Background: an optimization exercise with open tools, aiming at small area. Do not read the settings as production practice.
RTL that was checked went through simulation tests only; none was proved equivalent to the original.
Not every run is shown, and edits may drop behaviour that the tests do not exercise.
For run 2, only the layout was checked, not whether the RTL still works.

<file path="flow/constraint.sdc">
create_clock -name core_clock -period 10.0 [get_ports {clk}]
set_input_delay 2.0000 -clock core_clock [delete_from_list [all_inputs] [get_ports {clk}]]
set_output_delay 2.0000 -clock core_clock [all_outputs]
set_load 0.01 [all_outputs]
</file>
<file path="flow/run.sh">
#!/bin/bash
# synth_recipe.tcl (not shown) runs the flow's synth.tcl, then flattens the netlist and writes it again
# the make line also repeats each setting of config.mk as NAME=value (left out here)
make -C /OpenROAD-flow-scripts/flow DESIGN_CONFIG=/design/flow/config.mk WORK_HOME=/design/flow/orfs CLKGATE_MAP_FILE= SYNTH_SCRIPT=/design/flow/synth_recipe.tcl finish
</file>
<file path="flow/design.v">
module ppm_decoder(clk, rst, ppm, ch_flat);
input logic clk;
input logic rst;
input logic ppm;
output logic [155:0] ch_flat;
logic [11:0] ch [0:12];
logic [11:0] ch1 [0:12];
logic [11:0] ch2 [0:12];
logic [11:0] ch3 [0:12];
genvar gi;
generate
	for (gi = 0; gi < 13; gi = gi + 1) begin : g_flat
		assign ch_flat[gi*12 +: 12] = ch[gi];
	end
endgenerate
logic [63:0] micros;
logic [63:0] t0;
wire [63:0] dt = micros - t0;
logic last_ppm;
logic [3:0] chi;
integer i;
always @(posedge clk) begin
	if(~rst) begin
		for (i = 0; i < 13; i = i + 1) begin
			ch[i] <= 12'b0;
			ch1[i] <= 12'b0;
			ch2[i] <= 12'b0;
			ch3[i] <= 12'b0;
		end
		micros <= 64'b0;
		t0 <= 64'b0;
		last_ppm <= 1'b1;
		chi <= 4'b0;
	end else begin
		last_ppm <= ppm;
		if(ppm & ~last_ppm) begin
			t0 <= micros;
			if(dt > 5000) begin
				chi <= 4'b0;
			end else if(chi < 4'd13) begin
				ch[chi] <= (
					(ch1[chi] <= ch2[chi]) && (ch2[chi] <= ch3[chi]) ? ch2[chi] :
					(ch1[chi] <= ch3[chi]) && (ch3[chi] <= ch2[chi]) ? ch3[chi] :
					(ch2[chi] <= ch1[chi]) && (ch1[chi] <= ch3[chi]) ? ch1[chi] :
					(ch2[chi] <= ch3[chi]) && (ch3[chi] <= ch1[chi]) ? ch3[chi] :
					(ch3[chi] <= ch1[chi]) && (ch1[chi] <= ch2[chi]) ? ch1[chi] :
					                                                   ch2[chi]
				);
				ch1[chi] <= (
					dt[11:0] < 1000 ? 12'd0 :
					dt[11:0] >= 2000 ? 12'd999 :
					dt[11:0] - 1000
				);
				ch2[chi] <= ch1[chi];
				ch3[chi] <= ch2[chi];
				chi <= chi + 1;
			end else begin
				chi <= chi + 1;
			end
		end
		micros <= micros + 1;
	end
end
endmodule
</file>
<file path="flow/config.mk">
export PLATFORM = sky130hd
export DESIGN_NAME = ppm_decoder
export DESIGN_NICKNAME = ppm_decoder
export VERILOG_FILES = /design/flow/design.v
export SDC_FILE = /design/flow/constraint.sdc
export NUM_CORES = 4
export LEC_CHECK = 0
export CAP_MARGIN = 20
export CORE_MARGIN = 2
export CORE_UTILIZATION = 40
export SLEW_MARGIN = 20
</file>
Figure 1. Wires at chosen ports, followed through buffers (run 1).
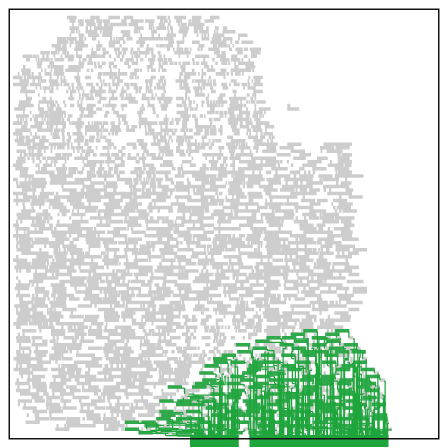
legend:
  green:
    port: `ch_flat`
    direction: output
    end_cells: 156
    buffers: 156
    wire: 7080 um

Figure 2. Register map, names as in the netlist (run 1).
Scale bar: 100 um. Other sequential cells in the stronger grey, the rest of the logic in the fainter grey.
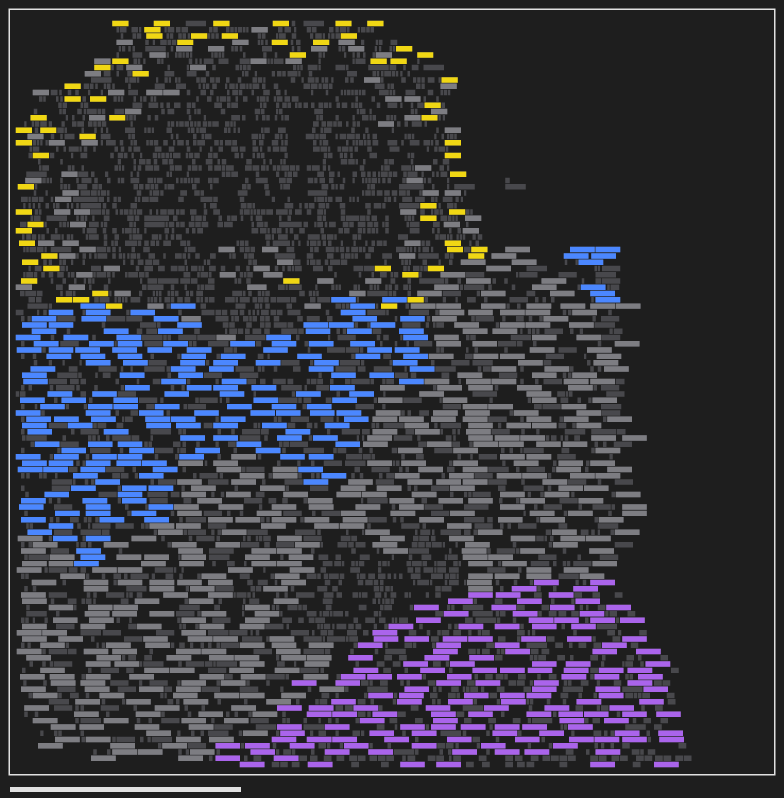
legend:
  blue:
    name_in_the_netlist: `ch1`
    placed_flops: 192
  purple:
    name_in_the_netlist: `ch`
    placed_flops: 156
  yellow:
    name_in_the_netlist: `micros`
    placed_flops: 64

==> impl_metrics.env, run 1 <==
export IMPL_antenna_cells=0
export IMPL_yosys_area_share_simple_pct=15.5
export IMPL_slew_headroom_pct=25.8
export IMPL_synth_fa_ha_area_share_pct=3.15
export IMPL_highest_layer="met4"
export IMPL_grt_pass1_wl_um=192000
export IMPL_regToRegSetupSlack_ps=3230
export IMPL_drt_total_wl_um=129000
export IMPL_fin_setup_tns_ps=0
export IMPL_critPathBufInv=4
export IMPL_worst_setup_path_type="reg -> reg"
export IMPL_final_period_utilization_pct=67.7
export IMPL_ff2ff_path_depth=15
export IMPL_cp_max_fo=69
export IMPL_cts_root_buf="clkbuf_16"
export IMPL_cts_resized=0
export IMPL_min_to="t0[10]"
export IMPL_crit_start="micros[0]"
export IMPL_r2r_end="ch3[4][10]"
export IMPL_postCtsHoldBufs=0
export IMPL_cpMaxStageDelayCell="o21ai_4"
export IMPL_use_met1_pct=33.3
export IMPL_numCtsBuffers=92
export IMPL_synth_cell_area_um2=42700
export IMPL_hpwl_um=74300
export IMPL_worstReg2RegStart="micros[0]"
export IMPL_cts_sinks=869
export IMPL_finalNetCount=3751
export IMPL_die_area_um2=109000
export IMPL_synth_compound_area_share_pct=7.76
export IMPL_ys_seq_elements=869
export IMPL_cap_violations=0
export IMPL_hold_violations=0
export IMPL_status="finished clean"
export IMPL_netlist_instances=3601
export IMPL_min_period_ps=6770
export IMPL_grt_max_degree=210
export IMPL_row_count=119
export IMPL_clk_latency_ps=690
export IMPL_startpoint_type="flip-flop"
export IMPL_port_buffers=158
export IMPL_setup_viol=0
export IMPL_drive_gt1_share_pct=13.1
export IMPL_drtPass1Iterations=6
export IMPL_cp_end_kind="flip-flop"
export IMPL_critPathCapture="ch3[4][10]"
export IMPL_met2WireLength_um=60700
export IMPL_die_height_um=331
export IMPL_final_setup_skew_ps=56.9
export IMPL_fmax_mhz=148
export IMPL_synthXorXnorAreaFrac_pct=1.68
export IMPL_htreeDepth=3
export IMPL_synth_area_per_cell_um2=11.9
export IMPL_min_from="t0[10]"
export IMPL_grt_use_total_pct=23.3
export IMPL_met1_length_um=54200
export IMPL_cts_setup_buffers=0
export IMPL_slowest_delay_ps=780
export IMPL_vias_per_cell=6.00
export IMPL_met3_usage_pct=3.34
export IMPL_overflow=0
export IMPL_async_reset_ff_share_pct=0
export IMPL_cp_arrival_ps=7070
export IMPL_dr_wl_met3_um=10000
export IMPL_place_congestion=0.980
export IMPL_final_cell_mix="edfxtp_1, nor3_1, nand2_1"
export IMPL_synth_top_family_by_area="simple AND/OR/NAND/NOR gates"
export IMPL_wire_per_inst_um=25.2
export IMPL_ys_types=84
export IMPL_path_clk_slew_ps=60
export IMPL_cts_tree="done"
export IMPL_cp_cell_sequence="inv_1, ha_1, inv_1, fa_1, a211oi_1, o21ai_1, a22oi_1, a21oi_1, a2111oi_0, o2111ai_1, nor4_1, nand4_4, buf_4, o21ai_4, buf_4"
export IMPL_synth_mux_area_share_pct=9.58
export IMPL_drc_errors=0
export IMPL_syn_to_final_growth_pct=13.5
export IMPL_path_depth=15
export IMPL_busiest_layer="met2"
export IMPL_ant_nets=0
export IMPL_critical_path_top_delay_family="compound AO/OA/AOI/OAI gates"
export IMPL_ys_warn_count=1
export IMPL_drt_initial_drc_count=3507
export IMPL_final_common_cell="edfxtp_1"
export IMPL_fin_hold_ws_ps=453
export IMPL_initial_utilization_pct=40.4
export IMPL_io_pins=159
export IMPL_rsz0062_at_grt="no"
export IMPL_grt_pass1_vias=29600
export IMPL_cts_path_max_buffers=3
export IMPL_synthFlopType="edfxtp_1"
export IMPL_hold_path_class="reg -> reg"
export IMPL_crit_required_ps=10300
export IMPL_antenna_found_initial=1
export IMPL_worst_slew_pin_slew_ps=1110
export IMPL_hold_depth=2
export IMPL_core_region_area_um2=106000
export IMPL_slew_viol_final=0
export IMPL_grt_use_met2_pct=36.9
export IMPL_fp_dieW_um=331
export IMPL_route_vias_total=30600
export IMPL_synth_seq_area_share_pct=57.8
export IMPL_synth_edf_count=732
Figure 3. A small window of the routed layout (run 1).
Region (140, 74) to (190, 124) um. Cells in grey, sequential cells in the stronger grey; small squares are vias.
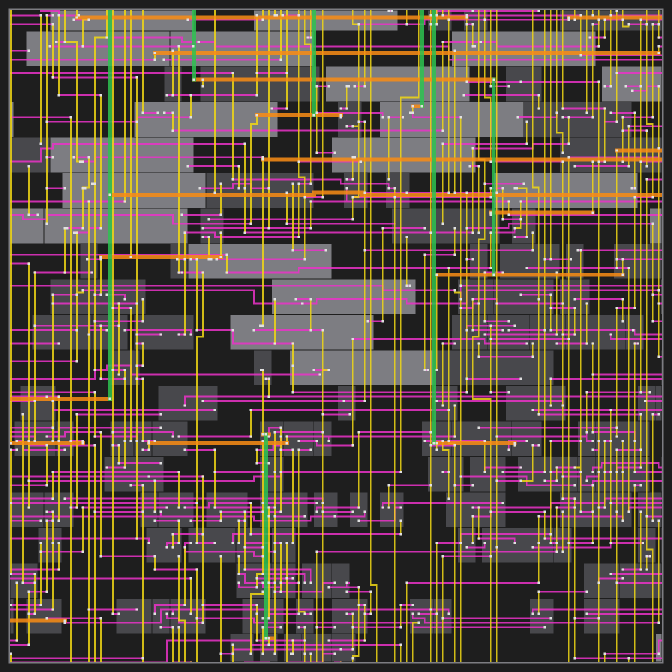
legend:
  green:
    layer: M4
  yellow:
    layer: M2
  magenta:
    layer: M1
  orange:
    layer: M3
sequential cells in the window: 17
most frequent: edfxtp_1 (17), ha_1 (14), nor3_1 (11)
netlist names of flops here include: `ch2` (9), `ch3` (8)
cells with their middle in the window: 123

[run 1: sequential cells by signal (all words and copies together) (netlist names), named ones only]
register / cells
chi: 4
ch1: 192
micros: 64
last_ppm: 1
t0: 64
ch2: 192
ch3: 192
ch: 156
[run 1: synthesized netlist by cell type, types with 11 or more instances]
cell | n | share of area, %
clkbuf_1 | 210 | 1.8
buf_2 | 48 | 0.56
buf_1 | 22 | 0.19
a21o_1 | 24 | 0.42
nand3_1 | 59 | 0.69
nand2_1 | 311 | 2.7
o211ai_1 | 19 | 0.33
o21a_1 | 26 | 0.46
xnor2_1 | 37 | 0.76
o2111ai_1 | 11 | 0.23
inv_1 | 150 | 1.3
nor2_1 | 151 | 1.3
mux2_2 | 25 | 0.66
ha_1 | 106 | 3.1
mux4_2 | 156 | 8.2
a21oi_1 | 181 | 2.1
xor2_1 | 45 | 0.92
or3_1 | 25 | 0.37
and3_1 | 21 | 0.31
nor3_1 | 615 | 7.2
mux2i_1 | 30 | 0.70
a211oi_1 | 11 | 0.19
o21ai_0 | 102 | 1.2
nand4_1 | 59 | 0.86
o21ai_1 | 39 | 0.46
buf_4 | 24 | 0.42
a31oi_1 | 12 | 0.18
nor3_2 | 32 | 0.75
edfxtp_1 | 732 | 51
dfxtp_1 | 137 | 6.4
[run 1: area by class of cell]
| class | count | area (um2) |
|---|---|---|
| Fill cell | 9659 | 57200 |
| Sequential cell | 869 | 24700 |
| Multi-Input combinational cell | 2288 | 16400 |
| Clock buffer | 114 | 2390 |
| Timing Repair Buffer | 240 | 2230 |
| Tap cell | 1391 | 1740 |
| Inverter | 150 | 566 |
| Clock inverter | 54 | 459 |
[run 1: stage by stage]
step | instance area, um2 | worst slack (ps) | utilization, % | cells
2_1_floorplan | 42800 | 2600 | - | 3616
4_1_cts | 48500 | 3360 | 45.9 | 5106
5_1_grt | 48500 | 2860 | 45.9 | 5106
3_3_place_gp | 45700 | 3370 | 43.2 | 4938
6_report | 48500 | 3230 | 45.9 | 5106
3_5_place_dp | 45700 | 3400 | 43.2 | 4938
[run 1: worst min-delay path, cell delays in order, from the launching register on]
cell	delay [ps]
dfxtp_1	300
nand2_1	50
a21oi_1	50
Figure 4. Metal 1 (run 1).
Supply wires on this layer in grey.
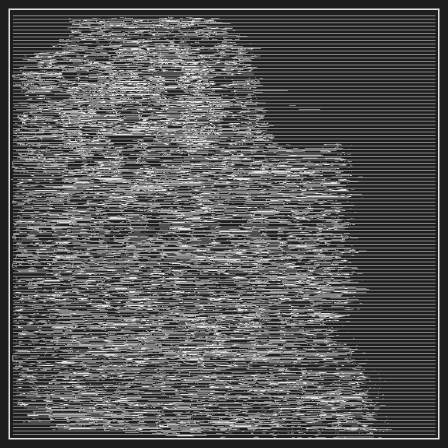

==> run 2: changes to the inputs <==
==> flow/design.v (replaced) <==
module ppm_decoder(clk, rst, ppm, ch_flat);
input logic clk;
input logic rst;
input logic ppm;
output logic [155:0] ch_flat;
logic [9:0] ch [0:12];
logic [9:0] pm [0:12];
logic [9:0] h1 [0:12];
logic [9:0] h2 [0:12];
genvar gi;
generate
	for (gi = 0; gi < 13; gi = gi + 1) begin : g_flat
		assign ch_flat[gi*12 +: 12] = {2'b00, ch[gi]};
	end
endgenerate
logic [12:0] dt;
logic last_ppm;
logic [3:0] chi;
wire edge_p = ppm & ~last_ppm;
wire sync = dt > 13'd5000;
wire we = edge_p & ~sync & (chi < 4'd13);
wire [11:0] d12 = dt[11:0];
wire [9:0] x = (d12 < 12'd1000) ? 10'd0 :
               (d12 >= 12'd2000) ? 10'd999 :
               d12[9:0] + 10'd24;  
wire [9:0] a = h1[chi];
wire [9:0] b = h2[chi];
wire ab = a <= b;
wire xa = x <= a;
wire xb = x <= b;
wire [9:0] med = (xa ^ xb) ? x : ((ab ^ xa) ? b : a);
wire [12:0] wr;
wire [12:0] keep;
genvar gc;
generate
	for (gc = 0; gc < 13; gc = gc + 1) begin : g_ch
		assign wr[gc] = rst & we & (chi == gc);
		assign keep[gc] = rst & ~(we & (chi == gc));
		always @(posedge clk) begin
			ch[gc] <= ({10{wr[gc]}} & pm[gc]) | ({10{keep[gc]}} & ch[gc]);
			pm[gc] <= ({10{wr[gc]}} & med) | ({10{keep[gc]}} & pm[gc]);
			h1[gc] <= ({10{wr[gc]}} & x) | ({10{keep[gc]}} & h1[gc]);
			h2[gc] <= ({10{wr[gc]}} & h1[gc]) | ({10{keep[gc]}} & h2[gc]);
		end
	end
endgenerate
always @(posedge clk) begin
	if (~rst) begin
		dt <= 13'd0;
		last_ppm <= 1'b1;
		chi <= 4'd0;
	end else begin
		last_ppm <= ppm;
		if (edge_p) begin
			dt <= 13'd1;
			if (sync) chi <= 4'd0;
			else chi <= chi + 4'd1;
		end else if (!sync) begin
			dt <= dt + 13'd1;
		end
	end
end
endmodule
Figure 5. Metal 1 (run 2).
Supply wires on this layer in grey.
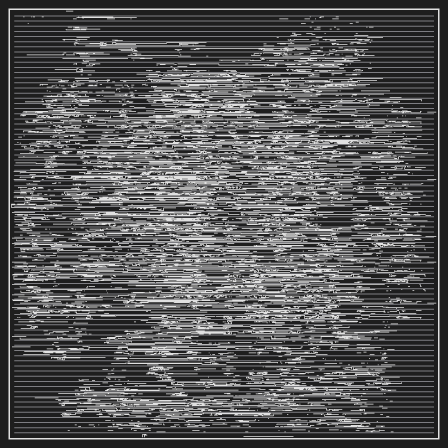
nets with wire on the layer: 1984
wire length on this layer: 29.3 mm
share of all routed wire: 43%
main direction: horizontal
longest straight run: 95.7 um

Figure 6. A small window of the routed layout (run 2).
Region (88, 43) to (138, 93) um. Cells in grey, sequential cells in the stronger grey; small squares are vias.
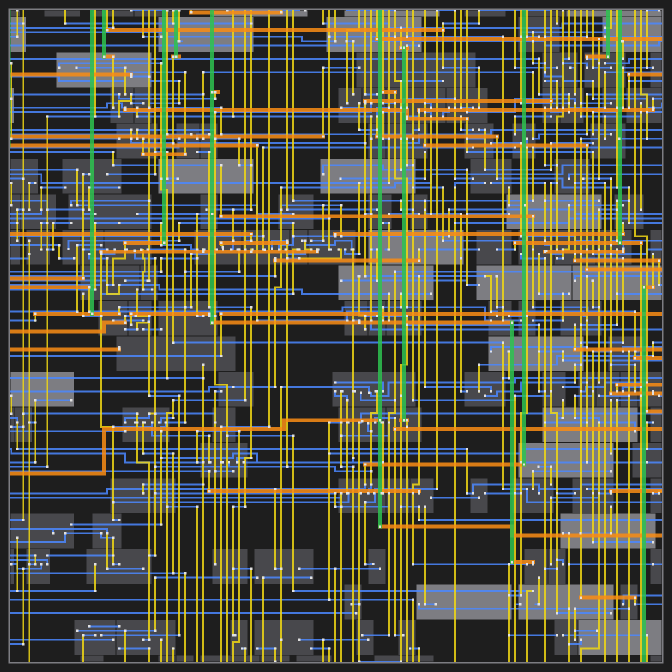
legend:
  blue:
    layer: M1
  green:
    layer: M4
  orange:
    layer: M3
  yellow:
    layer: M2
most frequent: dfxtp_1 (19), nand2_1 (15), a22o_1 (10)
cells with their middle in the window: 120
sequential cells in the window: 19
netlist names of flops here include: `h2` (9), `h1` (7), `pm` (3)

==> run 2 against run 1 <==
  * Still clean
  * Setup slack gained 250 ps
  * Synthesized area down 54%
  * Cell area shrank 51%
  * Synthesized cell count shrank 46%
  * Hold slack worse by 7.3 ps
  * Via count down 47%
  * Non-clock buffer count shrank 42
  * Critical path depth grew 1
  * Core utilization grew 2.4 points
  * Die area fell by 53%
==> impl_metrics.env, run 2 <==
export IMPL_cts_path_max_buffers=3
export IMPL_core_region_area_um2=48800
export IMPL_hold_violations=0
export IMPL_cp_cell_sequence="nand3b_1, o41ai_2, buf_4, a221oi_1, o211ai_1, ha_1, and3_1, a221o_1, a21oi_1, o31ai_1, a211oi_2, a41oi_4, mux2i_2, a222oi_1, buf_4, o21ai_0"
export IMPL_fp_dieW_um=226
export IMPL_post_synth_top_count_cell="dfxtp_1"
export IMPL_synth_seq_area_share_pct=54.5
export IMPL_finalNetCount=2082
export IMPL_synth_mux_area_share_pct=0.558
export IMPL_grt_use_total_pct=26.7
export IMPL_synthXorXnorAreaFrac_pct=0.754
export IMPL_critPathMostFrequentCell="buf_4"
export IMPL_worst_slew_pin_slew_ps=1170
export IMPL_numCtsBuffers=55
export IMPL_drc_errors=0
export IMPL_cp_arrival_ps=6980
export IMPL_ff2ff_path_depth=16
export IMPL_synth_common_cells="dfxtp_1, a22o_1, nand2_1"
export IMPL_port_buffers=132
export IMPL_htreeDepth=2
export IMPL_critical_path_top_delay_family="compound AO/OA/AOI/OAI gates"
export IMPL_setup_viol=0
export IMPL_slowest_delay_ps=1100
export IMPL_path_clk_slew_ps=60
export IMPL_final_setup_skew_ps=22.8
export IMPL_row_count=81
export IMPL_place_congestion=0.916
export IMPL_hold_path_class="reg -> reg"
export IMPL_synth_top_family_by_area="compound AO/OA/AOI/OAI gates"
export IMPL_antenna_found_initial=1
export IMPL_regToRegSetupSlack_ps=3480
export IMPL_cpMaxStageDelayCell="dfxtp_1"
export IMPL_syn_to_final_growth_pct=19.6
export IMPL_fin_setup_tns_ps=0
export IMPL_synth_fa_ha_area_share_pct=2.34
export IMPL_drive_gt1_share_pct=9.30
export IMPL_synth_edf_count=0
export IMPL_synth_area_per_cell_um2=10.1
export IMPL_initial_utilization_pct=40.4
export IMPL_grt_max_degree=41
export IMPL_cap_violations=0
export IMPL_cts_root_buf="clkbuf_16"
export IMPL_cts_setup_buffers=0
export IMPL_stdcell_count=2749
export IMPL_ant_nets=0
export IMPL_yosys_area_share_simple_pct=8.86
export IMPL_startpoint_type="flip-flop"
export IMPL_netlist_instances=1958
export IMPL_final_cell_mix="dfxtp_1, a22o_1, nand2_1"
export IMPL_min_period_ps=6520
export IMPL_yosysTopAreaCellShare_pct=54.5
export IMPL_path_depth=16
export IMPL_clk_latency_ps=630
export IMPL_hold_depth=2
export IMPL_critPathBufInv=2
export IMPL_rsz0062_at_grt="no"
export IMPL_worst_setup_path_type="reg -> reg"
export IMPL_cts_tree="done"
export IMPL_synth_compound_area_share_pct=27.7
export IMPL_vias_per_cell=5.90
export IMPL_dpl_worst_slack_ps=3250
export IMPL_slew_headroom_pct=21.8
export IMPL_crit_required_ps=10460
export IMPL_antenna_cells=0
export IMPL_synth_cell_area_um2=19700
export IMPL_ys_types=68
export IMPL_placed_cells=2648
export IMPL_drt_initial_drc_count=1588
export IMPL_die_height_um=226
export IMPL_yosys_area_top_type="dfxtp_1"
export IMPL_final_period_utilization_pct=65.2
export IMPL_ys_seq_elements=538
export IMPL_cts_sinks=538
export IMPL_synth_area_leaders="dfxtp_1, a22o_1, nand2_1"
export IMPL_cts_resized=0
export IMPL_io_pins=159
export IMPL_cp_end_kind="flip-flop"
export IMPL_synthFlopType="dfxtp_1"
export IMPL_cp_max_fo=22
export IMPL_post_route_worst_setup_slack_ps=3480
export IMPL_overflow=0
export IMPL_status="finished clean"
export IMPL_grt_pass1_vias=15400
export IMPL_hpwl_um=44400
export IMPL_die_area_um2=51200
export IMPL_slew_viol_final=0
export IMPL_postCtsHoldBufs=0
export IMPL_final_common_cell="dfxtp_1"
export IMPL_grt_pass1_wl_um=101000
export IMPL_ys_warn_count=5
export IMPL_drtPass1Iterations=8
export IMPL_fmax_mhz=153
export IMPL_async_reset_ff_share_pct=0
Figure 7. Routing view (run 2).
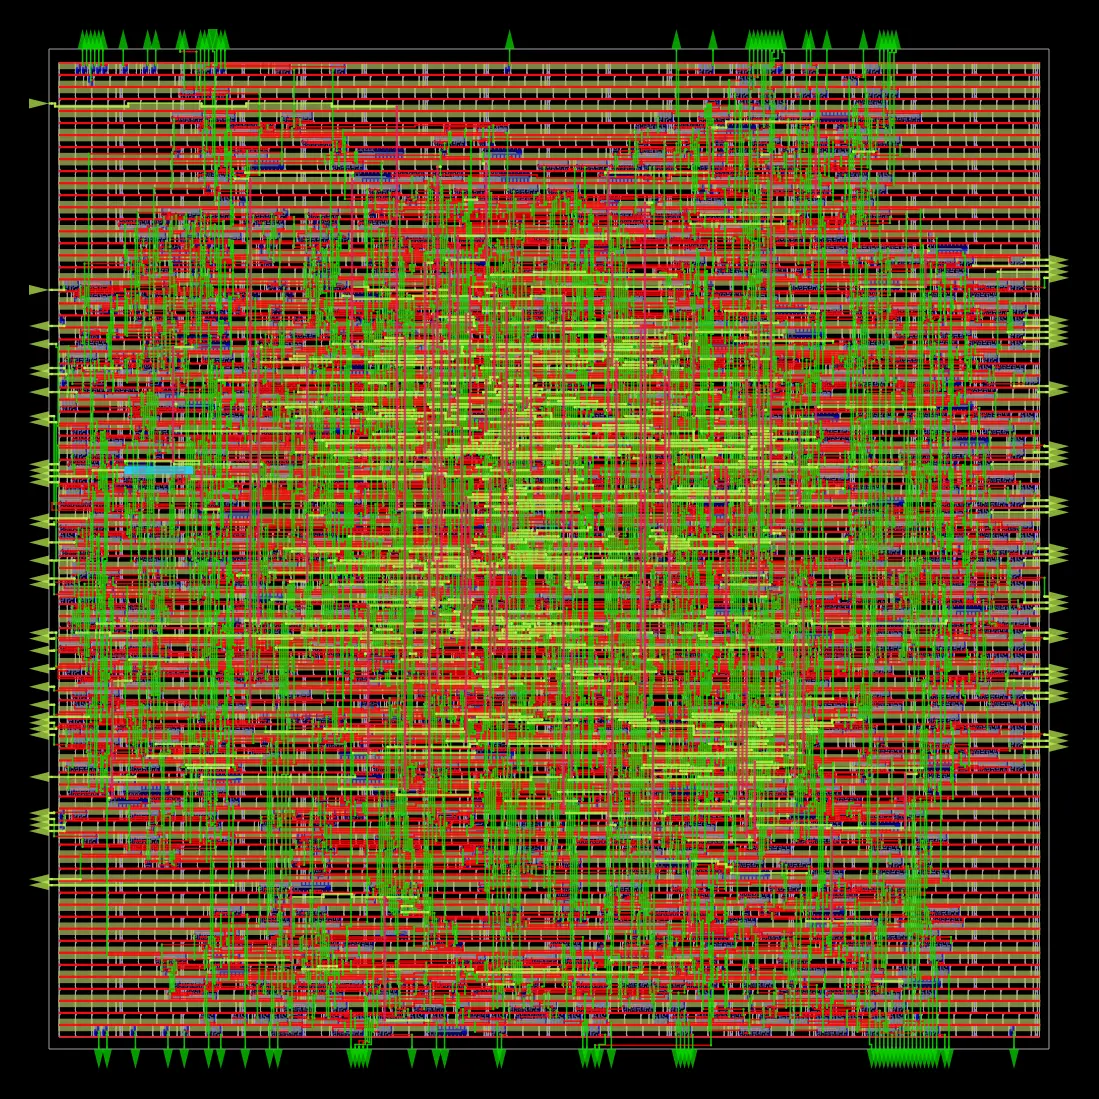
routed vias: 16200
DR WL/cell: 25.0 um
wirelength, routed: 68600 um

run 2: worst min-delay path: cells and delay by family, from the launching register on:
family          cells  cell delay, ps
compound gates      1              50
flops               1             310
simple gates        1              50
run 2: cell families after synthesis:
family          after synthesis
buf+inv                     231
xor+xnor                     17
flops                       538
other cells                   1
compound gates              734
fa+ha+maj                    37
mux                          10
simple gates                390
run 2: layout make-up:
type,count,area [um2]
fill,4597,25200
clock buffer,73,1520
timing repair buffer,198,1810
multi-input combinational,1214,8250
clock inverter,27,293
inverter,35,131
sequential,538,10800
tap,664,831
run 2: worst paths after layout:
check,start,to
min reg2reg,pm[8][1],pm[8][1]
min,pm[8][1],pm[8][1]
max reg2reg,chi[3],pm[12][9]
max,chi[3],pm[12][9]
run 2: per-layer routing:
metal / vias up / global-route usage, % / share of wire [%]
met5: - / 0 / 0.019
met4: 2 / 11.0 / 4.0
li1: 7314 / - / -
met1: 7905 / 36.1 / 43
met2: 812 / 41.2 / 44
met3: 178 / 5.69 / 9.1
run 2: through the flow:
stage          area [um2]  utilization, %  hold WS [ps]
2_1_floorplan       19800               -           426
3_3_place_gp        21800            44.5           435
3_5_place_dp        21800            44.6           441
4_1_cts             23600            48.3           449
5_1_grt             23600            48.3           464
6_report            23600            48.3           445
Figure 8. Register map, names as in the netlist (run 2).
Scale bar: 50 um. Other sequential cells in the stronger grey, the rest of the logic in the fainter grey.
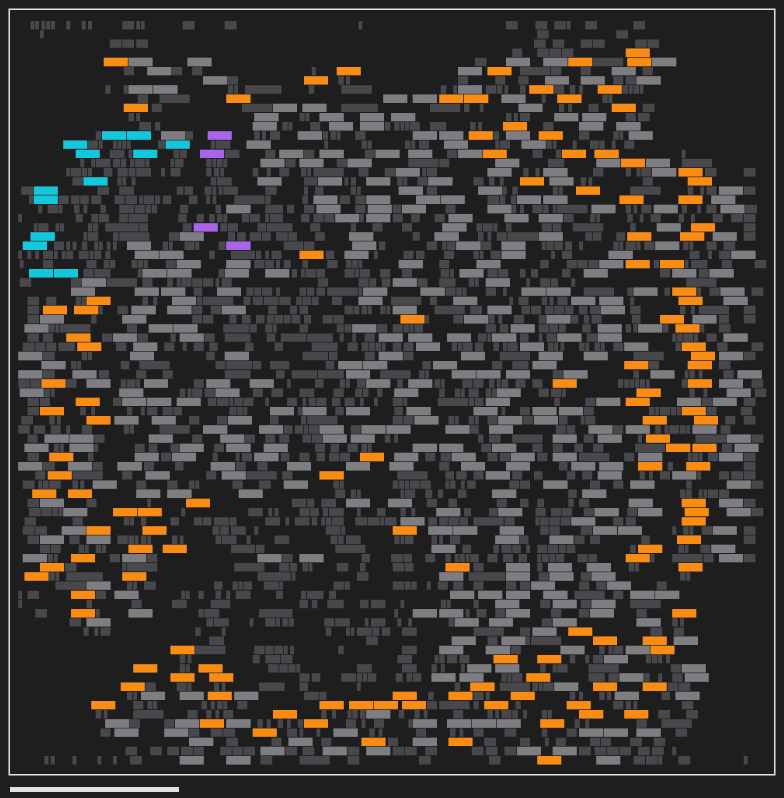

==> run 3: changes to the inputs <==
--- a/flow/design.v
+++ b/flow/design.v
@@ -13,21 +13,29 @@
 		assign ch_flat[gi*12 +: 12] = {2'b00, ch[gi]};
 	end
 endgenerate
-logic [12:0] dt;
+logic [9:0] v;
+logic [2:0] ph;
 logic last_ppm;
 logic [3:0] chi;
 wire edge_p = ppm & ~last_ppm;
-wire sync = dt > 13'd5000;
+wire sync = ph[2] & ph[1];
 wire we = edge_p & ~sync & (chi < 4'd13);
-wire [11:0] d12 = dt[11:0];
-wire [9:0] x = (d12 < 12'd1000) ? 10'd0 :
-               (d12 >= 12'd2000) ? 10'd999 :
-               d12[9:0] + 10'd24;  
+wire v_wrap = (v == 10'd999) | (ph == 3'd5);
+wire x_hi = (ph == 3'd2) | (ph == 3'd3) | ((ph == 3'd4) & (v < 10'd96));
+wire [9:0] x = (ph == 3'd1) ? v : (x_hi ? 10'd999 : 10'd0);
 wire [9:0] a = h1[chi];
 wire [9:0] b = h2[chi];
-wire ab = a <= b;
-wire xa = x <= a;
-wire xb = x <= b;
+function automatic logic le10(input logic [9:0] p, input logic [9:0] q);
+	logic r;
+	integer k;
+	r = 1'b1;
+	for (k = 0; k < 10; k = k + 1)
+		r = (p[k] == q[k]) ? r : q[k];
+	le10 = r;
+endfunction
+wire ab = le10(a, b);
+wire xa = le10(x, a);
+wire xb = le10(x, b);
 wire [9:0] med = (xa ^ xb) ? x : ((ab ^ xa) ? b : a);
 wire [12:0] wr;
 wire [12:0] keep;
@@ -46,17 +54,24 @@
 endgenerate
 always @(posedge clk) begin
 	if (~rst) begin
-		dt <= 13'd0;
+		v <= 10'd0;
+		ph <= 3'd0;
 		last_ppm <= 1'b1;
 		chi <= 4'd0;
 	end else begin
 		last_ppm <= ppm;
 		if (edge_p) begin
-			dt <= 13'd1;
+			v <= 10'd1;
+			ph <= 3'd0;
 			if (sync) chi <= 4'd0;
 			else chi <= chi + 4'd1;
 		end else if (!sync) begin
-			dt <= dt + 13'd1;
+			if (v_wrap) begin
+				v <= 10'd0;
+				ph <= ph + 3'd1;
+			end else begin
+				v <= v + 10'd1;
+			end
 		end
 	end
 end
==> flow/flow/run.sh (new file) <==
#!/bin/bash
# Own layout flow: the standard flow (standard.sh) with
#  - synthesis mapped by an area-oriented ABC script (flow/synth.tcl, flow/abc.script),
#  - minimum-size buffers on the ports,
#  - a clock tree of small buffers without dummy loads.
# Each tool's full output is in the ORFS logs under orfs/logs; make's own output is in
# flow_make.log in the work folder.
set -euo pipefail
W=$(pwd)
export OWN_WORK=$W
export OWN_ABC_SCRIPT=$W/flow/abc.script
CTS="-sink_clustering_enable -repair_clock_nets -dont_use_dummy_load"
CTS="$CTS -buf_list sky130_fd_sc_hd__clkbuf_4 -sink_clustering_size 8 -sink_clustering_max_diameter 40"
bash standard.sh \
  SYNTH_SCRIPT=$W/flow/synth.tcl \
  "BUFFER_PORTS_ARGS=-buffer_cell sky130_fd_sc_hd__buf_1" \
  "CTS_ARGS=$CTS" \
  finish > $W/flow_make.log 2>&1
==> flow/flow/abc.script (new file) <==
&get -n
&st
&dch
&nf -R 1000
&put
topo
dnsize -c
==> flow/flow/synth.tcl (new file) <==
# The standard synthesis (synth_recipe.tcl, unchanged), with ABC run on an
# area-oriented mapping script instead of ORFS's speed script. Only the
# combinational mapping differs: registers, their names and cells are the
# standard synthesis's.
proc abc {args} {
  set i [lsearch -exact $args -script]
  if {$i >= 0 && [info exists ::env(OWN_ABC_SCRIPT)]} {
    lset args [expr {$i + 1}] $::env(OWN_ABC_SCRIPT)
  }
  yosys abc {*}$args
}
source $::env(OWN_WORK)/synth_recipe.tcl
==> flow/standard.sh (new file) <==
#!/bin/bash
# synth_recipe.tcl (not shown) runs the flow's synth.tcl, then flattens the netlist and writes it again
# the make line also repeats each setting of config.mk as NAME=value (left out here)
make -C /OpenROAD-flow-scripts/flow DESIGN_CONFIG=/design/flow/config.mk WORK_HOME=/design/flow/orfs CLKGATE_MAP_FILE= SYNTH_SCRIPT=/design/flow/synth_recipe.tcl "${@:-finish}"
--- a/flow/config.mk
+++ b/flow/config.mk
@@ -7,5 +7,5 @@
 export LEC_CHECK = 0
 export CAP_MARGIN = 20
 export CORE_MARGIN = 2
-export CORE_UTILIZATION = 40
+export CORE_UTILIZATION = 45
 export SLEW_MARGIN = 20
removed: flow/run.sh
Figure 9. Register map, names as in the netlist (run 3).
Scale bar: 50 um. Other sequential cells in the stronger grey, the rest of the logic in the fainter grey.
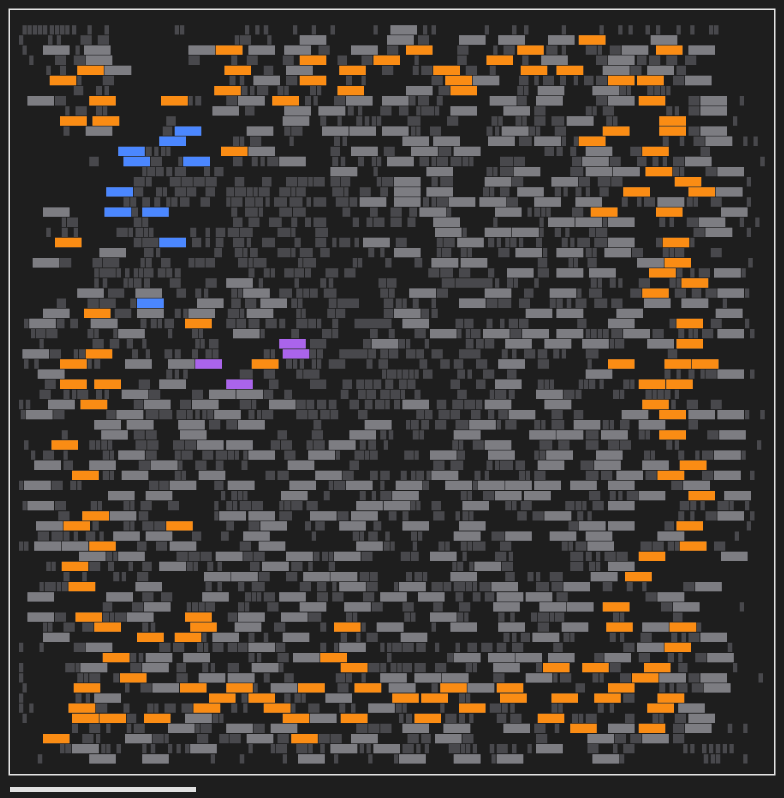
legend:
  purple:
    name_in_the_netlist: `chi`
    placed_flops: 4
  blue:
    name_in_the_netlist: `v`
    placed_flops: 10
    where: upper left
  orange:
    name_in_the_netlist: `pm`
    placed_flops: 130
    where: all over the die
not coloured: 394

Figure 10. Wires at chosen ports, followed through buffers (run 3).
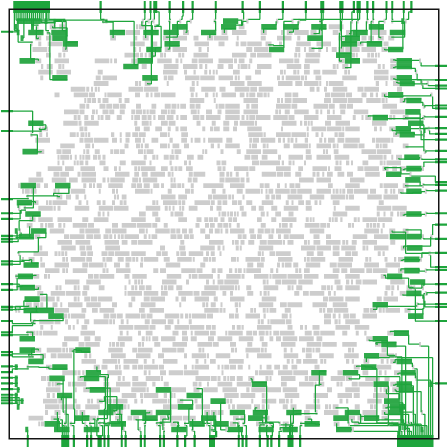
legend:
  green:
    port: `ch_flat`
    direction: output
    end_cells: 156
    buffers: 130
    wire: 3780 um

Figure 11. A small window of the routed layout (run 3).
Region (78, 37) to (128, 87) um. Cells in grey, sequential cells in the stronger grey; small squares are vias.
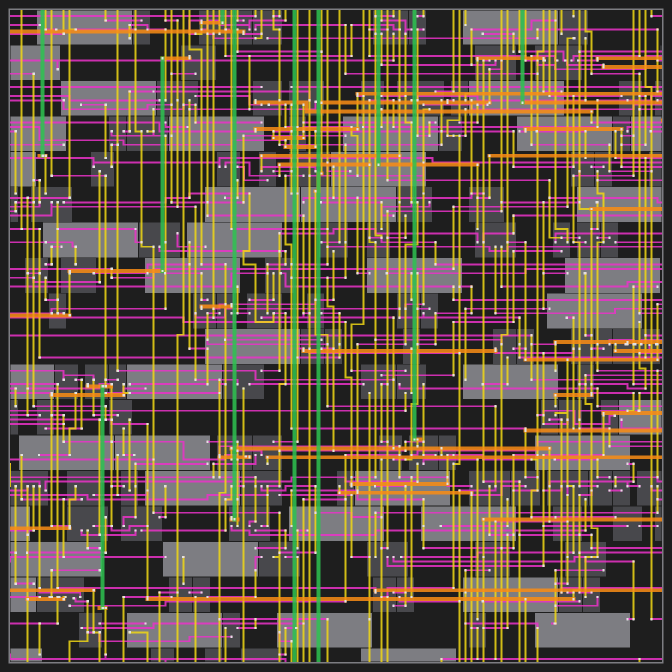
legend:
  green:
    layer: M4
  orange:
    layer: M3
  magenta:
    layer: M1
  yellow:
    layer: M2
most frequent: nand2_1 (36), dfxtp_1 (35), o21ai_0 (23)
sequential cells in the window: 35
netlist names of flops here include: `h1` (19), `h2` (15)
cells with their middle in the window: 140

==> run 3 against run 2 <==
  * Still clean
  * Cell area fell by 13%
  * Register-to-register slack worse by 1500 ps
  * Non-clock buffer count is 12 lower
  * Synthesized area shrank 7.7%
  * Count of clock-buffer cells in the layout increased by 6
  * Hold slack better by 2.8 ps
  * Largest cell class unchanged
==> impl_metrics.env, run 3 <==
export IMPL_synth_mux_area_share_pct=0.439
export IMPL_htreeDepth=3
export IMPL_postCtsHoldBufs=0
export IMPL_drive_gt1_share_pct=7.94
export IMPL_synth_edf_count=0
export IMPL_cp_arrival_ps=8670
export IMPL_async_reset_ff_share_pct=0
export IMPL_setup_viol=0
export IMPL_cts_setup_buffers=0
export IMPL_status="finished clean"
export IMPL_cap_violations=0
export IMPL_cp_end_kind="flip-flop"
export IMPL_cp_max_fo=27
export IMPL_busiest_layer="met2"
export IMPL_final_period_utilization_pct=80.6
export IMPL_regToRegSetupSlack_ps=1940
export IMPL_rsz0062_at_grt="no"
export IMPL_row_count=73
export IMPL_final_setup_skew_ps=59.2
export IMPL_cts_tree="done"
export IMPL_met1_length_um=26400
export IMPL_place_congestion=0.974
export IMPL_yosysTopAreaCellShare_pct=59.1
export IMPL_synth_area_per_cell_um2=10.4
export IMPL_met2WireLength_um=25300
export IMPL_die_height_um=205
export IMPL_core_region_area_um2=39800
export IMPL_highest_layer="met4"
export IMPL_synth_compound_area_share_pct=27.7
export IMPL_finalNetCount=2031
export IMPL_io_pins=159
export IMPL_initial_utilization_pct=45.8
export IMPL_dr_wl_met3_um=4200
export IMPL_hold_path_class="reg -> reg"
export IMPL_numCtsBuffers=79
export IMPL_die_area_um2=42100
export IMPL_ys_warn_count=5
export IMPL_netlist_instances=1752
export IMPL_slew_viol_final=0
export IMPL_yosys_area_share_simple_pct=9.72
export IMPL_vias_per_cell=5.91
export IMPL_cts_root_buf="clkbuf_4"
export IMPL_crit_start="chi[0]"
export IMPL_hold_violations=0
export IMPL_grt_pass1_wl_um=87100
export IMPL_port_buffers=132
export IMPL_startpoint_type="flip-flop"
export IMPL_worst_setup_path_type="reg -> reg"
export IMPL_fmax_mhz=124
export IMPL_route_vias_total=15000
export IMPL_r2r_end="pm[0][8]"
export IMPL_crit_required_ps=10610
export IMPL_synth_area_leaders="dfxtp_1, a22o_1, o21ai_0"
export IMPL_drtPass1Iterations=8
export IMPL_synth_common_cells="dfxtp_1, nand2_1, a22o_1"
export IMPL_post_synth_top_count_cell="dfxtp_1"
export IMPL_wire_per_inst_um=22.5
export IMPL_fin_hold_ws_ps=448
export IMPL_met3_usage_pct=4.81
export IMPL_drt_initial_drc_count=1402
export IMPL_cts_sinks=538
export IMPL_ant_nets=0
export IMPL_antenna_found_initial=4
export IMPL_worst_slew_pin_slew_ps=1210
export IMPL_drc_errors=0
export IMPL_placed_cell_area_um2=19800
export IMPL_grt_use_total_pct=27.1
export IMPL_critPathCapture="pm[0][8]"
export IMPL_final_cell_mix="dfxtp_1, nand2_1, a22o_1"
export IMPL_synth_cell_area_um2=18200
export IMPL_slew_headroom_pct=19.0
export IMPL_worstReg2RegStart="chi[0]"
export IMPL_syn_to_final_growth_pct=12.2
export IMPL_ys_seq_elements=538
export IMPL_hpwl_um=36000
export IMPL_drt_total_wl_um=57200
export IMPL_use_met1_pct=38.7
export IMPL_synthXorXnorAreaFrac_pct=0.384
export IMPL_ys_types=37
export IMPL_grt_pass1_vias=14000
export IMPL_ff2ff_path_depth=23
export IMPL_grt_max_degree=41
export IMPL_yosys_area_top_type="dfxtp_1"
export IMPL_synthFlopType="dfxtp_1"
export IMPL_fin_setup_tns_ps=0
export IMPL_fin_area_um2=20400
export IMPL_final_common_cell="dfxtp_1"
export IMPL_min_period_ps=8060
export IMPL_nFillCells=3801
export IMPL_grt_use_met2_pct=41.1
export IMPL_cts_resized=0
export IMPL_clk_latency_ps=780
export IMPL_overflow=0
export IMPL_synth_seq_area_share_pct=59.1
export IMPL_fp_dieW_um=205
export IMPL_cts_path_max_buffers=3
export IMPL_synth_fa_ha_area_share_pct=1.18
export IMPL_path_clk_slew_ps=90
export IMPL_synth_top_family_by_area="compound AO/OA/AOI/OAI gates"
## run 3: cell count changes after synthesis, moves of 13 or more
| cell | previous run | this run |
|---|---|---|
| and2_0 | 1 | 23 |
| nand2_1 | 260 | 309 |
| ha_1 | 37 | 10 |
| a221oi_1 | 26 | 13 |
| a222oi_1 | 13 | 40 |
| o21ai_0 | 129 | 264 |
| o22ai_1 | 0 | 13 |
| a22oi_1 | 50 | 30 |
| and2_1 | 28 | 0 |
| a22o_1 | 339 | 288 |
| clkinv_1 | 1 | 19 |
| o21ai_1 | 87 | 0 |
| inv_1 | 34 | 0 |
| clkbuf_1 | 146 | 0 |
## run 3: worst min path at each step
stage,start,end,cells after the start
after floorplan,h1[10][8],h1[10][8],2
after detailed placement,h1[3][7],h1[3][7],2
after global routing,pm[12][4],ch[12][4],1
after CTS,pm[12][4],ch[12][4],1
final,pm[12][4],ch[12][4],1
after global placement,h2[9][5],h2[9][5],2
## run 3: cells by family after synthesis
| family | after synthesis |
|---|---|
| XOR/XNOR | 8 |
| buffers and inverters | 45 |
| other | 1 |
| AND/OR/NAND/NOR | 421 |
| AO/OA/AOI/OAI | 712 |
| multiplexers | 8 |
| adder cells (fa/ha/maj) | 19 |
| flip-flops | 538 |
## run 3: per-stage QoR
stage | setup WS [ps] | util, % | cells
2_1_floorplan | 2470 | - | 1777
3_5_place_dp | 2090 | 49.8 | 2461
4_1_cts | 2030 | 51.3 | 2540
6_report | 1940 | 51.3 | 2542
5_1_grt | 1550 | 51.3 | 2542
3_3_place_gp | 2200 | 49.7 | 2460
## run 3: cell type report
class                           instances  area (um2)  share of cell area [%]
Multi-Input combinational cell       1194        7410                    36.3
Antenna cell                            1        2.50                  0.0122
Inverter                               19        71.3                   0.349
Tap cell                              525         657                    3.21
Timing Repair Buffer                  186         941                    4.60
Clock buffer                           79         593                    2.90
Sequential cell                       538       10800                    52.7
## run 3: critical path: stages, from the launching register on
cell,delay (ps)
dfxtp_1,420
clkinv_1,150
ha_1,320
and3_1,430
buf_4,290
nor4_1,290
nand3_1,740
a21oi_1,490
nand2b_1,90
maj3_1,350
maj3_1,360
maj3_1,370
maj3_1,360
maj3_1,360
maj3_1,360
maj3_1,360
maj3_1,360
maj3_1,370
xor2_1,150
buf_4,210
mux2i_1,150
a21oi_2,470
buf_4,310
o21ai_0,110
Figure 12. Routing view (run 3).
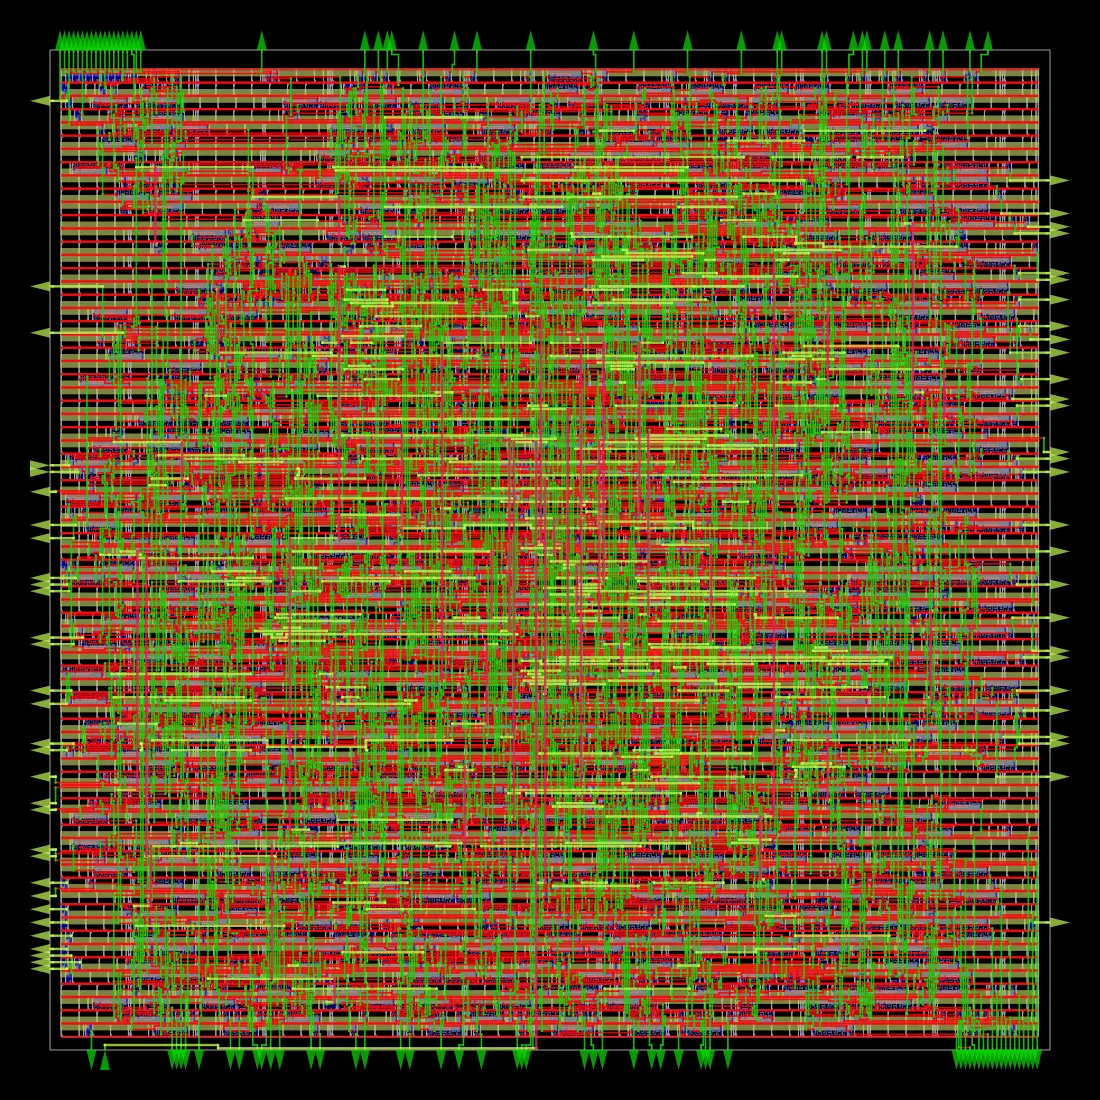

==> run 4: changes to the inputs <==
==> flow/design.v (replaced) <==
module ppm_decoder(clk, rst, ppm, ch_flat);
input logic clk;
input logic rst;
input logic ppm;
output logic [155:0] ch_flat;
logic [9:0] ch [0:12];
logic [9:0] pm [0:12];
logic [19:0] ring [0:12];  
genvar gi;
generate
	for (gi = 0; gi < 13; gi = gi + 1) begin : g_flat
		assign ch_flat[gi*12 +: 12] = {2'b00, ch[gi]};
	end
endgenerate
logic [9:0] v;
logic [2:0] ph;
logic last_ppm;
logic [3:0] chi;
wire edge_p = ppm & ~last_ppm;
wire sync = ph[2] & ph[1];
wire we = edge_p & ~sync & (chi < 4'd13);
wire v_wrap = (v == 10'd999) | (ph == 3'd5);
wire x_hi = (ph == 3'd2) | (ph == 3'd3) | ((ph == 3'd4) & (v < 10'd96));
wire [9:0] x = (ph == 3'd1) ? v : (x_hi ? 10'd999 : 10'd0);
logic [3:0] phase;
logic [3:0] sp;
logic sweep;
wire [3:0] rq = (chi < 4'd13) ? chi : 4'd0;
wire svc = (sp != rq) & (phase == sp);
wire [9:0] r_h1 = sweep ? 10'd0 : ring[0][9:0];
wire [9:0] r_h2 = sweep ? 10'd0 : ring[0][19:10];
wire [9:0] px = pm[phase];
function automatic logic le10(input logic [9:0] p, input logic [9:0] q);
	logic r;
	integer k;
	r = 1'b1;
	for (k = 0; k < 10; k = k + 1)
		r = (p[k] == q[k]) ? r : q[k];
	le10 = r;
endfunction
wire ab = le10(r_h1, r_h2);
wire xa = le10(px, r_h1);
wire xb = le10(px, r_h2);
wire [9:0] med = (xa ^ xb) ? px : ((ab ^ xa) ? r_h2 : r_h1);
wire [12:0] wr;
wire [12:0] sv;
wire [12:0] kc;
wire [12:0] kp;
genvar gc;
generate
	for (gc = 0; gc < 13; gc = gc + 1) begin : g_ch
		assign wr[gc] = rst & we & (chi == gc);
		assign sv[gc] = rst & svc & (phase == gc);
		assign kc[gc] = rst & ~(we & (chi == gc));
		assign kp[gc] = rst & ~(we & (chi == gc)) & ~(svc & (phase == gc));
		always @(posedge clk) begin
			ch[gc] <= ({10{wr[gc]}} & pm[gc]) | ({10{kc[gc]}} & ch[gc]);
			pm[gc] <= ({10{wr[gc]}} & x) | ({10{sv[gc]}} & med) | ({10{kp[gc]}} & pm[gc]);
		end
	end
endgenerate
integer k;
always @(posedge clk) begin
	for (k = 0; k < 12; k = k + 1)
		ring[k] <= ring[k + 1];
	ring[12] <= svc ? {r_h1, px} : {r_h2, r_h1};
end
always @(posedge clk) begin
	if (~rst) begin
		v <= 10'd0;
		ph <= 3'd0;
		last_ppm <= 1'b1;
		chi <= 4'd0;
		phase <= 4'd0;
		sp <= 4'd0;
		sweep <= 1'b1;
	end else begin
		last_ppm <= ppm;
		phase <= (phase == 4'd12) ? 4'd0 : phase + 4'd1;
		if (phase == 4'd12) sweep <= 1'b0;
		if (edge_p) begin
			v <= 10'd1;
			ph <= 3'd0;
			if (sync) begin
				chi <= 4'd0;
				sp <= 4'd0;
			end else begin
				chi <= chi + 4'd1;
			end
		end else if (!sync) begin
			if (v_wrap) begin
				v <= 10'd0;
				ph <= ph + 3'd1;
			end else begin
				v <= v + 10'd1;
			end
		end
		if (svc) sp <= (sp == 4'd12) ? 4'd0 : sp + 4'd1;
	end
end
endmodule
Figure 13. Routing view (run 4).
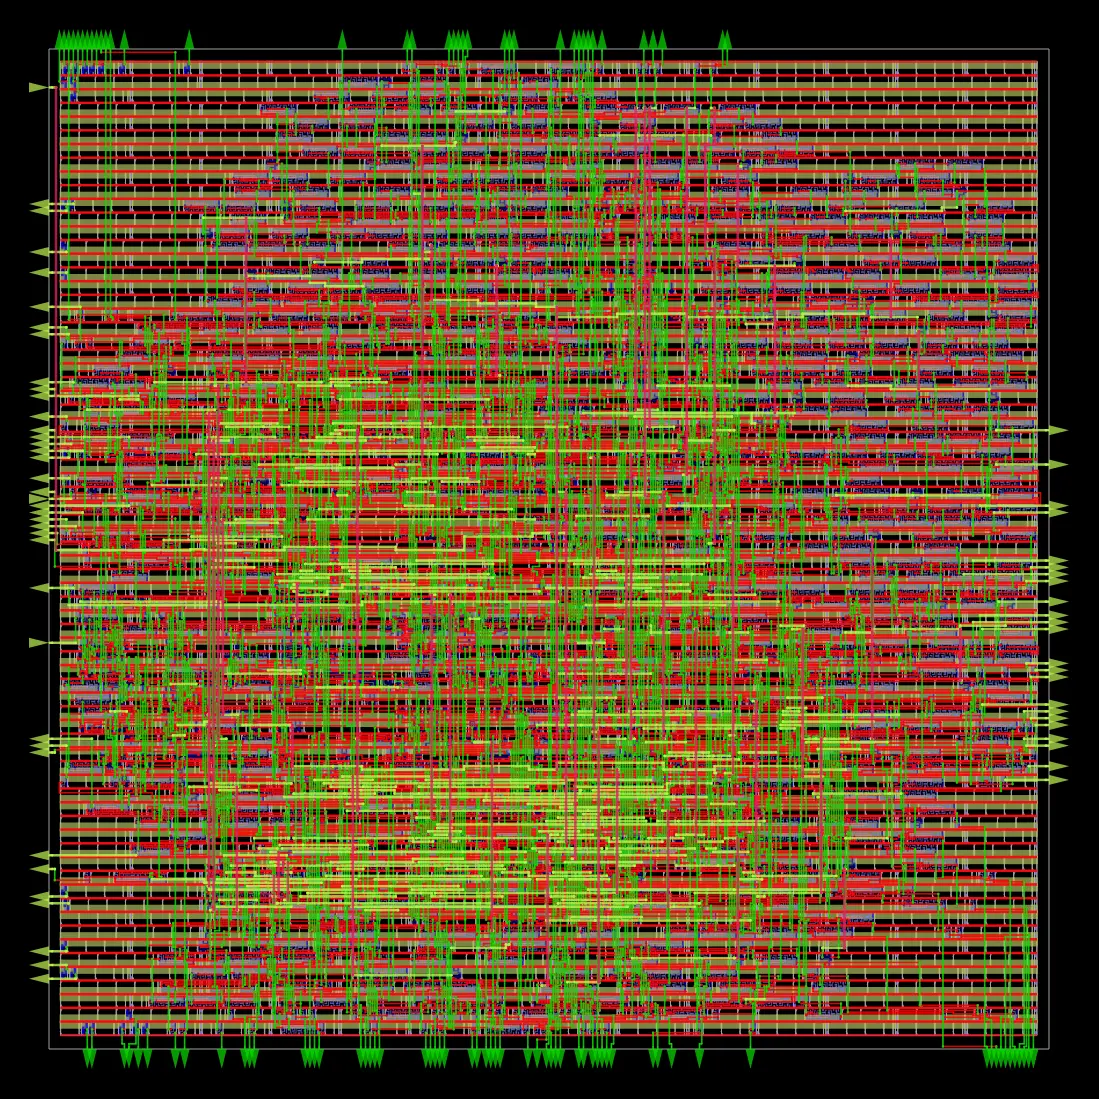
met3 routed WL: 4650 um
met1 WL: 21600 um
total track usage: 24.5%

Figure 14. Wires at chosen ports, followed through buffers (run 4).
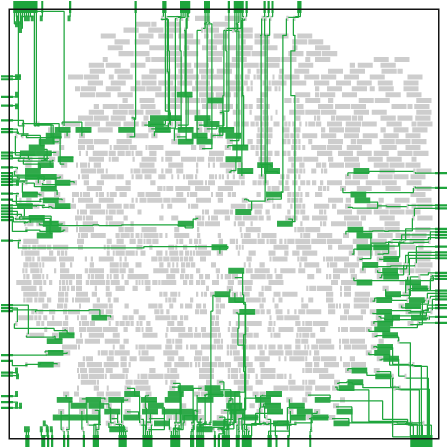
legend:
  green:
    port: `ch_flat`
    direction: output
    end_cells: 156
    buffers: 130
    wire: 5800 um

==> run 4 against run 3 <==
  * Die area decreased by 6.6%
  * Non-clock buffer count decreased by 21
  * Final cell count decreased by 14%
  * Sequential cell count increased by 9
  * Register-to-register slack improved by 2100 ps
  * Count of clock-buffer cells in the layout increased by 4
  * Routed wire length decreased by 15%
  * Critical endpoint is now pm[6][6]
==> impl_metrics.env, run 4 <==
export IMPL_status="finished clean"
export IMPL_final_period_utilization_pct=59.7
export IMPL_grt_pass1_wl_um=72400
export IMPL_synth_edf_count=0
export IMPL_drc_errors=0
export IMPL_synthXorXnorAreaFrac_pct=0.979
export IMPL_synth_area_per_cell_um2=11.8
export IMPL_drive_gt1_share_pct=8.02
export IMPL_ys_types=40
export IMPL_drtPass1Iterations=8
export IMPL_cts_sinks=547
export IMPL_wire_per_inst_um=22.1
export IMPL_ys_warn_count=4
export IMPL_initial_utilization_pct=45.5
export IMPL_ant_nets=0
export IMPL_min_from="ring[11][8]"
export IMPL_crit_start="phase[0]"
export IMPL_cp_arrival_ps=6620
export IMPL_die_area_um2=39300
export IMPL_cp_max_fo=20
export IMPL_clk_latency_ps=790
export IMPL_cap_violations=0
export IMPL_hold_violations=0
export IMPL_fmax_mhz=167
export IMPL_die_height_um=198
export IMPL_io_pins=159
export IMPL_netlist_instances=1437
export IMPL_slew_viol_final=0
export IMPL_setup_viol=0
export IMPL_synth_cell_area_um2=17000
export IMPL_fin_area_um2=19000
export IMPL_worst_slew_pin_slew_ps=1190
export IMPL_synth_mux_area_share_pct=0.655
export IMPL_cts_setup_buffers=0
export IMPL_worst_setup_path_type="reg -> reg"
export IMPL_critPathMostFrequentCell="a21oi_1"
export IMPL_startpoint_type="flip-flop"
export IMPL_crit_required_ps=10640
export IMPL_dpl_worst_slack_ps=3700
export IMPL_final_cell_mix="dfxtp_1, nor2_1, a22o_1"
export IMPL_overflow=0
export IMPL_final_common_cell="dfxtp_1"
export IMPL_drt_total_wl_um=48500
export IMPL_path_clk_slew_ps=100
export IMPL_cts_resized=0
export IMPL_row_count=71
export IMPL_synth_common_cells="dfxtp_1, nor2_1, a22o_1"
export IMPL_placed_cell_area_um2=18300
export IMPL_grt_max_degree=65
export IMPL_cp_cell_sequence="clkinv_1, ha_1, and2_0, nor4_1, nand3_1, o21ai_0, a22oi_1, a21oi_1, a221oi_1, o21ai_0, o221ai_1, a21oi_1, a21oi_1, xor2_2, mux2_1, nand2_1, o21ai_1, buf_4, a221o_1"
export IMPL_drt_initial_drc_count=1287
export IMPL_synth_top_family_by_area="compound AO/OA/AOI/OAI gates"
export IMPL_synth_compound_area_share_pct=21.2
export IMPL_synth_area_leaders="dfxtp_1, a221o_1, a22o_1"
export IMPL_ys_seq_elements=547
export IMPL_slew_headroom_pct=20.4
export IMPL_hpwl_um=32900
export IMPL_synthFlopType="dfxtp_1"
export IMPL_slowest_delay_ps=770
export IMPL_core_region_area_um2=37400
export IMPL_cts_tree="done"
export IMPL_yosys_area_top_type="dfxtp_1"
export IMPL_final_setup_skew_ps=79.8
export IMPL_cp_end_kind="flip-flop"
export IMPL_top_register="ring"
export IMPL_yosysTopAreaCellShare_pct=64.4
export IMPL_htreeDepth=3
export IMPL_cpMaxStageDelayCell="o21ai_0"
export IMPL_nFillCells=3451
export IMPL_utilization_pct=50.9
export IMPL_post_synth_top_count_cell="dfxtp_1"
export IMPL_grt_pass1_vias=12200
export IMPL_vias_per_cell=5.87
export IMPL_fin_setup_tns_ps=0
export IMPL_hold_path_class="reg -> reg"
export IMPL_min_period_ps=5970
export IMPL_cts_root_buf="clkbuf_4"
export IMPL_synth_fa_ha_area_share_pct=1.72
export IMPL_synth_seq_area_share_pct=64.4
export IMPL_antenna_found_initial=1
export IMPL_async_reset_ff_share_pct=0
export IMPL_finalNetCount=1706
export IMPL_post_route_worst_setup_slack_ps=4030
export IMPL_yosys_area_share_simple_pct=9.52
export IMPL_worstReg2RegStart="phase[0]"
export IMPL_rsz0062_at_grt="no"
export IMPL_top_regs="ring: 260 flops, ch: 130 flops, pm: 130 flops"
export IMPL_fp_dieW_um=198
export IMPL_port_buffers=132
export IMPL_largest_reg_flops=260
export IMPL_numCtsBuffers=83
Figure 15. A small window of the routed layout (run 4).
Region (74, 35) to (124, 85) um. Cells in grey, sequential cells in the stronger grey; small squares are vias.
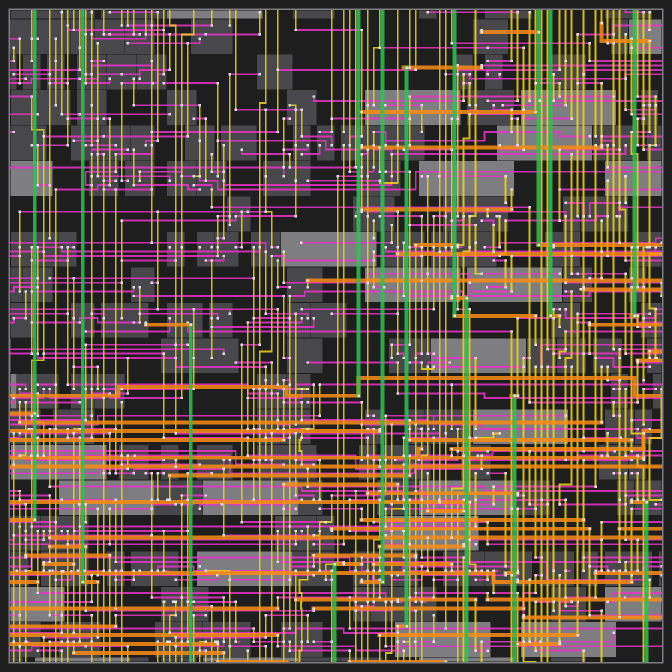
legend:
  green:
    layer: M4
  magenta:
    layer: M1
  orange:
    layer: M3
  yellow:
    layer: M2
sequential cells in the window: 20
netlist names of flops here include: `pm` (16), `ch` (4)
cells with their middle in the window: 154
most frequent: nor2_1 (21), a221o_1 (20), dfxtp_1 (20)

==> run 4: kinds of logic (layout without fill, tap and decap cells) <==
group	after synthesis	in the layout
flip-flops	547	547
AO/OA/AOI/OAI	431	431
AND/OR/NAND/NOR	360	360
buffers and inverters	43	265
adder cells (fa/ha/maj)	25	25
XOR/XNOR	19	19
multiplexers	11	11
other	1	27
==> run 4: area by class of cell <==
class	instances	area [um2]	area share (%)
diodes	1	2.50	0.0132
clock buffers	83	623	3.28
inverters	17	63.8	0.335
multi-input cells	872	6010	31.6
flip-flops and latches	547	11000	57.6
well taps	511	639	3.36
repair buffers	165	738	3.88
==> run 4: metrics by stage <==
stage | hold slack (ps) | cells
after CTS | 284 | 2193
after floorplan | 310 | 1462
after global placement | 310 | 2109
final | 283 | 2196
after global routing | 280 | 2196
after detailed placement | 312 | 2110
==> run 4: path summary, 6_finish.rpt <==
| check | end | slack (ps) | depth (start not counted) |
|---|---|---|---|
| setup / recovery | pm[6][6] | 4030 | 19 |
| setup reg to reg | pm[6][6] | 4030 | 19 |
| hold reg to reg | ring[10][8] | 280 | 0 |
| hold / removal | ring[10][8] | 280 | 0 |
==> run 4: layer usage <==
layer  part of all wire [%]  vias up  track usage, %
li1                       -     5911               -
met1                     44     6207            34.2
met2                     42      641            35.0
met5                      0        -               0
met4                    4.2        0            11.4
met3                    9.6      122            6.83
==> run 4: worst max-delay path: cells and delay by family, from the launching register on <==
family | cells | cell delay [ps]
buffers and inverters | 2 | 350
AND/OR/NAND/NOR | 4 | 1560
XOR/XNOR | 1 | 660
flip-flops | 1 | 440
AO/OA/AOI/OAI | 10 | 2230
multiplexers | 1 | 380
adder cells (fa/ha/maj) | 1 | 240
Figure 16. Metal 1 (run 4).
Supply wires on this layer in grey.
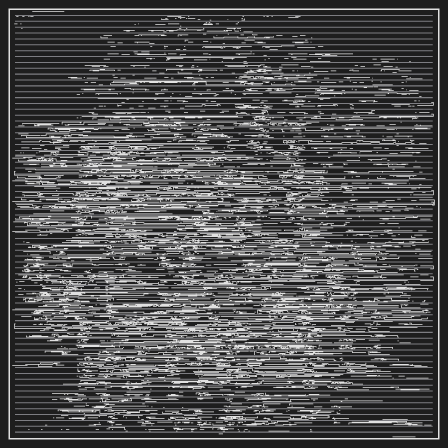

==> run 5: changes to the inputs <==
==> flow/flow/run.sh (replaced) <==
#!/bin/bash
# Own layout flow: the standard flow (standard.sh) with
#  - synthesis mapped by an area-oriented ABC script (flow/synth.tcl, flow/abc.script);
#    registers, their names and cells are the standard synthesis's,
#  - the constant-0 outputs driven by one tie cell instead of one per port
#    (flow/merge_ties.tcl, run on the floorplan),
#  - minimum-size buffers on the ports,
#  - a clock tree of small buffers without dummy loads.
# Logs: make's output in flow_make_*.log, the tie step's in merge_ties.log, and each
# ORFS tool's full log under orfs/logs.
set -euo pipefail
W=$(pwd)
export OWN_WORK=$W
export OWN_ABC_SCRIPT=$W/flow/abc.script
CTS="-sink_clustering_enable -repair_clock_nets -dont_use_dummy_load"
CTS="$CTS -buf_list sky130_fd_sc_hd__clkbuf_4 -sink_clustering_size 9 -sink_clustering_max_diameter 45"
ARGS=(SYNTH_SCRIPT=$W/flow/synth.tcl
  "BUFFER_PORTS_ARGS=-buffer_cell sky130_fd_sc_hd__buf_1"
  "CTS_ARGS=$CTS")
bash standard.sh "${ARGS[@]}" floorplan > $W/flow_make_1.log 2>&1
R=$W/orfs/results/sky130hd/ppm_decoder/base
ODB_IN=$R/2_floorplan.odb ODB_OUT=$R/2_floorplan.odb \
  openroad -no_init -exit $W/flow/merge_ties.tcl > $W/merge_ties.log 2>&1
bash standard.sh "${ARGS[@]}" finish > $W/flow_make_2.log 2>&1
==> flow/flow/merge_ties.tcl (new file) <==
# Drive every constant-0 output from one tie cell instead of one tie cell per port.
read_db $::env(ODB_IN)
set block [ord::get_db_block]
set ties {}
foreach inst [$block getInsts] {
  if {[[$inst getMaster] getName] eq "sky130_fd_sc_hd__conb_1"} { lappend ties $inst }
}
puts "tie cells: [llength $ties]"
if {[llength $ties] > 1} {
  set keep [lindex $ties 0]
  set keepnet [[$keep findITerm LO] getNet]
  foreach t [lrange $ties 1 end] {
    set it [$t findITerm HI]
    if {$it ne "NULL" && [$it getNet] ne "NULL"} { puts "skip [$t getName]: HI used"; continue }
    set net [[$t findITerm LO] getNet]
    foreach bt [$net getBTerms] { $bt connect $keepnet }
    foreach it [$net getITerms] {
      if {[$it getInst] ne $t} { $it connect $keepnet }
    }
    odb::dbInst_destroy $t
    odb::dbNet_destroy $net
  }
}
set n 0
foreach inst [$block getInsts] { if {[[$inst getMaster] getName] eq "sky130_fd_sc_hd__conb_1"} { incr n } }
puts "tie cells now: $n, ports on tie net: [llength [$keepnet getBTerms]]"
write_db $::env(ODB_OUT)
--- a/flow/config.mk
+++ b/flow/config.mk
@@ -7,5 +7,5 @@
 export LEC_CHECK = 0
 export CAP_MARGIN = 20
 export CORE_MARGIN = 2
-export CORE_UTILIZATION = 45
+export CORE_UTILIZATION = 50
 export SLEW_MARGIN = 20
Figure 17. Metal 1 (run 5).
Supply wires on this layer in grey.
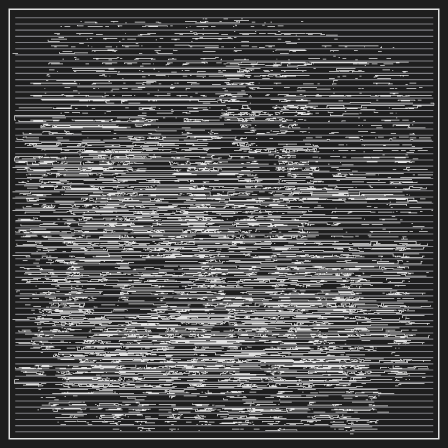
met1 usage: 38.1%
routed vias: 12700
wirelength, routed: 47000 um

Figure 18. A small window of the routed layout (run 5).
Region (69, 32) to (119, 82) um. Cells in grey, sequential cells in the stronger grey; small squares are vias.
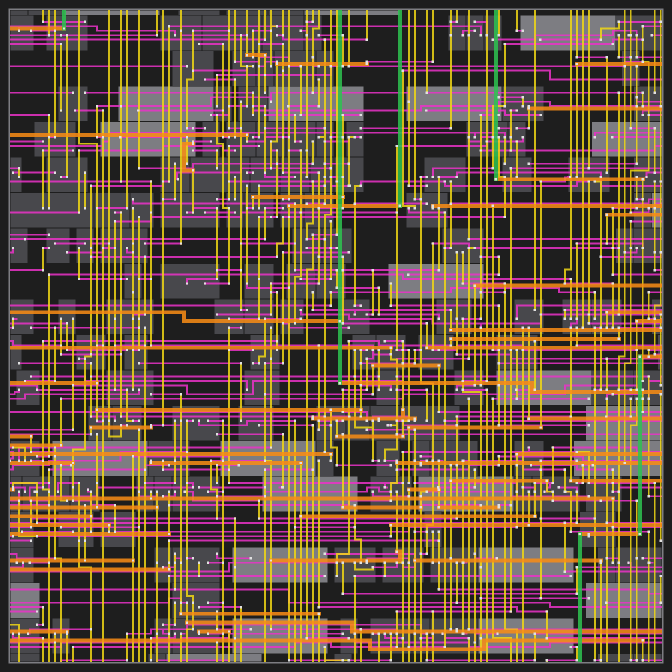
legend:
  green:
    layer: M4
  yellow:
    layer: M2
  magenta:
    layer: M1
  orange:
    layer: M3
sequential cells in the window: 19
netlist names of flops here include: `pm` (12), `ch` (4), `phase` (3)
cells with their middle in the window: 157
most frequent: nor2_1 (22), dfxtp_1 (19), a221o_1 (16)

Figure 19. Register map, names as in the netlist (run 5).
Scale bar: 50 um. Other sequential cells in the stronger grey, the rest of the logic in the fainter grey.
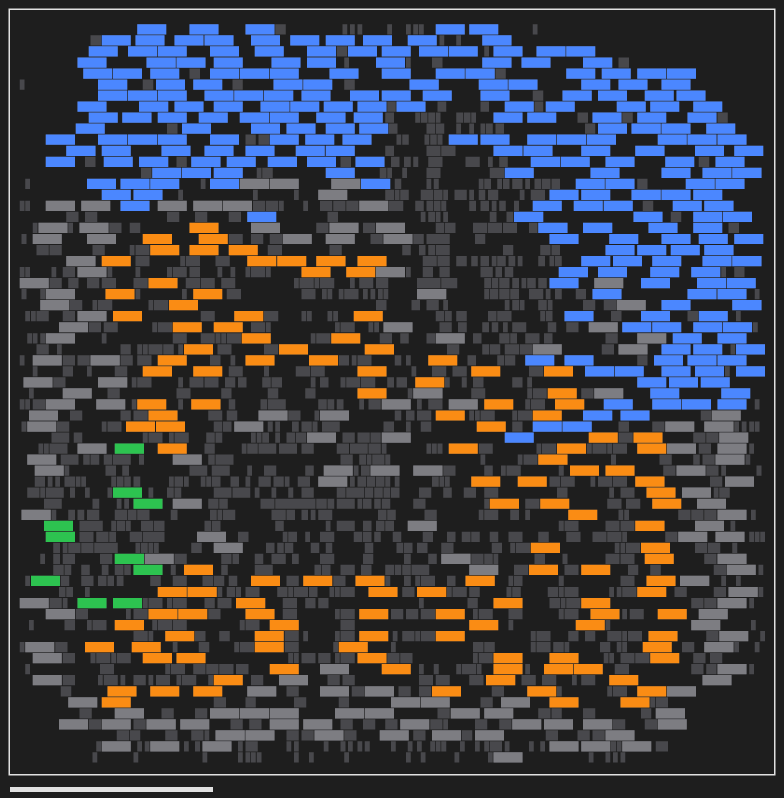
legend:
  blue:
    name_in_the_netlist: `ring`
    placed_flops: 260
  green:
    name_in_the_netlist: `v`
    placed_flops: 10
  orange:
    name_in_the_netlist: `pm`
    placed_flops: 130

==> run 5 against run 4 <==
  * Synthesized area did not move
  * Global-route usage rose by 1.6 points
  * Clock skew fell by 25 ps
  * Maximum frequency rose by 0.43%
  * Final cell count down 4.7%
  * Register-to-register slack better by 30 ps
  * Cell area is 1.4% lower
  * Hold slack improved by 41 ps
  * Die area fell by 9.8%
  * Routed wire length decreased by 3.0%
==> impl_metrics.env, run 5 <==
export IMPL_status="finished clean"
export IMPL_crit_required_ps=10610
export IMPL_post_synth_top_count_cell="dfxtp_1"
export IMPL_cts_setup_buffers=0
export IMPL_final_setup_skew_ps=54.8
export IMPL_core_region_area_um2=33500
export IMPL_synth_cell_area_um2=17000
export IMPL_cts_root_buf="clkbuf_4"
export IMPL_finalNetCount=1665
export IMPL_top_register="ring"
export IMPL_hold_violations=0
export IMPL_grt_max_degree=52
export IMPL_yosysTopAreaCellShare_pct=64.4
export IMPL_ys_seq_elements=547
export IMPL_ys_warn_count=4
export IMPL_io_pins=159
export IMPL_min_period_ps=5950
export IMPL_drt_initial_drc_count=1352
export IMPL_final_cell_mix="dfxtp_1, nor2_1, a22o_1"
export IMPL_ant_nets=0
export IMPL_vias_per_cell=6.04
export IMPL_startpoint_type="flip-flop"
export IMPL_final_common_cell="dfxtp_1"
export IMPL_synth_common_cells="dfxtp_1, nor2_1, a22o_1"
export IMPL_worst_slew_pin_slew_ps=1270
export IMPL_fmax_mhz=168
export IMPL_synth_area_leaders="dfxtp_1, a221o_1, a22o_1"
export IMPL_grt_pass1_vias=11700
export IMPL_drtPass1Iterations=8
export IMPL_die_height_um=188
export IMPL_slew_headroom_pct=15.4
export IMPL_htreeDepth=3
export IMPL_nFillCells=2965
export IMPL_hpwl_um=31700
export IMPL_cts_resized=0
export IMPL_seq_area_um2=11000
export IMPL_cts_sinks=547
export IMPL_die_area_um2=35500
export IMPL_wire_per_inst_um=22.5
export IMPL_stdcell_count=2093
export IMPL_cp_end_kind="flip-flop"
export IMPL_path_clk_slew_ps=90
export IMPL_multi_input_area_um2=5920
export IMPL_antenna_found_initial=2
export IMPL_ys_types=40
export IMPL_top_regs="ring: 260 flops, ch: 130 flops, pm: 130 flops"
export IMPL_worst_setup_path_type="reg -> reg"
export IMPL_initial_utilization_pct=50.7
export IMPL_cap_violations=0
export IMPL_postCtsHoldBufs=0
export IMPL_async_reset_ff_share_pct=0
export IMPL_final_period_utilization_pct=59.5
export IMPL_fp_dieW_um=188
export IMPL_row_count=67
export IMPL_numCtsBuffers=72
export IMPL_setup_viol=0
export IMPL_cts_path_max_buffers=3
export IMPL_drc_errors=0
export IMPL_place_congestion=0.895
export IMPL_synth_edf_count=0
export IMPL_fin_setup_tns_ps=0
export IMPL_largest_reg_flops=260
export IMPL_grt_use_total_pct=26.1
export IMPL_cp_max_fo=20
export IMPL_cp_arrival_ps=6560
export IMPL_synth_area_per_cell_um2=11.8
export IMPL_hold_path_class="reg -> reg"
export IMPL_port_buffers=132
export IMPL_netlist_instances=1437
export IMPL_syn_to_final_growth_pct=10.3
export IMPL_yosys_area_top_type="dfxtp_1"
export IMPL_overflow=0
export IMPL_clk_latency_ps=750
export IMPL_grt_pass1_wl_um=70800
export IMPL_drive_gt1_share_pct=7.36
export IMPL_rsz0062_at_grt="no"
export IMPL_slew_viol_final=0
export IMPL_placed_cells=2019
export IMPL_cts_tree="done"
export IMPL_synthFlopType="dfxtp_1"
export IMPL_synth_seq_area_share_pct=64.4
-- run 5: cell counts after synthesis --
No cell type changed its count.
-- run 5: final cells by class --
cell class              instances  area share, %
repair buffers                160           3.79
clock buffers                  72           2.88
multi-input cells             847           31.6
well taps                     448           2.99
flip-flops and latches        547           58.4
diodes                          2         0.0267
inverters                      17          0.340
-- run 5: logic make-up (layout without fill, tap and decap cells) --
logic type,count (synthesis),count (layout),share of synthesized area [%]
AND/OR/NAND/NOR,360,360,9.52
XOR/XNOR,19,19,0.979
flip-flops,547,547,64.4
AO/OA/AOI/OAI,431,431,21.2
buffers and inverters,43,249,1.52
other,1,3,0.0221
multiplexers,11,11,0.655
adder cells (fa/ha/maj),25,25,1.72
-- run 5: path summary, 6_finish.rpt --
check | end | slack, ps | startpoint | cells after the start
min | ring[4][15] | 320 | ring[5][15] | 0
max | pm[11][6] | 4050 | phase[0] | 19
min reg2reg | ring[4][15] | 320 | ring[5][15] | 0
max reg2reg | pm[11][6] | 4050 | phase[0] | 19
-- run 5: critical path, cell delays in order (launching register included) --
cell	delay, ps
dfxtp_1	450
clkinv_1	130
ha_1	230
and2_0	430
nor4_1	430
nand3_1	630
o21ai_0	770
a22oi_1	190
a21oi_1	170
a221oi_1	60
o21ai_0	210
o221ai_1	140
a21oi_1	160
a21oi_1	120
xor2_2	630
mux2_1	380
nand2_1	70
o21ai_1	70
buf_4	230
a221o_1	330
-- run 5: through the flow --
stage          setup slack (ps)  hold slack [ps]  cell area [um2]  utilization (%)
3_3_place_gp               3830              310            18100             54.0
2_1_floorplan              4320              310            17100                -
5_1_grt                    3560              322            18800             55.9
3_5_place_dp               3770              312            18200             54.1
4_1_cts                    3720              326            18700             55.8
6_report                   4050              323            18800             55.9
-- run 5: per-layer routing --
layer  part of all wire [%]  wire length, um  track usage [%]  vias up
li1                       -                -                -     5841
met1                     46            21500             38.1     6081
met2                     42            19900             37.6      633
met3                    9.4             4430             6.74       97
met4                    2.6             1240             8.62        0
met5                      0                0                0        -
Figure 20. Wires at chosen ports, followed through buffers (run 5).
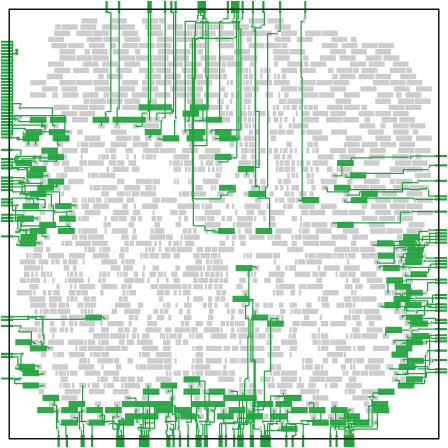

==> run 6: changes to the inputs <==
--- a/flow/design.v
+++ b/flow/design.v
@@ -41,7 +41,10 @@
 wire ab = le10(r_h1, r_h2);
 wire xa = le10(px, r_h1);
 wire xb = le10(px, r_h2);
-wire [9:0] med = (xa ^ xb) ? px : ((ab ^ xa) ? r_h2 : r_h1);
+wire m_x = xa ^ xb;
+wire m_2 = ~m_x & (ab ^ xa);
+wire m_1 = ~m_x & ~(ab ^ xa);
+wire [9:0] med = ({10{m_x}} & px) | ({10{m_2}} & r_h2) | ({10{m_1}} & r_h1);
 wire [12:0] wr;
 wire [12:0] sv;
 wire [12:0] kc;
Figure 21. Wires at chosen ports, followed through buffers (run 6).
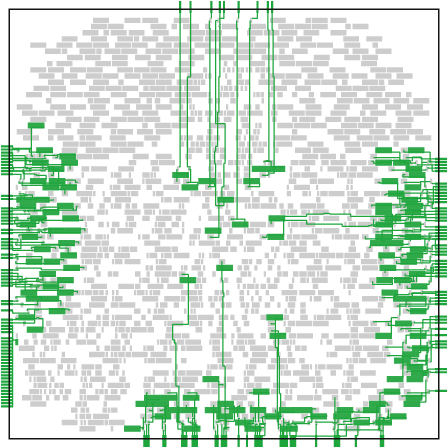
legend:
  green:
    port: `ch_flat`
    direction: output
    end_cells: 131
    buffers: 130
    wire: 4240 um

Figure 22. Routing view (run 6).
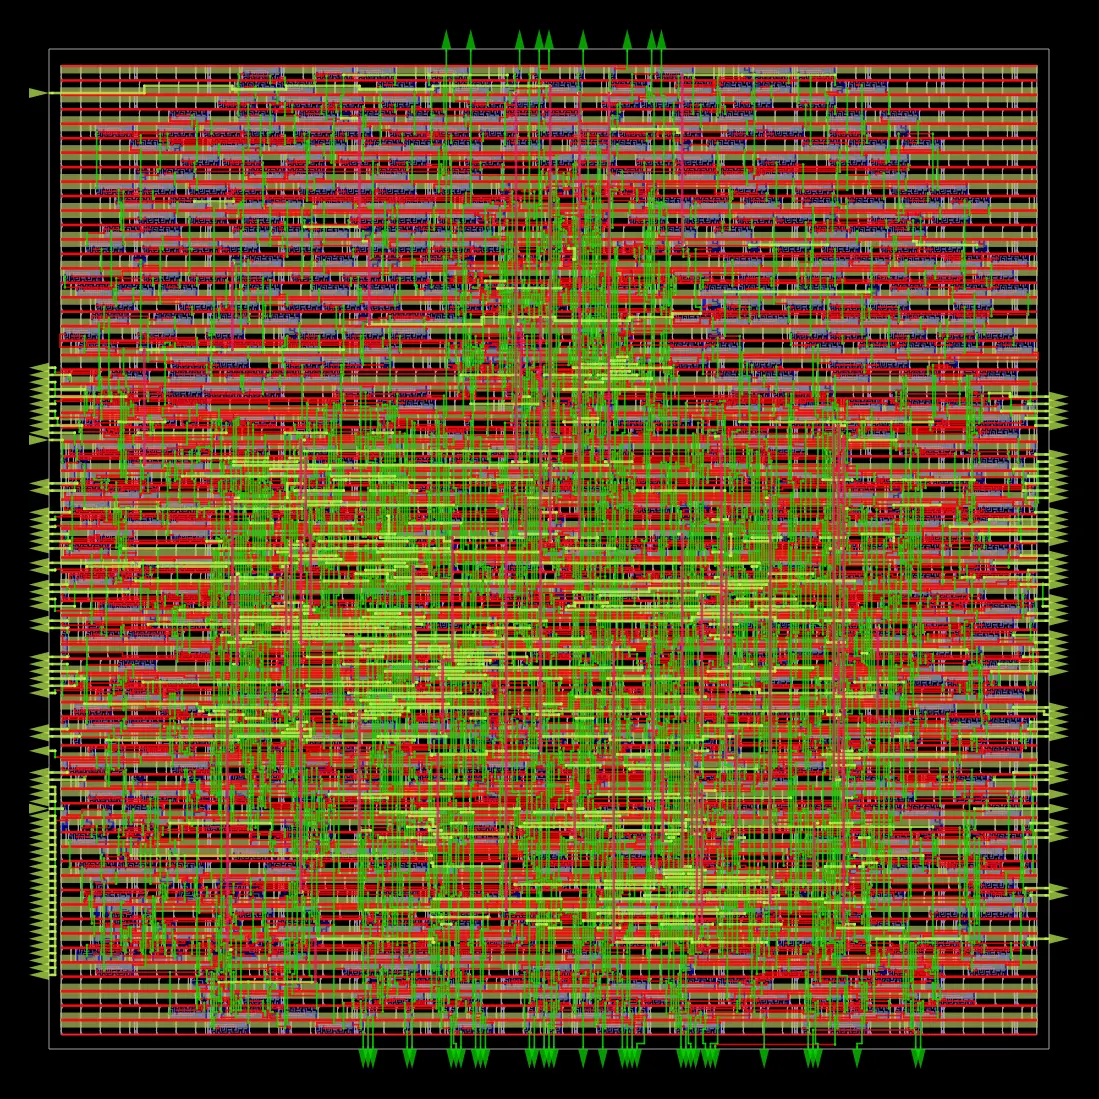
routed vias: 12800
DR WL/cell: 23.1 um
met1 WL: 22100 um

Figure 23. Register map, names as in the netlist (run 6).
Scale bar: 50 um. Other sequential cells in the stronger grey, the rest of the logic in the fainter grey.
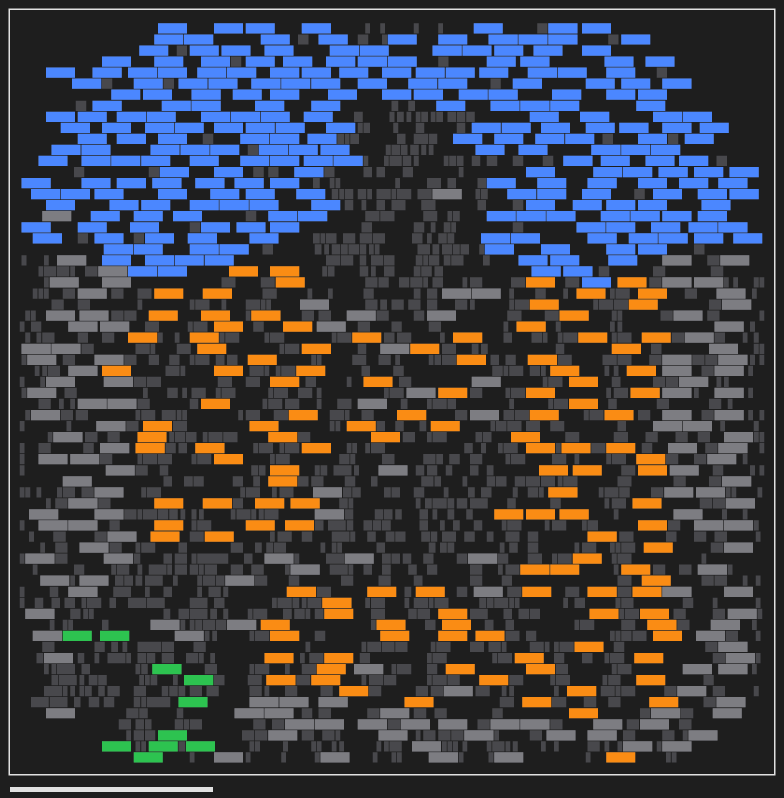
utilization after layout: 55.8%

==> run 6 against run 5 <==
  * Still clean
  * Synthesized area fell by 0.26%
  * Synthesized cell count is 0.63% lower
  * Die area is 0.26% lower
  * Routed wire length rose by 2.3%
  * Critical path type unchanged
==> impl_metrics.env, run 6 <==
export IMPL_min_period_ps=6970
export IMPL_worstReg2RegStart="sweep"
export IMPL_status="finished clean"
export IMPL_crit_start="sweep"
export IMPL_fmax_mhz=143
export IMPL_setup_viol=0
export IMPL_post_synth_top_count_cell="dfxtp_1"
export IMPL_largest_reg_flops=260
export IMPL_grt_max_degree=56
export IMPL_synthFlopType="dfxtp_1"
export IMPL_seq_area_um2=11000
export IMPL_initial_utilization_pct=50.7
export IMPL_netlist_instances=1428
export IMPL_final_cell_mix="dfxtp_1, nor2_1, a22o_1"
export IMPL_io_pins=159
export IMPL_finalNetCount=1654
export IMPL_slew_headroom_pct=26.1
export IMPL_synth_seq_area_share_pct=64.6
export IMPL_critPathMostFrequentCell="maj3_1"
export IMPL_fin_setup_tns_ps=0
export IMPL_multi_input_area_um2=5860
export IMPL_cts_sinks=547
export IMPL_cts_setup_buffers=0
export IMPL_cpMaxStageDelayCell="dfxtp_1"
export IMPL_cp_end_kind="flip-flop"
export IMPL_top_register="ring"
export IMPL_synth_common_cells="dfxtp_1, nor2_1, a22o_1"
export IMPL_fin_area_um2=18700
export IMPL_core_region_area_um2=33400
export IMPL_synth_edf_count=0
export IMPL_placed_cell_area_um2=18100
export IMPL_yosys_area_top_type="dfxtp_1"
export IMPL_overflow=0
export IMPL_cts_resized=0
export IMPL_drt_initial_drc_count=1444
export IMPL_numCtsBuffers=72
export IMPL_path_clk_slew_ps=90
export IMPL_cp_arrival_ps=7560
export IMPL_cts_root_buf="clkbuf_4"
export IMPL_row_count=67
export IMPL_hpwl_um=31800
export IMPL_critPathCapture="pm[10][3]"
export IMPL_critical_path_top_delay_family="adder cells"
export IMPL_fin_hold_ws_ps=308
export IMPL_nFillCells=2936
export IMPL_startpoint_type="flip-flop"
export IMPL_ys_warn_count=4
export IMPL_die_area_um2=35400
export IMPL_worst_slew_pin_slew_ps=1110
export IMPL_clk_latency_ps=740
export IMPL_synth_area_leaders="dfxtp_1, a221o_1, a22o_1"
export IMPL_fp_dieW_um=188
export IMPL_top_regs="ring: 260 flops, ch: 130 flops, pm: 130 flops"
export IMPL_grt_pass1_vias=11900
export IMPL_drtPass1Iterations=6
export IMPL_path_depth=17
export IMPL_regToRegSetupSlack_ps=3030
export IMPL_final_setup_skew_ps=55.0
export IMPL_drive_gt1_share_pct=7.17
export IMPL_hold_depth=0
export IMPL_cts_path_max_buffers=3
export IMPL_slew_viol_final=0
export IMPL_synth_cell_area_um2=17000
export IMPL_drt_total_wl_um=48100
export IMPL_postCtsHoldBufs=0
export IMPL_grt_pass1_wl_um=72000
export IMPL_synth_area_per_cell_um2=11.9
export IMPL_hold_violations=0
export IMPL_ys_types=41
export IMPL_critPathBufInv=1
export IMPL_final_common_cell="dfxtp_1"
export IMPL_min_from="ring[9][16]"
export IMPL_hold_path_class="reg -> reg"
export IMPL_antenna_found_initial=3
export IMPL_r2r_end="pm[10][3]"
export IMPL_crit_required_ps=10580
export IMPL_cp_cell_sequence="clkinv_1, nand2_1, nand2_1, maj3_1, maj3_1, maj3_1, maj3_1, maj3_1, maj3_1, maj3_1, maj3_1, maj3_1, xor2_1, nor2_1, a22oi_1, o21ai_2, a221o_1"
export IMPL_place_congestion=0.924
export IMPL_slowest_delay_ps=780
export IMPL_min_to="ring[8][16]"
export IMPL_ys_seq_elements=547
export IMPL_rsz0062_at_grt="no"
export IMPL_yosysTopAreaCellShare_pct=64.6
export IMPL_grt_use_total_pct=26.7
export IMPL_cap_violations=0
export IMPL_cp_max_fo=20
export IMPL_syn_to_final_growth_pct=10.1
export IMPL_ant_nets=0
export IMPL_cts_tree="done"
export IMPL_htreeDepth=3
export IMPL_port_buffers=132
export IMPL_ff2ff_path_depth=17
export IMPL_async_reset_ff_share_pct=0
export IMPL_drc_errors=0
export IMPL_vias_per_cell=6.13
export IMPL_die_height_um=188
export IMPL_worst_setup_path_type="reg -> reg"
export IMPL_final_period_utilization_pct=69.7
run 6: changes by cell type in the layout (fill, tap and decap cells not counted), moves of 3 or more:
cell,delta
a22oi_1,+8
o21ai_2,+4
nand2_1,-5
nor3_2,-4
o22ai_1,-5
mux2i_1,-8
nor3_1,+3
o21ai_0,-4
a21oi_1,-7
o21ai_1,+3
xor2_1,+3
nand2b_1,-3
run 6: logic make-up (layout without fill, tap and decap cells):
| logic type | count (synthesis) | in the layout | share of synthesized area (%) |
|---|---|---|---|
| flops | 547 | 547 | 64.6 |
| compound gates | 439 | 439 | 21.7 |
| simple gates | 352 | 352 | 9.31 |
| buf+inv | 41 | 245 | 1.48 |
| fa+ha+maj | 26 | 26 | 1.79 |
| xor+xnor | 20 | 20 | 1.03 |
| mux | 2 | 2 | 0.118 |
| other cells | 1 | 4 | 0.0221 |
run 6: worst register-to-register path, delay by kind of cell (launching register included):
family	cells	cell delay (ps)
fa+ha+maj	9	3270
simple gates	3	640
buf+inv	1	500
flops	1	780
compound gates	3	1060
xor+xnor	1	590
run 6: layer usage:
layer | vias up | global-route usage [%] | share of wire [%]
li1 | 5837 | - | -
met1 | 6119 | 39.2 | 46
met2 | 702 | 38.1 | 41
met3 | 114 | 6.06 | 9.4
met4 | 0 | 10.7 | 3.4
met5 | - | 0 | 0
run 6: stage by stage:
| stage | utilization (%) | setup WS, ps | cells |
|---|---|---|---|
| 2_1_floorplan | - | 3870 | 1453 |
| 3_3_place_gp | 54.0 | 3350 | 2008 |
| 3_5_place_dp | 54.0 | 3240 | 2008 |
| 4_1_cts | 55.7 | 3170 | 2080 |
| 5_1_grt | 55.8 | 2690 | 2082 |
| 6_report | 55.8 | 3030 | 2083 |
run 6: area by class of cell:
class / instances / area share, %
Multi-Input combinational cell: 840 / 31.4
Antenna cell: 3 / 0.0402
Inverter: 15 / 0.302
Clock buffer: 72 / 2.90
Sequential cell: 547 / 58.7
Tap cell: 448 / 3.00
Timing Repair Buffer: 158 / 3.70
Figure 24. Metal 1 (run 6).
Supply wires on this layer in grey.
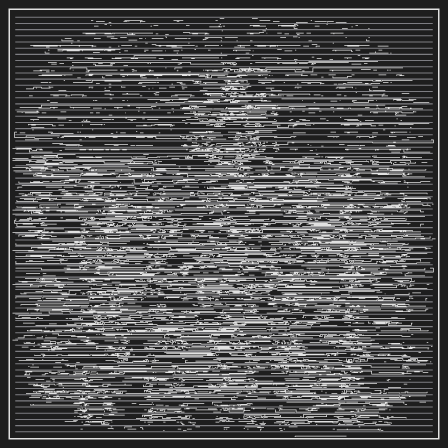

==> run 7: changes to the inputs <==
--- a/flow/config.mk
+++ b/flow/config.mk
@@ -8,4 +8,5 @@
 export CAP_MARGIN = 20
 export CORE_MARGIN = 2
 export CORE_UTILIZATION = 50
+export PLACE_DENSITY = 0.75
 export SLEW_MARGIN = 20
Figure 25. Metal 1 (run 7).
Supply wires on this layer in grey.
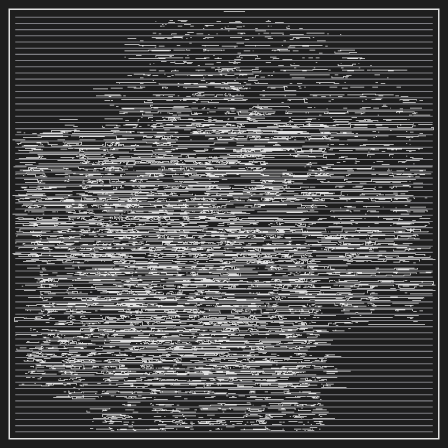
share of all routed wire: 42%
main direction: horizontal

Figure 26. Wires at chosen ports, followed through buffers (run 7).
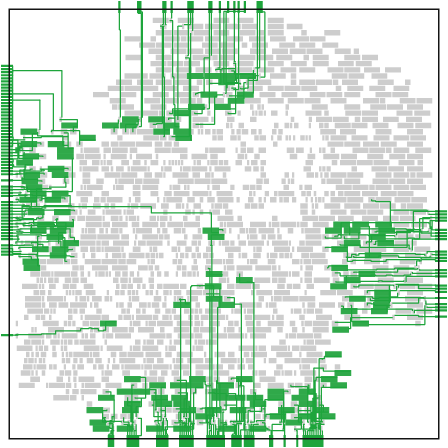
legend:
  green:
    port: `ch_flat`
    direction: output
    end_cells: 131
    buffers: 130
    wire: 5040 um

Figure 27. Register map, names as in the netlist (run 7).
Scale bar: 50 um. Other sequential cells in the stronger grey, the rest of the logic in the fainter grey.
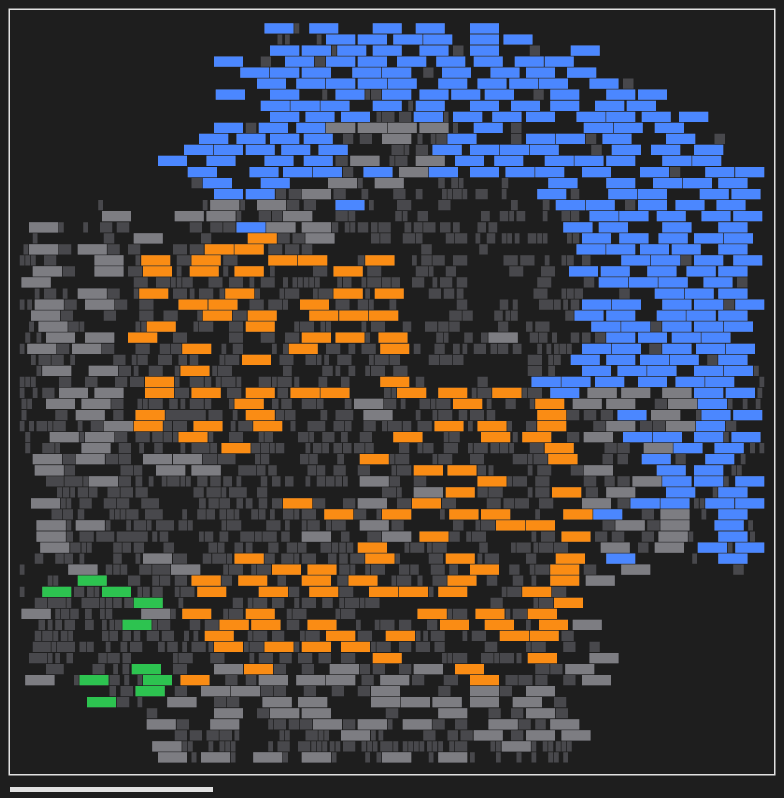
legend:
  orange:
    name_in_the_netlist: `pm`
    placed_flops: 130
  green:
    name_in_the_netlist: `v`
    placed_flops: 10
    where: lower left
  blue:
    name_in_the_netlist: `ring`
    placed_flops: 260
not coloured: 147

==> run 7 against run 6 <==
  * Highest routed layer unchanged
  * Synthesized area unchanged
  * Global-route usage fell by 0.85 points
  * Register-to-register slack better by 40 ps
  * Synthesized cell count did not move
  * Core utilization shrank 0.090 points
  * Clock skew increased by 28 ps
==> impl_metrics.env, run 7 <==
export IMPL_startpoint_type="flip-flop"
export IMPL_cp_max_fo=20
export IMPL_cp_end_kind="flip-flop"
export IMPL_synth_area_per_cell_um2=11.9
export IMPL_drt_initial_drc_count=1705
export IMPL_clk_latency_ps=790
export IMPL_final_common_cell="dfxtp_1"
export IMPL_grt_use_total_pct=25.9
export IMPL_ys_warn_count=4
export IMPL_setup_viol=0
export IMPL_hold_violations=0
export IMPL_cts_root_buf="clkbuf_4"
export IMPL_min_period_ps=6930
export IMPL_hpwl_um=31900
export IMPL_io_pins=159
export IMPL_slowest_delay_ps=770
export IMPL_post_synth_top_count_cell="dfxtp_1"
export IMPL_grt_pass1_vias=12000
export IMPL_yosys_area_top_type="dfxtp_1"
export IMPL_utilization_pct=55.7
export IMPL_route_vias_total=12900
export IMPL_fmax_mhz=144
export IMPL_cts_tree="done"
export IMPL_async_reset_ff_share_pct=0
export IMPL_ant_nets=0
export IMPL_vias_per_cell=6.19
export IMPL_top_regs="ring: 260 flops, ch: 130 flops, pm: 130 flops"
export IMPL_drc_errors=0
export IMPL_finalNetCount=1650
export IMPL_final_period_utilization_pct=69.3
export IMPL_slew_viol_final=0
export IMPL_antenna_found_initial=2
export IMPL_cpMaxStageDelayCell="dfxtp_1"
export IMPL_core_region_area_um2=33400
export IMPL_cts_sinks=547
export IMPL_hold_path_class="reg -> reg"
export IMPL_top_register="ring"
export IMPL_synth_cell_area_um2=17000
export IMPL_ys_seq_elements=547
export IMPL_overflow=0
export IMPL_place_congestion=0.923
export IMPL_postCtsHoldBufs=0
export IMPL_wire_per_inst_um=22.6
export IMPL_ys_types=41
export IMPL_netlist_instances=1428
export IMPL_grt_pass1_wl_um=70600
export IMPL_final_cell_mix="dfxtp_1, nor2_1, a22o_1"
export IMPL_status="finished clean"
export IMPL_yosysTopAreaCellShare_pct=64.6
export IMPL_die_area_um2=35400
export IMPL_synth_seq_area_share_pct=64.6
export IMPL_synthFlopType="dfxtp_1"
export IMPL_fin_hold_ws_ps=315
export IMPL_synth_area_leaders="dfxtp_1, a221o_1, a22o_1"
export IMPL_critPathBufInv=1
export IMPL_cp_arrival_ps=7540
export IMPL_die_height_um=188
export IMPL_rsz0062_at_grt="no"
export IMPL_drive_gt1_share_pct=6.88
export IMPL_cts_resized=0
export IMPL_crit_required_ps=10610
export IMPL_critPathMostFrequentCell="maj3_1"
export IMPL_drtPass1Iterations=10
export IMPL_cts_setup_buffers=0
export IMPL_fin_setup_tns_ps=0
export IMPL_drt_total_wl_um=46900
export IMPL_row_count=67
export IMPL_worst_slew_pin_slew_ps=1140
export IMPL_final_setup_skew_ps=83.0
export IMPL_slew_headroom_pct=23.5
export IMPL_htreeDepth=3
export IMPL_cp_cell_sequence="clkinv_1, nand2_1, nand2_1, maj3_1, maj3_1, maj3_1, maj3_1, maj3_1, maj3_1, maj3_1, maj3_1, maj3_1, xor2_1, nor2_1, a22oi_1, o21ai_2, a221o_1"
export IMPL_worst_setup_path_type="reg -> reg"
export IMPL_syn_to_final_growth_pct=9.92
export IMPL_critical_path_top_delay_family="adder cells"
export IMPL_grt_max_degree=58
export IMPL_port_buffers=132
export IMPL_cap_violations=0
export IMPL_fp_dieW_um=188
export IMPL_initial_utilization_pct=50.7
export IMPL_cts_path_max_buffers=3
export IMPL_path_clk_slew_ps=100
export IMPL_synth_common_cells="dfxtp_1, nor2_1, a22o_1"
export IMPL_synth_edf_count=0
export IMPL_numCtsBuffers=71
export IMPL_largest_reg_flops=260
run 7: worst paths after layout:
check,slack (ps),from,cells after the start,to
worst max register to register,3070,sweep,17,pm[7][3]
worst min register to register,320,ring[7][5],0,ring[6][5]
worst min-delay path,320,ring[7][5],0,ring[6][5]
worst max-delay path,3070,sweep,17,pm[7][3]
run 7: layout make-up:
| class | instances | area (um2) |
|---|---|---|
| antenna | 2 | 5.00 |
| clock buffer | 71 | 533 |
| fill | 2873 | 14800 |
| inverter | 15 | 56.3 |
| multi-input combinational | 840 | 5840 |
| sequential | 547 | 11000 |
| tap | 448 | 561 |
| timing repair buffer | 155 | 688 |
run 7: metrics by stage:
step | setup slack (ps) | instance area [um2] | cells
6_report | 3070 | 18600 | 2078
5_1_grt | 2740 | 18600 | 2078
4_1_cts | 3180 | 18600 | 2075
3_5_place_dp | 3270 | 18000 | 2004
3_3_place_gp | 3340 | 18000 | 2004
2_1_floorplan | 3870 | 17000 | 1453
run 7: routing by layer:
| layer | GRT usage [%] | vias to the layer above | wire length (um) |
|---|---|---|---|
| met4 | 11.9 | 0 | 1920 |
| li1 | - | 5818 | - |
| met2 | 38.4 | 740 | 20500 |
| met5 | 0 | - | 0 |
| met3 | 6.06 | 140 | 4630 |
| met1 | 35.9 | 6158 | 19800 |
run 7: cell families after synthesis:
family,count (synthesis),synth area share [%]
flops,547,64.6
simple gates,352,9.31
buf+inv,41,1.48
fa+ha+maj,26,1.79
compound gates,439,21.7
mux,2,0.118
xor+xnor,20,1.03
other cells,1,0.0221
Figure 28. Routing view (run 7).
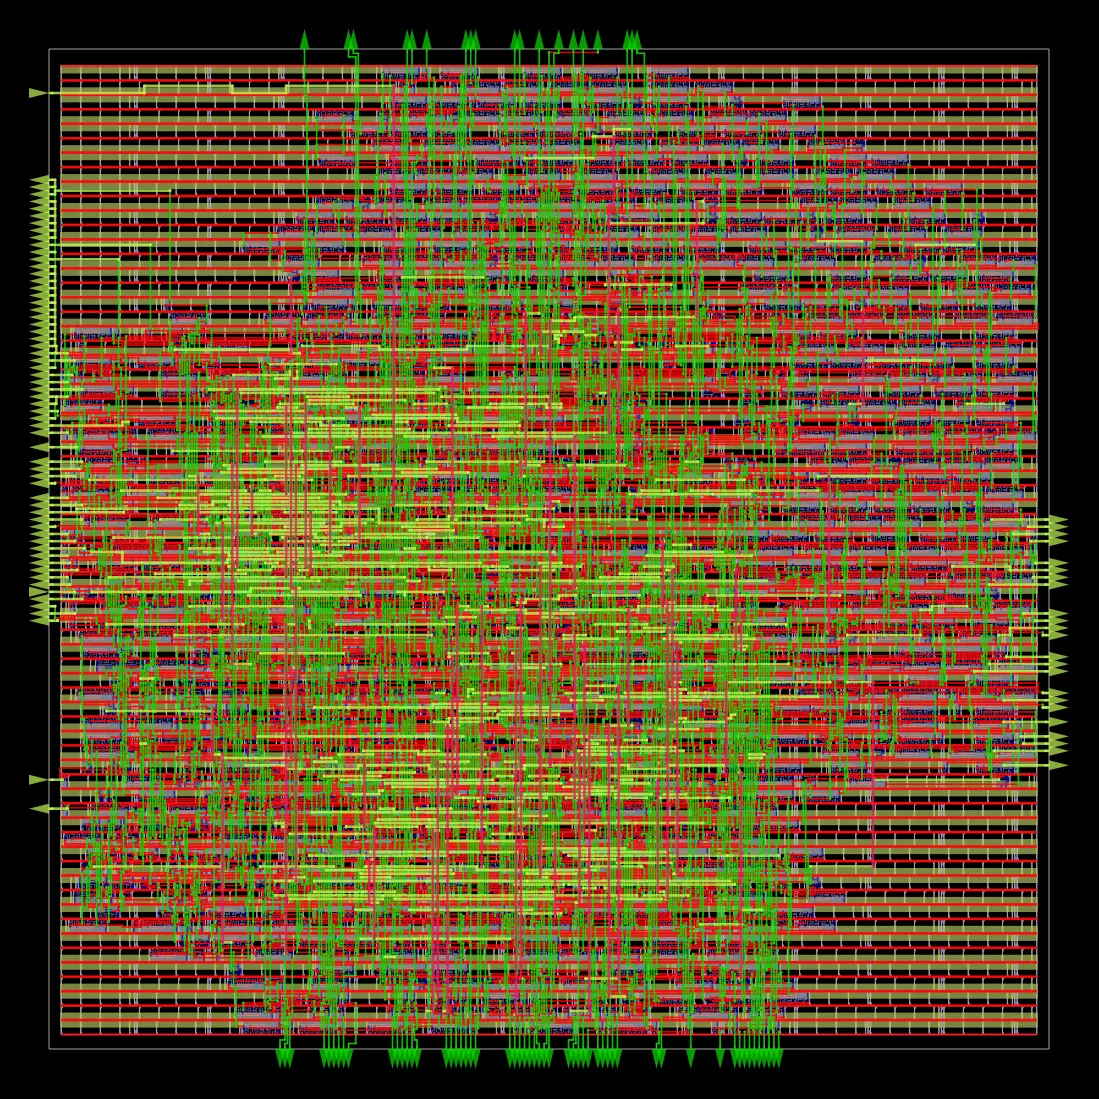

==> run 8: changes to the inputs <==
--- a/flow/design.v
+++ b/flow/design.v
@@ -27,8 +27,8 @@
 logic sweep;
 wire [3:0] rq = (chi < 4'd13) ? chi : 4'd0;
 wire svc = (sp != rq) & (phase == sp);
-wire [9:0] r_h1 = sweep ? 10'd0 : ring[0][9:0];
-wire [9:0] r_h2 = sweep ? 10'd0 : ring[0][19:10];
+wire [9:0] r_h1 = ring[0][9:0];
+wire [9:0] r_h2 = ring[0][19:10];
 wire [9:0] px = pm[phase];
 function automatic logic le10(input logic [9:0] p, input logic [9:0] q);
 	logic r;
@@ -66,7 +66,7 @@
 always @(posedge clk) begin
 	for (k = 0; k < 12; k = k + 1)
 		ring[k] <= ring[k + 1];
-	ring[12] <= svc ? {r_h1, px} : {r_h2, r_h1};
+	ring[12] <= svc ? {r_h1, px} : (sweep ? 20'd0 : ring[0]);
 end
 always @(posedge clk) begin
 	if (~rst) begin
Figure 29. Routing view (run 8).
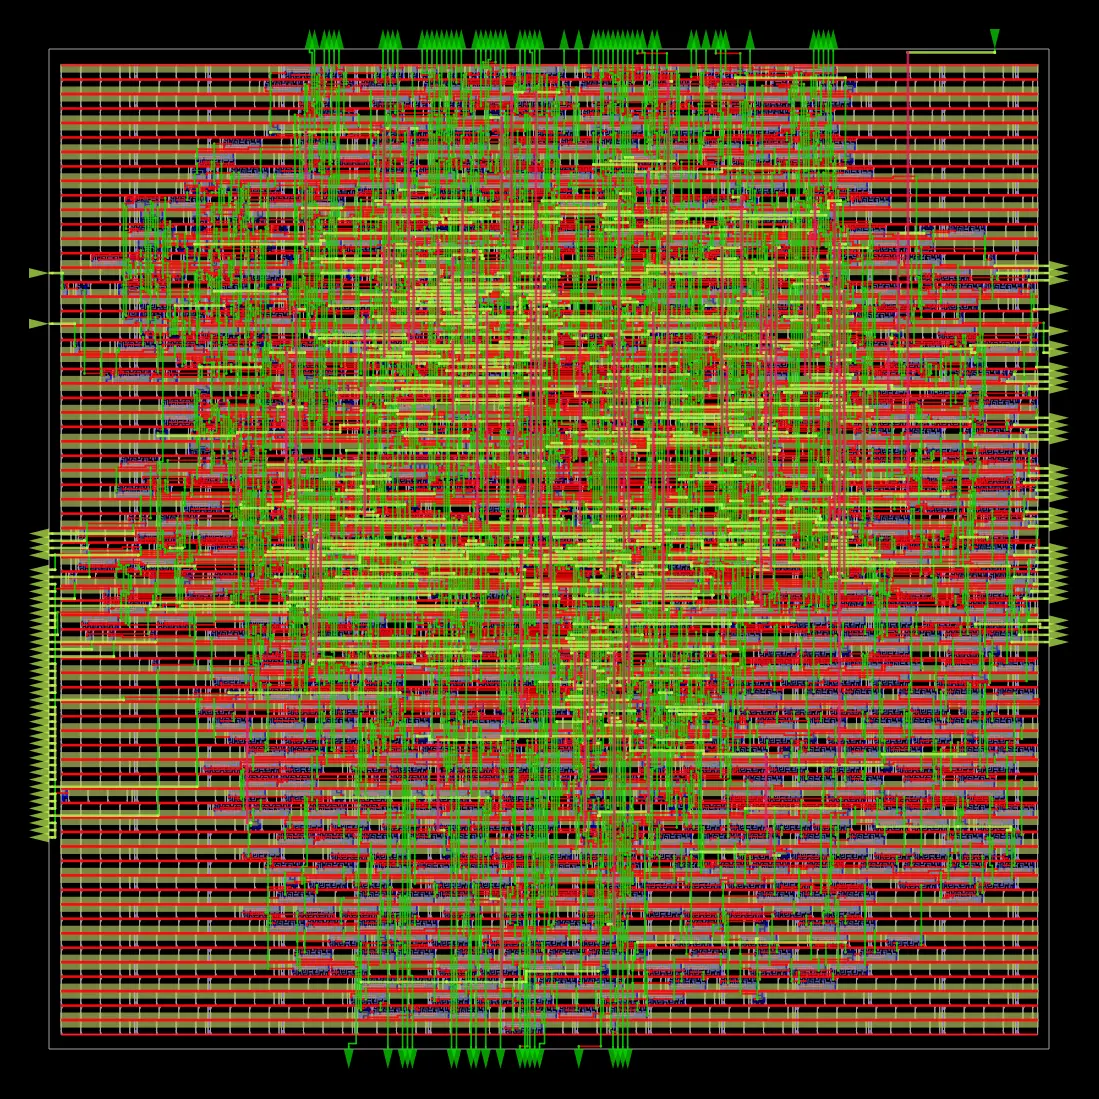
Top Metal Used: met4
routed vias: 12900

Figure 30. Metal 1 (run 8).
Supply wires on this layer in grey.
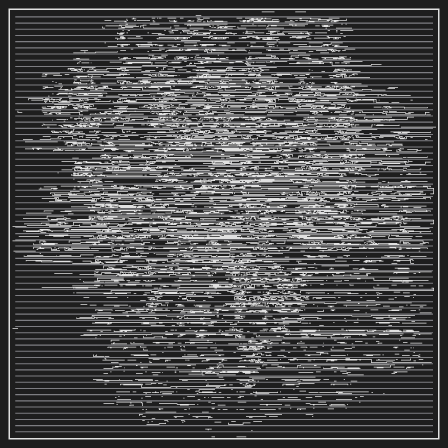
wire length on this layer: 19400 um
share of all routed wire: 41%
nets with wire on the layer: 1549
longest straight run: 61.6 um
main direction: horizontal

Figure 31. Register map, names as in the netlist (run 8).
Scale bar: 50 um. Other sequential cells in the stronger grey, the rest of the logic in the fainter grey.
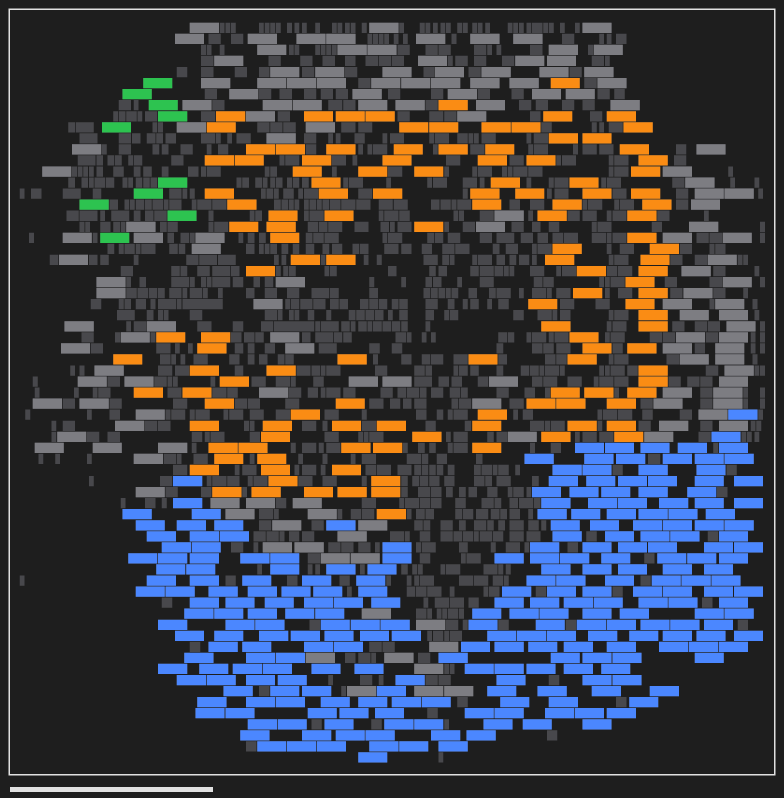
legend:
  orange:
    name_in_the_netlist: `pm`
    placed_flops: 130
  green:
    name_in_the_netlist: `v`
    placed_flops: 10
    where: upper left
  blue:
    name_in_the_netlist: `ring`
    placed_flops: 260
not coloured: 147

==> run 8 against run 7 <==
  * Maximum frequency is 0.67% lower
  * Die area is 0.17% lower
  * Critical path depth is 3 higher
  * First-iteration DRC count is 8.6% higher
  * Largest cell class unchanged
  * Critical path type unchanged
  * Synthesized cell count is 0.14% lower
  * Register-to-register slack worse by 50 ps
  * Routed wire length hardly changed
  * Still clean on timing, DRC and antenna
==> impl_metrics.env, run 8 <==
export IMPL_status="finished clean"
export IMPL_drive_gt1_share_pct=6.76
export IMPL_syn_to_final_growth_pct=9.95
export IMPL_row_count=67
export IMPL_yosys_area_share_simple_pct=8.53
export IMPL_rsz0062_at_grt="no"
export IMPL_synthFlopType="dfxtp_1"
export IMPL_synth_seq_area_share_pct=64.7
export IMPL_setup_viol=0
export IMPL_final_period_utilization_pct=69.8
export IMPL_yosysTopAreaCellShare_pct=64.7
export IMPL_cts_tree="done"
export IMPL_synth_common_cells="dfxtp_1, nor2_1, a22o_1"
export IMPL_min_from="ring[10][1]"
export IMPL_top_regs="ring: 260 flops, ch: 130 flops, pm: 130 flops"
export IMPL_cp_max_fo=20
export IMPL_cts_root_buf="clkbuf_4"
export IMPL_cts_path_max_buffers=3
export IMPL_finalNetCount=1650
export IMPL_wire_per_inst_um=22.6
export IMPL_die_area_um2=35300
export IMPL_cts_setup_buffers=0
export IMPL_largest_reg_flops=260
export IMPL_cp_arrival_ps=7550
export IMPL_dpl_worst_slack_ps=3540
export IMPL_drt_initial_drc_count=1851
export IMPL_post_route_worst_setup_slack_ps=3020
export IMPL_final_cell_mix="dfxtp_1, nor2_1, a22o_1"
export IMPL_final_setup_skew_ps=104
export IMPL_fin_hold_ws_ps=282
export IMPL_ys_types=39
export IMPL_core_region_area_um2=33400
export IMPL_final_common_cell="dfxtp_1"
export IMPL_cts_sinks=547
export IMPL_slew_viol_final=0
export IMPL_synth_area_per_cell_um2=11.9
export IMPL_die_height_um=188
export IMPL_io_pins=159
export IMPL_grt_pass1_wl_um=70600
export IMPL_synth_fa_ha_area_share_pct=1.79
export IMPL_synth_area_leaders="dfxtp_1, a221o_1, a22o_1"
export IMPL_hold_violations=0
export IMPL_grt_max_degree=53
export IMPL_hpwl_um=32000
export IMPL_ys_seq_elements=547
export IMPL_post_synth_top_count_cell="dfxtp_1"
export IMPL_port_buffers=132
export IMPL_ys_warn_count=4
export IMPL_top_register="ring"
export IMPL_htreeDepth=3
export IMPL_yosys_area_top_type="dfxtp_1"
export IMPL_synthXorXnorAreaFrac_pct=1.03
export IMPL_cap_violations=0
export IMPL_clk_latency_ps=760
export IMPL_initial_utilization_pct=50.6
export IMPL_place_congestion=1.03
export IMPL_netlist_instances=1426
export IMPL_cp_end_kind="flip-flop"
export IMPL_numCtsBuffers=74
export IMPL_fin_setup_tns_ps=0
export IMPL_drc_errors=0
export IMPL_grt_pass1_vias=12000
export IMPL_synth_top_family_by_area="compound AO/OA/AOI/OAI gates"
export IMPL_synth_edf_count=0
export IMPL_synth_cell_area_um2=16900
export IMPL_worstReg2RegStart="phase[0]"
export IMPL_cts_resized=0
export IMPL_fmax_mhz=143
export IMPL_synth_mux_area_share_pct=0.532
export IMPL_postCtsHoldBufs=0
export IMPL_min_period_ps=6980
export IMPL_startpoint_type="flip-flop"
export IMPL_drtPass1Iterations=10
export IMPL_overflow=0
export IMPL_hold_path_class="reg -> reg"
export IMPL_antenna_found_initial=1
export IMPL_ant_nets=0
export IMPL_grt_use_total_pct=25.8
export IMPL_vias_per_cell=6.23
export IMPL_crit_required_ps=10580
export IMPL_crit_start="phase[0]"
export IMPL_worst_slew_pin_slew_ps=1210
export IMPL_synth_compound_area_share_pct=21.5
export IMPL_path_clk_slew_ps=100
export IMPL_async_reset_ff_share_pct=0
export IMPL_slew_headroom_pct=19.2
export IMPL_worst_setup_path_type="reg -> reg"
export IMPL_drt_total_wl_um=46900
export IMPL_fp_dieW_um=188
run 8: cell count changes after synthesis, sizes merged, moves of 4 or more:
cell	previous run	this run
nor2b	25	8
a221oi	11	7
mux2i	2	9
nand3	19	23
clkinv	15	32
a221o	130	121
a22oi	25	30
nor2	181	161
o31ai	0	9
o21ai	23	37
run 8: path summary, 6_finish.rpt:
check	depth (start not counted)	slack (ps)	end
worst max-delay path	20	3020	pm[4][4]
worst min-delay path	0	280	ring[9][1]
worst max register to register	20	3020	pm[4][4]
worst min register to register	0	280	ring[9][1]
run 8: cells by family after synthesis:
group | count (synthesis)
flops | 547
simple gates | 323
fa+ha+maj | 26
xor+xnor | 20
mux | 9
other cells | 1
compound gates | 442
buf+inv | 58
run 8: final cells by class:
cell class              instances  area (um2)
diodes                          1        2.50
clock buffers                  74         556
fillers                      2828       14800
inverters                      32         120
multi-input cells             821        5740
flip-flops and latches        547       11000
well taps                     448         561
repair buffers                154         681
run 8: worst max-delay path, cell delays in order (launching register included):
cell,delay (ps)
dfxtp_1,470
clkinv_1,140
ha_1,280
and2_0,410
nor4_1,400
nand3_1,610
o21ai_0,820
a22oi_1,260
a21oi_1,250
a221oi_1,70
o21ai_0,210
o221ai_1,130
a21oi_1,170
a21oi_1,90
xnor2_1,760
nor2b_1,610
a22oi_1,130
o21ai_1,400
buf_4,350
clkinv_1,80
o21ai_0,140
run 8: stage by stage:
stage	util [%]	instances	instance area, um2
finish	55.6	2077	18600
global route	55.6	2077	18600
CTS	55.5	2075	18600
detailed placement	53.8	2001	18000
global placement	53.8	2001	18000
floorplan	-	1451	17000
run 8: per-layer routing:
layer,up-vias,track usage (%),routed length [um]
met5,-,0,0
met3,166,6.29,5260
li1,5800,-,-
met2,859,38.7,20100
met1,6107,35.1,19400
met4,0,12.5,2190
Figure 32. Wires at chosen ports, followed through buffers (run 8).
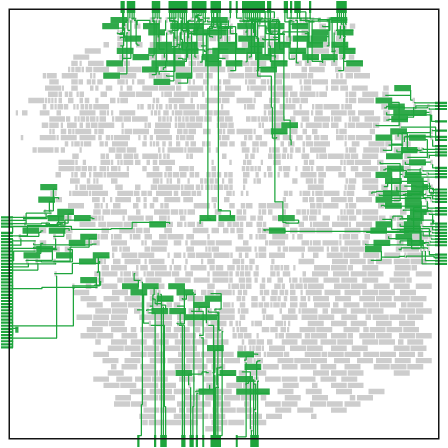

==> run 9: changes to the inputs <==
--- a/flow/design.v
+++ b/flow/design.v
@@ -90,13 +90,11 @@
 			end else begin
 				chi <= chi + 4'd1;
 			end
-		end else if (!sync) begin
-			if (v_wrap) begin
-				v <= 10'd0;
-				ph <= ph + 3'd1;
-			end else begin
-				v <= v + 10'd1;
-			end
+		end else if (v_wrap) begin
+			v <= 10'd0;
+			if (!sync) ph <= ph + 3'd1;
+		end else begin
+			v <= v + 10'd1;
 		end
 		if (svc) sp <= (sp == 4'd12) ? 4'd0 : sp + 4'd1;
 	end
Figure 33. Wires at chosen ports, followed through buffers (run 9).
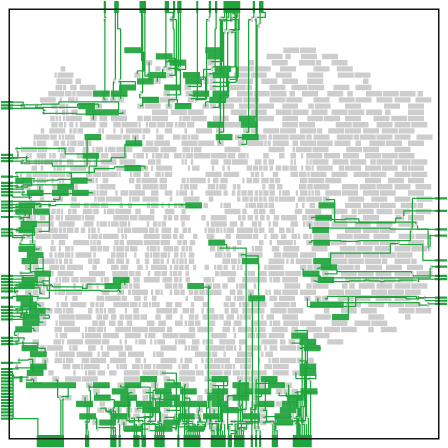
io pins: 159
port buffer count: 132

Figure 34. Register map, names as in the netlist (run 9).
Scale bar: 50 um. Other sequential cells in the stronger grey, the rest of the logic in the fainter grey.
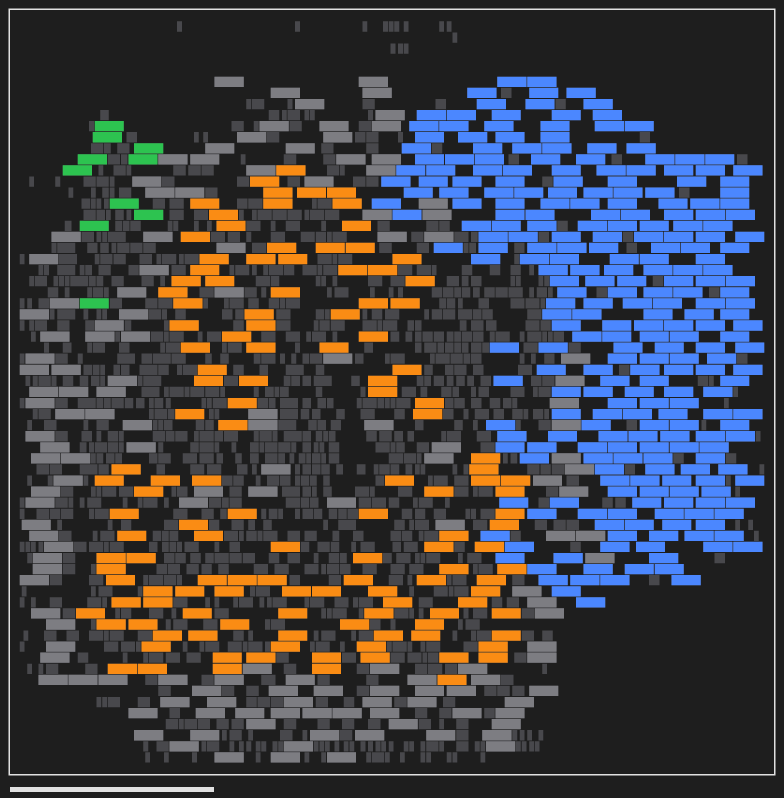
legend:
  orange:
    name_in_the_netlist: `pm`
    placed_flops: 130
  green:
    name_in_the_netlist: `v`
    placed_flops: 10
    where: upper left
  blue:
    name_in_the_netlist: `ring`
    placed_flops: 260

==> run 9 against run 8 <==
  * Setup slack gained 300 ps
  * Maximum frequency grew 4.5%
  * Sequential cell count is the same
  * Critical path depth shrank 3
  * Cell area shrank 0.52%
  * Global-route usage shrank 0.16 points
  * Highest routed layer unchanged
==> impl_metrics.env, run 9 <==
export IMPL_status="finished clean"
export IMPL_core_region_area_um2=33400
export IMPL_fp_dieW_um=188
export IMPL_cp_end_kind="flip-flop"
export IMPL_die_height_um=188
export IMPL_fmax_mhz=150
export IMPL_drt_total_wl_um=46600
export IMPL_overflow=0
export IMPL_synth_area_leaders="dfxtp_1, a221o_1, a22o_1"
export IMPL_top_regs="ring: 260 flops, ch: 130 flops, pm: 130 flops"
export IMPL_cts_sinks=547
export IMPL_min_period_ps=6680
export IMPL_crit_start="phase[0]"
export IMPL_ys_types=39
export IMPL_row_count=67
export IMPL_synthFlopType="dfxtp_1"
export IMPL_startpoint_type="flip-flop"
export IMPL_cp_max_fo=20
export IMPL_async_reset_ff_share_pct=0
export IMPL_synth_edf_count=0
export IMPL_largest_reg_flops=260
export IMPL_crit_required_ps=10650
export IMPL_cts_root_buf="clkbuf_4"
export IMPL_wire_per_inst_um=22.7
export IMPL_seq_area_um2=11000
export IMPL_initial_utilization_pct=50.5
export IMPL_ys_seq_elements=547
export IMPL_fin_setup_tns_ps=0
export IMPL_grt_pass1_wl_um=70400
export IMPL_drive_gt1_share_pct=6.99
export IMPL_top_register="ring"
export IMPL_setup_viol=0
export IMPL_postCtsHoldBufs=0
export IMPL_post_synth_top_count_cell="dfxtp_1"
export IMPL_synth_common_cells="dfxtp_1, nor2_1, a22o_1"
export IMPL_worst_slew_pin_slew_ps=1240
export IMPL_place_congestion=1.04
export IMPL_ff2ff_path_depth=17
export IMPL_hold_depth=0
export IMPL_hold_violations=0
export IMPL_cts_tree="done"
export IMPL_drc_errors=0
export IMPL_die_area_um2=35200
export IMPL_syn_to_final_growth_pct=9.76
export IMPL_grt_pass1_vias=12300
export IMPL_synth_seq_area_share_pct=64.9
export IMPL_slew_viol_final=0
export IMPL_finalNetCount=1625
export IMPL_fin_area_um2=18500
export IMPL_vias_per_cell=6.30
export IMPL_cts_setup_buffers=0
export IMPL_cap_violations=0
export IMPL_synth_area_per_cell_um2=12.0
export IMPL_grt_max_degree=45
export IMPL_multi_input_area_um2=5730
export IMPL_worst_setup_path_type="reg -> reg"
export IMPL_min_from="ring[2][16]"
export IMPL_cts_resized=0
export IMPL_drt_initial_drc_count=1827
export IMPL_ant_nets=0
export IMPL_hold_path_class="reg -> reg"
export IMPL_final_period_utilization_pct=66.8
export IMPL_cts_path_max_buffers=3
export IMPL_ys_warn_count=4
export IMPL_slew_headroom_pct=17.6
export IMPL_clk_latency_ps=740
export IMPL_netlist_instances=1405
export IMPL_cp_arrival_ps=7330
Figure 35. Routing view (run 9).
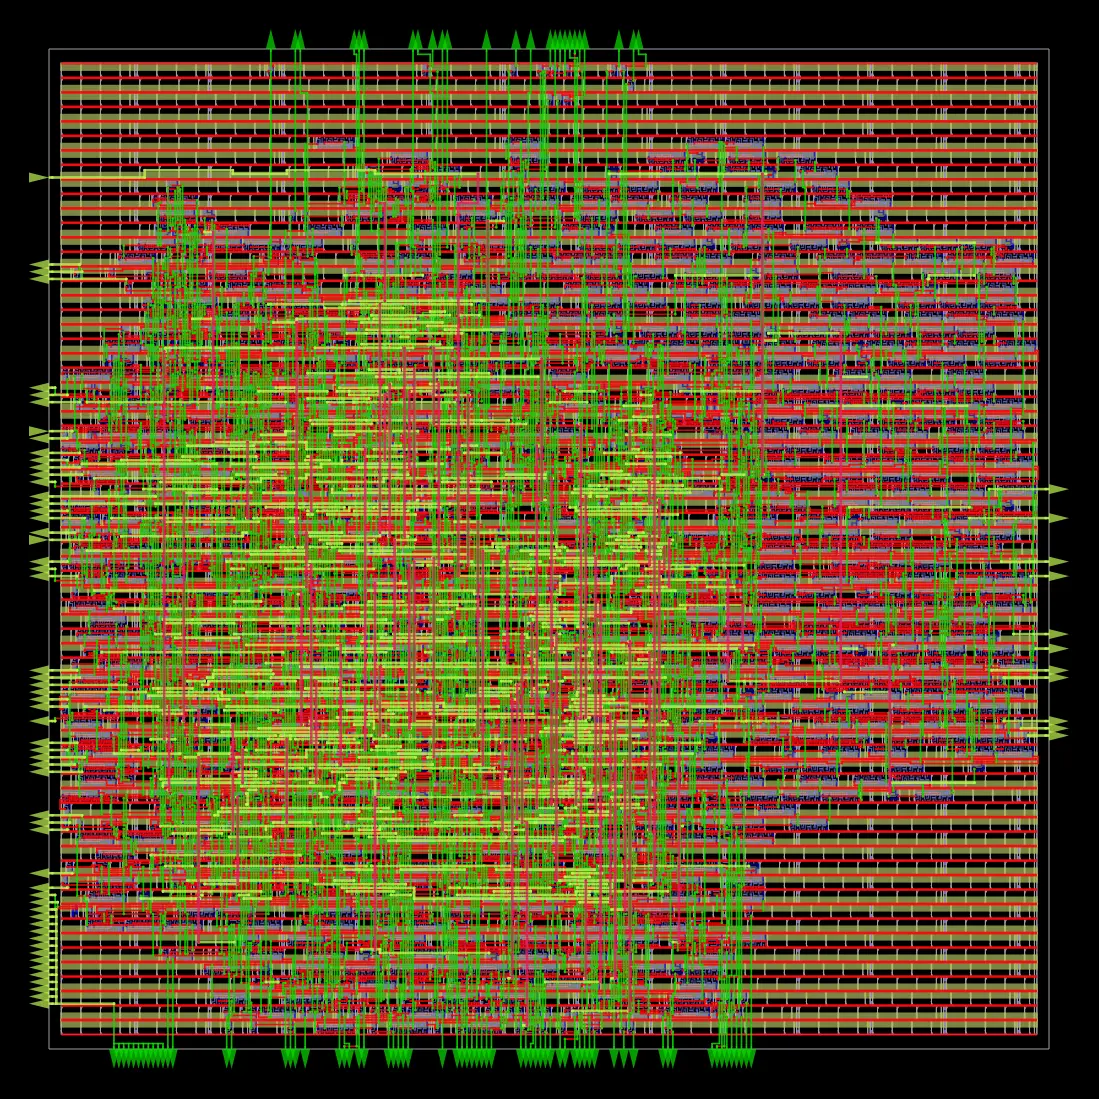
total track usage: 25.7%
routed vias: 12900

run 9: cell types whose count changed after synthesis, sizes merged, moves of 3 or more:
cell    previous run  this run
o21ai             37        23
a21oi             39        27
a221o            121       131
clkinv            32        22
nand2             53        58
a222oi            22        19
a22o             135       138
and4               4         1
nand3             23        20
nor2             161       164
run 9: through the flow:
stage	cells	setup WS, ps	hold slack, ps	util, %
after floorplan	1430	2270	310	-
after global placement	1978	3970	310	53.7
after detailed placement	1979	3640	312	53.8
after CTS	2051	3600	289	55.4
after global routing	2052	2900	304	55.5
final	2052	3320	309	55.5
run 9: layout make-up:
class | instances | area share (%)
inverters | 22 | 0.446
well taps | 448 | 3.03
clock buffers | 72 | 2.92
diodes | 1 | 0.0135
repair buffers | 152 | 3.47
flip-flops and latches | 547 | 59.2
multi-input cells | 810 | 31.0
run 9: worst paths after layout:
path,slack [ps],endpoint
hold reg to reg,310,ring[1][16]
setup / recovery,3320,pm[2][9]
setup reg to reg,3320,pm[2][9]
hold / removal,310,ring[1][16]
run 9: metal layers:
metal	global-route usage (%)	wire, um
met5	0	0
met2	39.4	20500
met1	34.2	18400
met4	13.0	2360
met3	5.80	5420
run 9: logic make-up after synthesis:
kind of cell,synth area share (%)
other,0.0222
AOI/OAI and AO/OA,21.5
DFF,64.9
adders and majority gates,1.80
and+or+nand+nor,8.58
buffers and inverters,1.65
muxes,0.475
xor gates and xnor gates,1.09
run 9: critical path: stages (launching register included):
cell	delay (ps)
dfxtp_1	460
clkinv_1	150
ha_1	290
and2_0	380
nor4_1	420
nand3_1	580
o21ai_0	780
a22oi_1	180
a21oi_1	190
a221oi_1	60
o21ai_0	200
o221ai_1	130
a21oi_1	170
a21oi_1	100
xnor2_1	790
nor2b_1	620
a221o_1	820
a221o_1	270

[static timing again, ports no longer ideal]
No port has a modelled driver above. Below, the same layouts with a new extraction and two added sets of constraints.
Step 1, drivers: a clkbuf_16 drives clk and a buf_2 each remaining input, both assumed.
Step 2 moves the port delays by t, midway between the first and last clock arrival at a register: inputs arrive t later, outputs are due t later. That takes back most of the time a late clock gives input paths.
a / b / c = no drivers / after step 1 / after step 2; a / b = the first two.
| run | t, ns | setup slack, ns | latest minus earliest clock arrival (ns) | slew at the worst register clock pin (ns) |
|---|---|---|---|---|
| run 1 | 0.730 | 3.232 / 3.232 / 3.232 | 0.057 / 0.057 | 0.06 / 0.06 |
| run 2 | 0.677 | 3.479 / 3.479 / 3.479 | 0.024 / 0.023 | 0.07 / 0.07 |
| run 3 | 0.804 | 1.942 / 1.942 / 1.942 | 0.060 / 0.060 | 0.10 / 0.10 |
| run 4 | 0.798 | 4.025 / 4.025 / 4.025 | 0.096 / 0.096 | 0.10 / 0.10 |
| run 5 | 0.775 | 4.051 / 4.051 / 4.051 | 0.057 / 0.058 | 0.11 / 0.11 |
| run 6 | 0.756 | 3.026 / 3.026 / 3.026 | 0.060 / 0.060 | 0.11 / 0.11 |
| run 7 | 0.798 | 3.068 / 3.068 / 3.068 | 0.083 / 0.083 | 0.11 / 0.11 |
| run 8 | 0.746 | 3.022 / 3.022 / 3.022 | 0.129 / 0.129 | 0.11 / 0.11 |
| run 9 | 0.758 | 3.322 / 3.322 / 3.322 | 0.063 / 0.063 | 0.11 / 0.11 |
After both steps setup and hold are still met in every run listed.
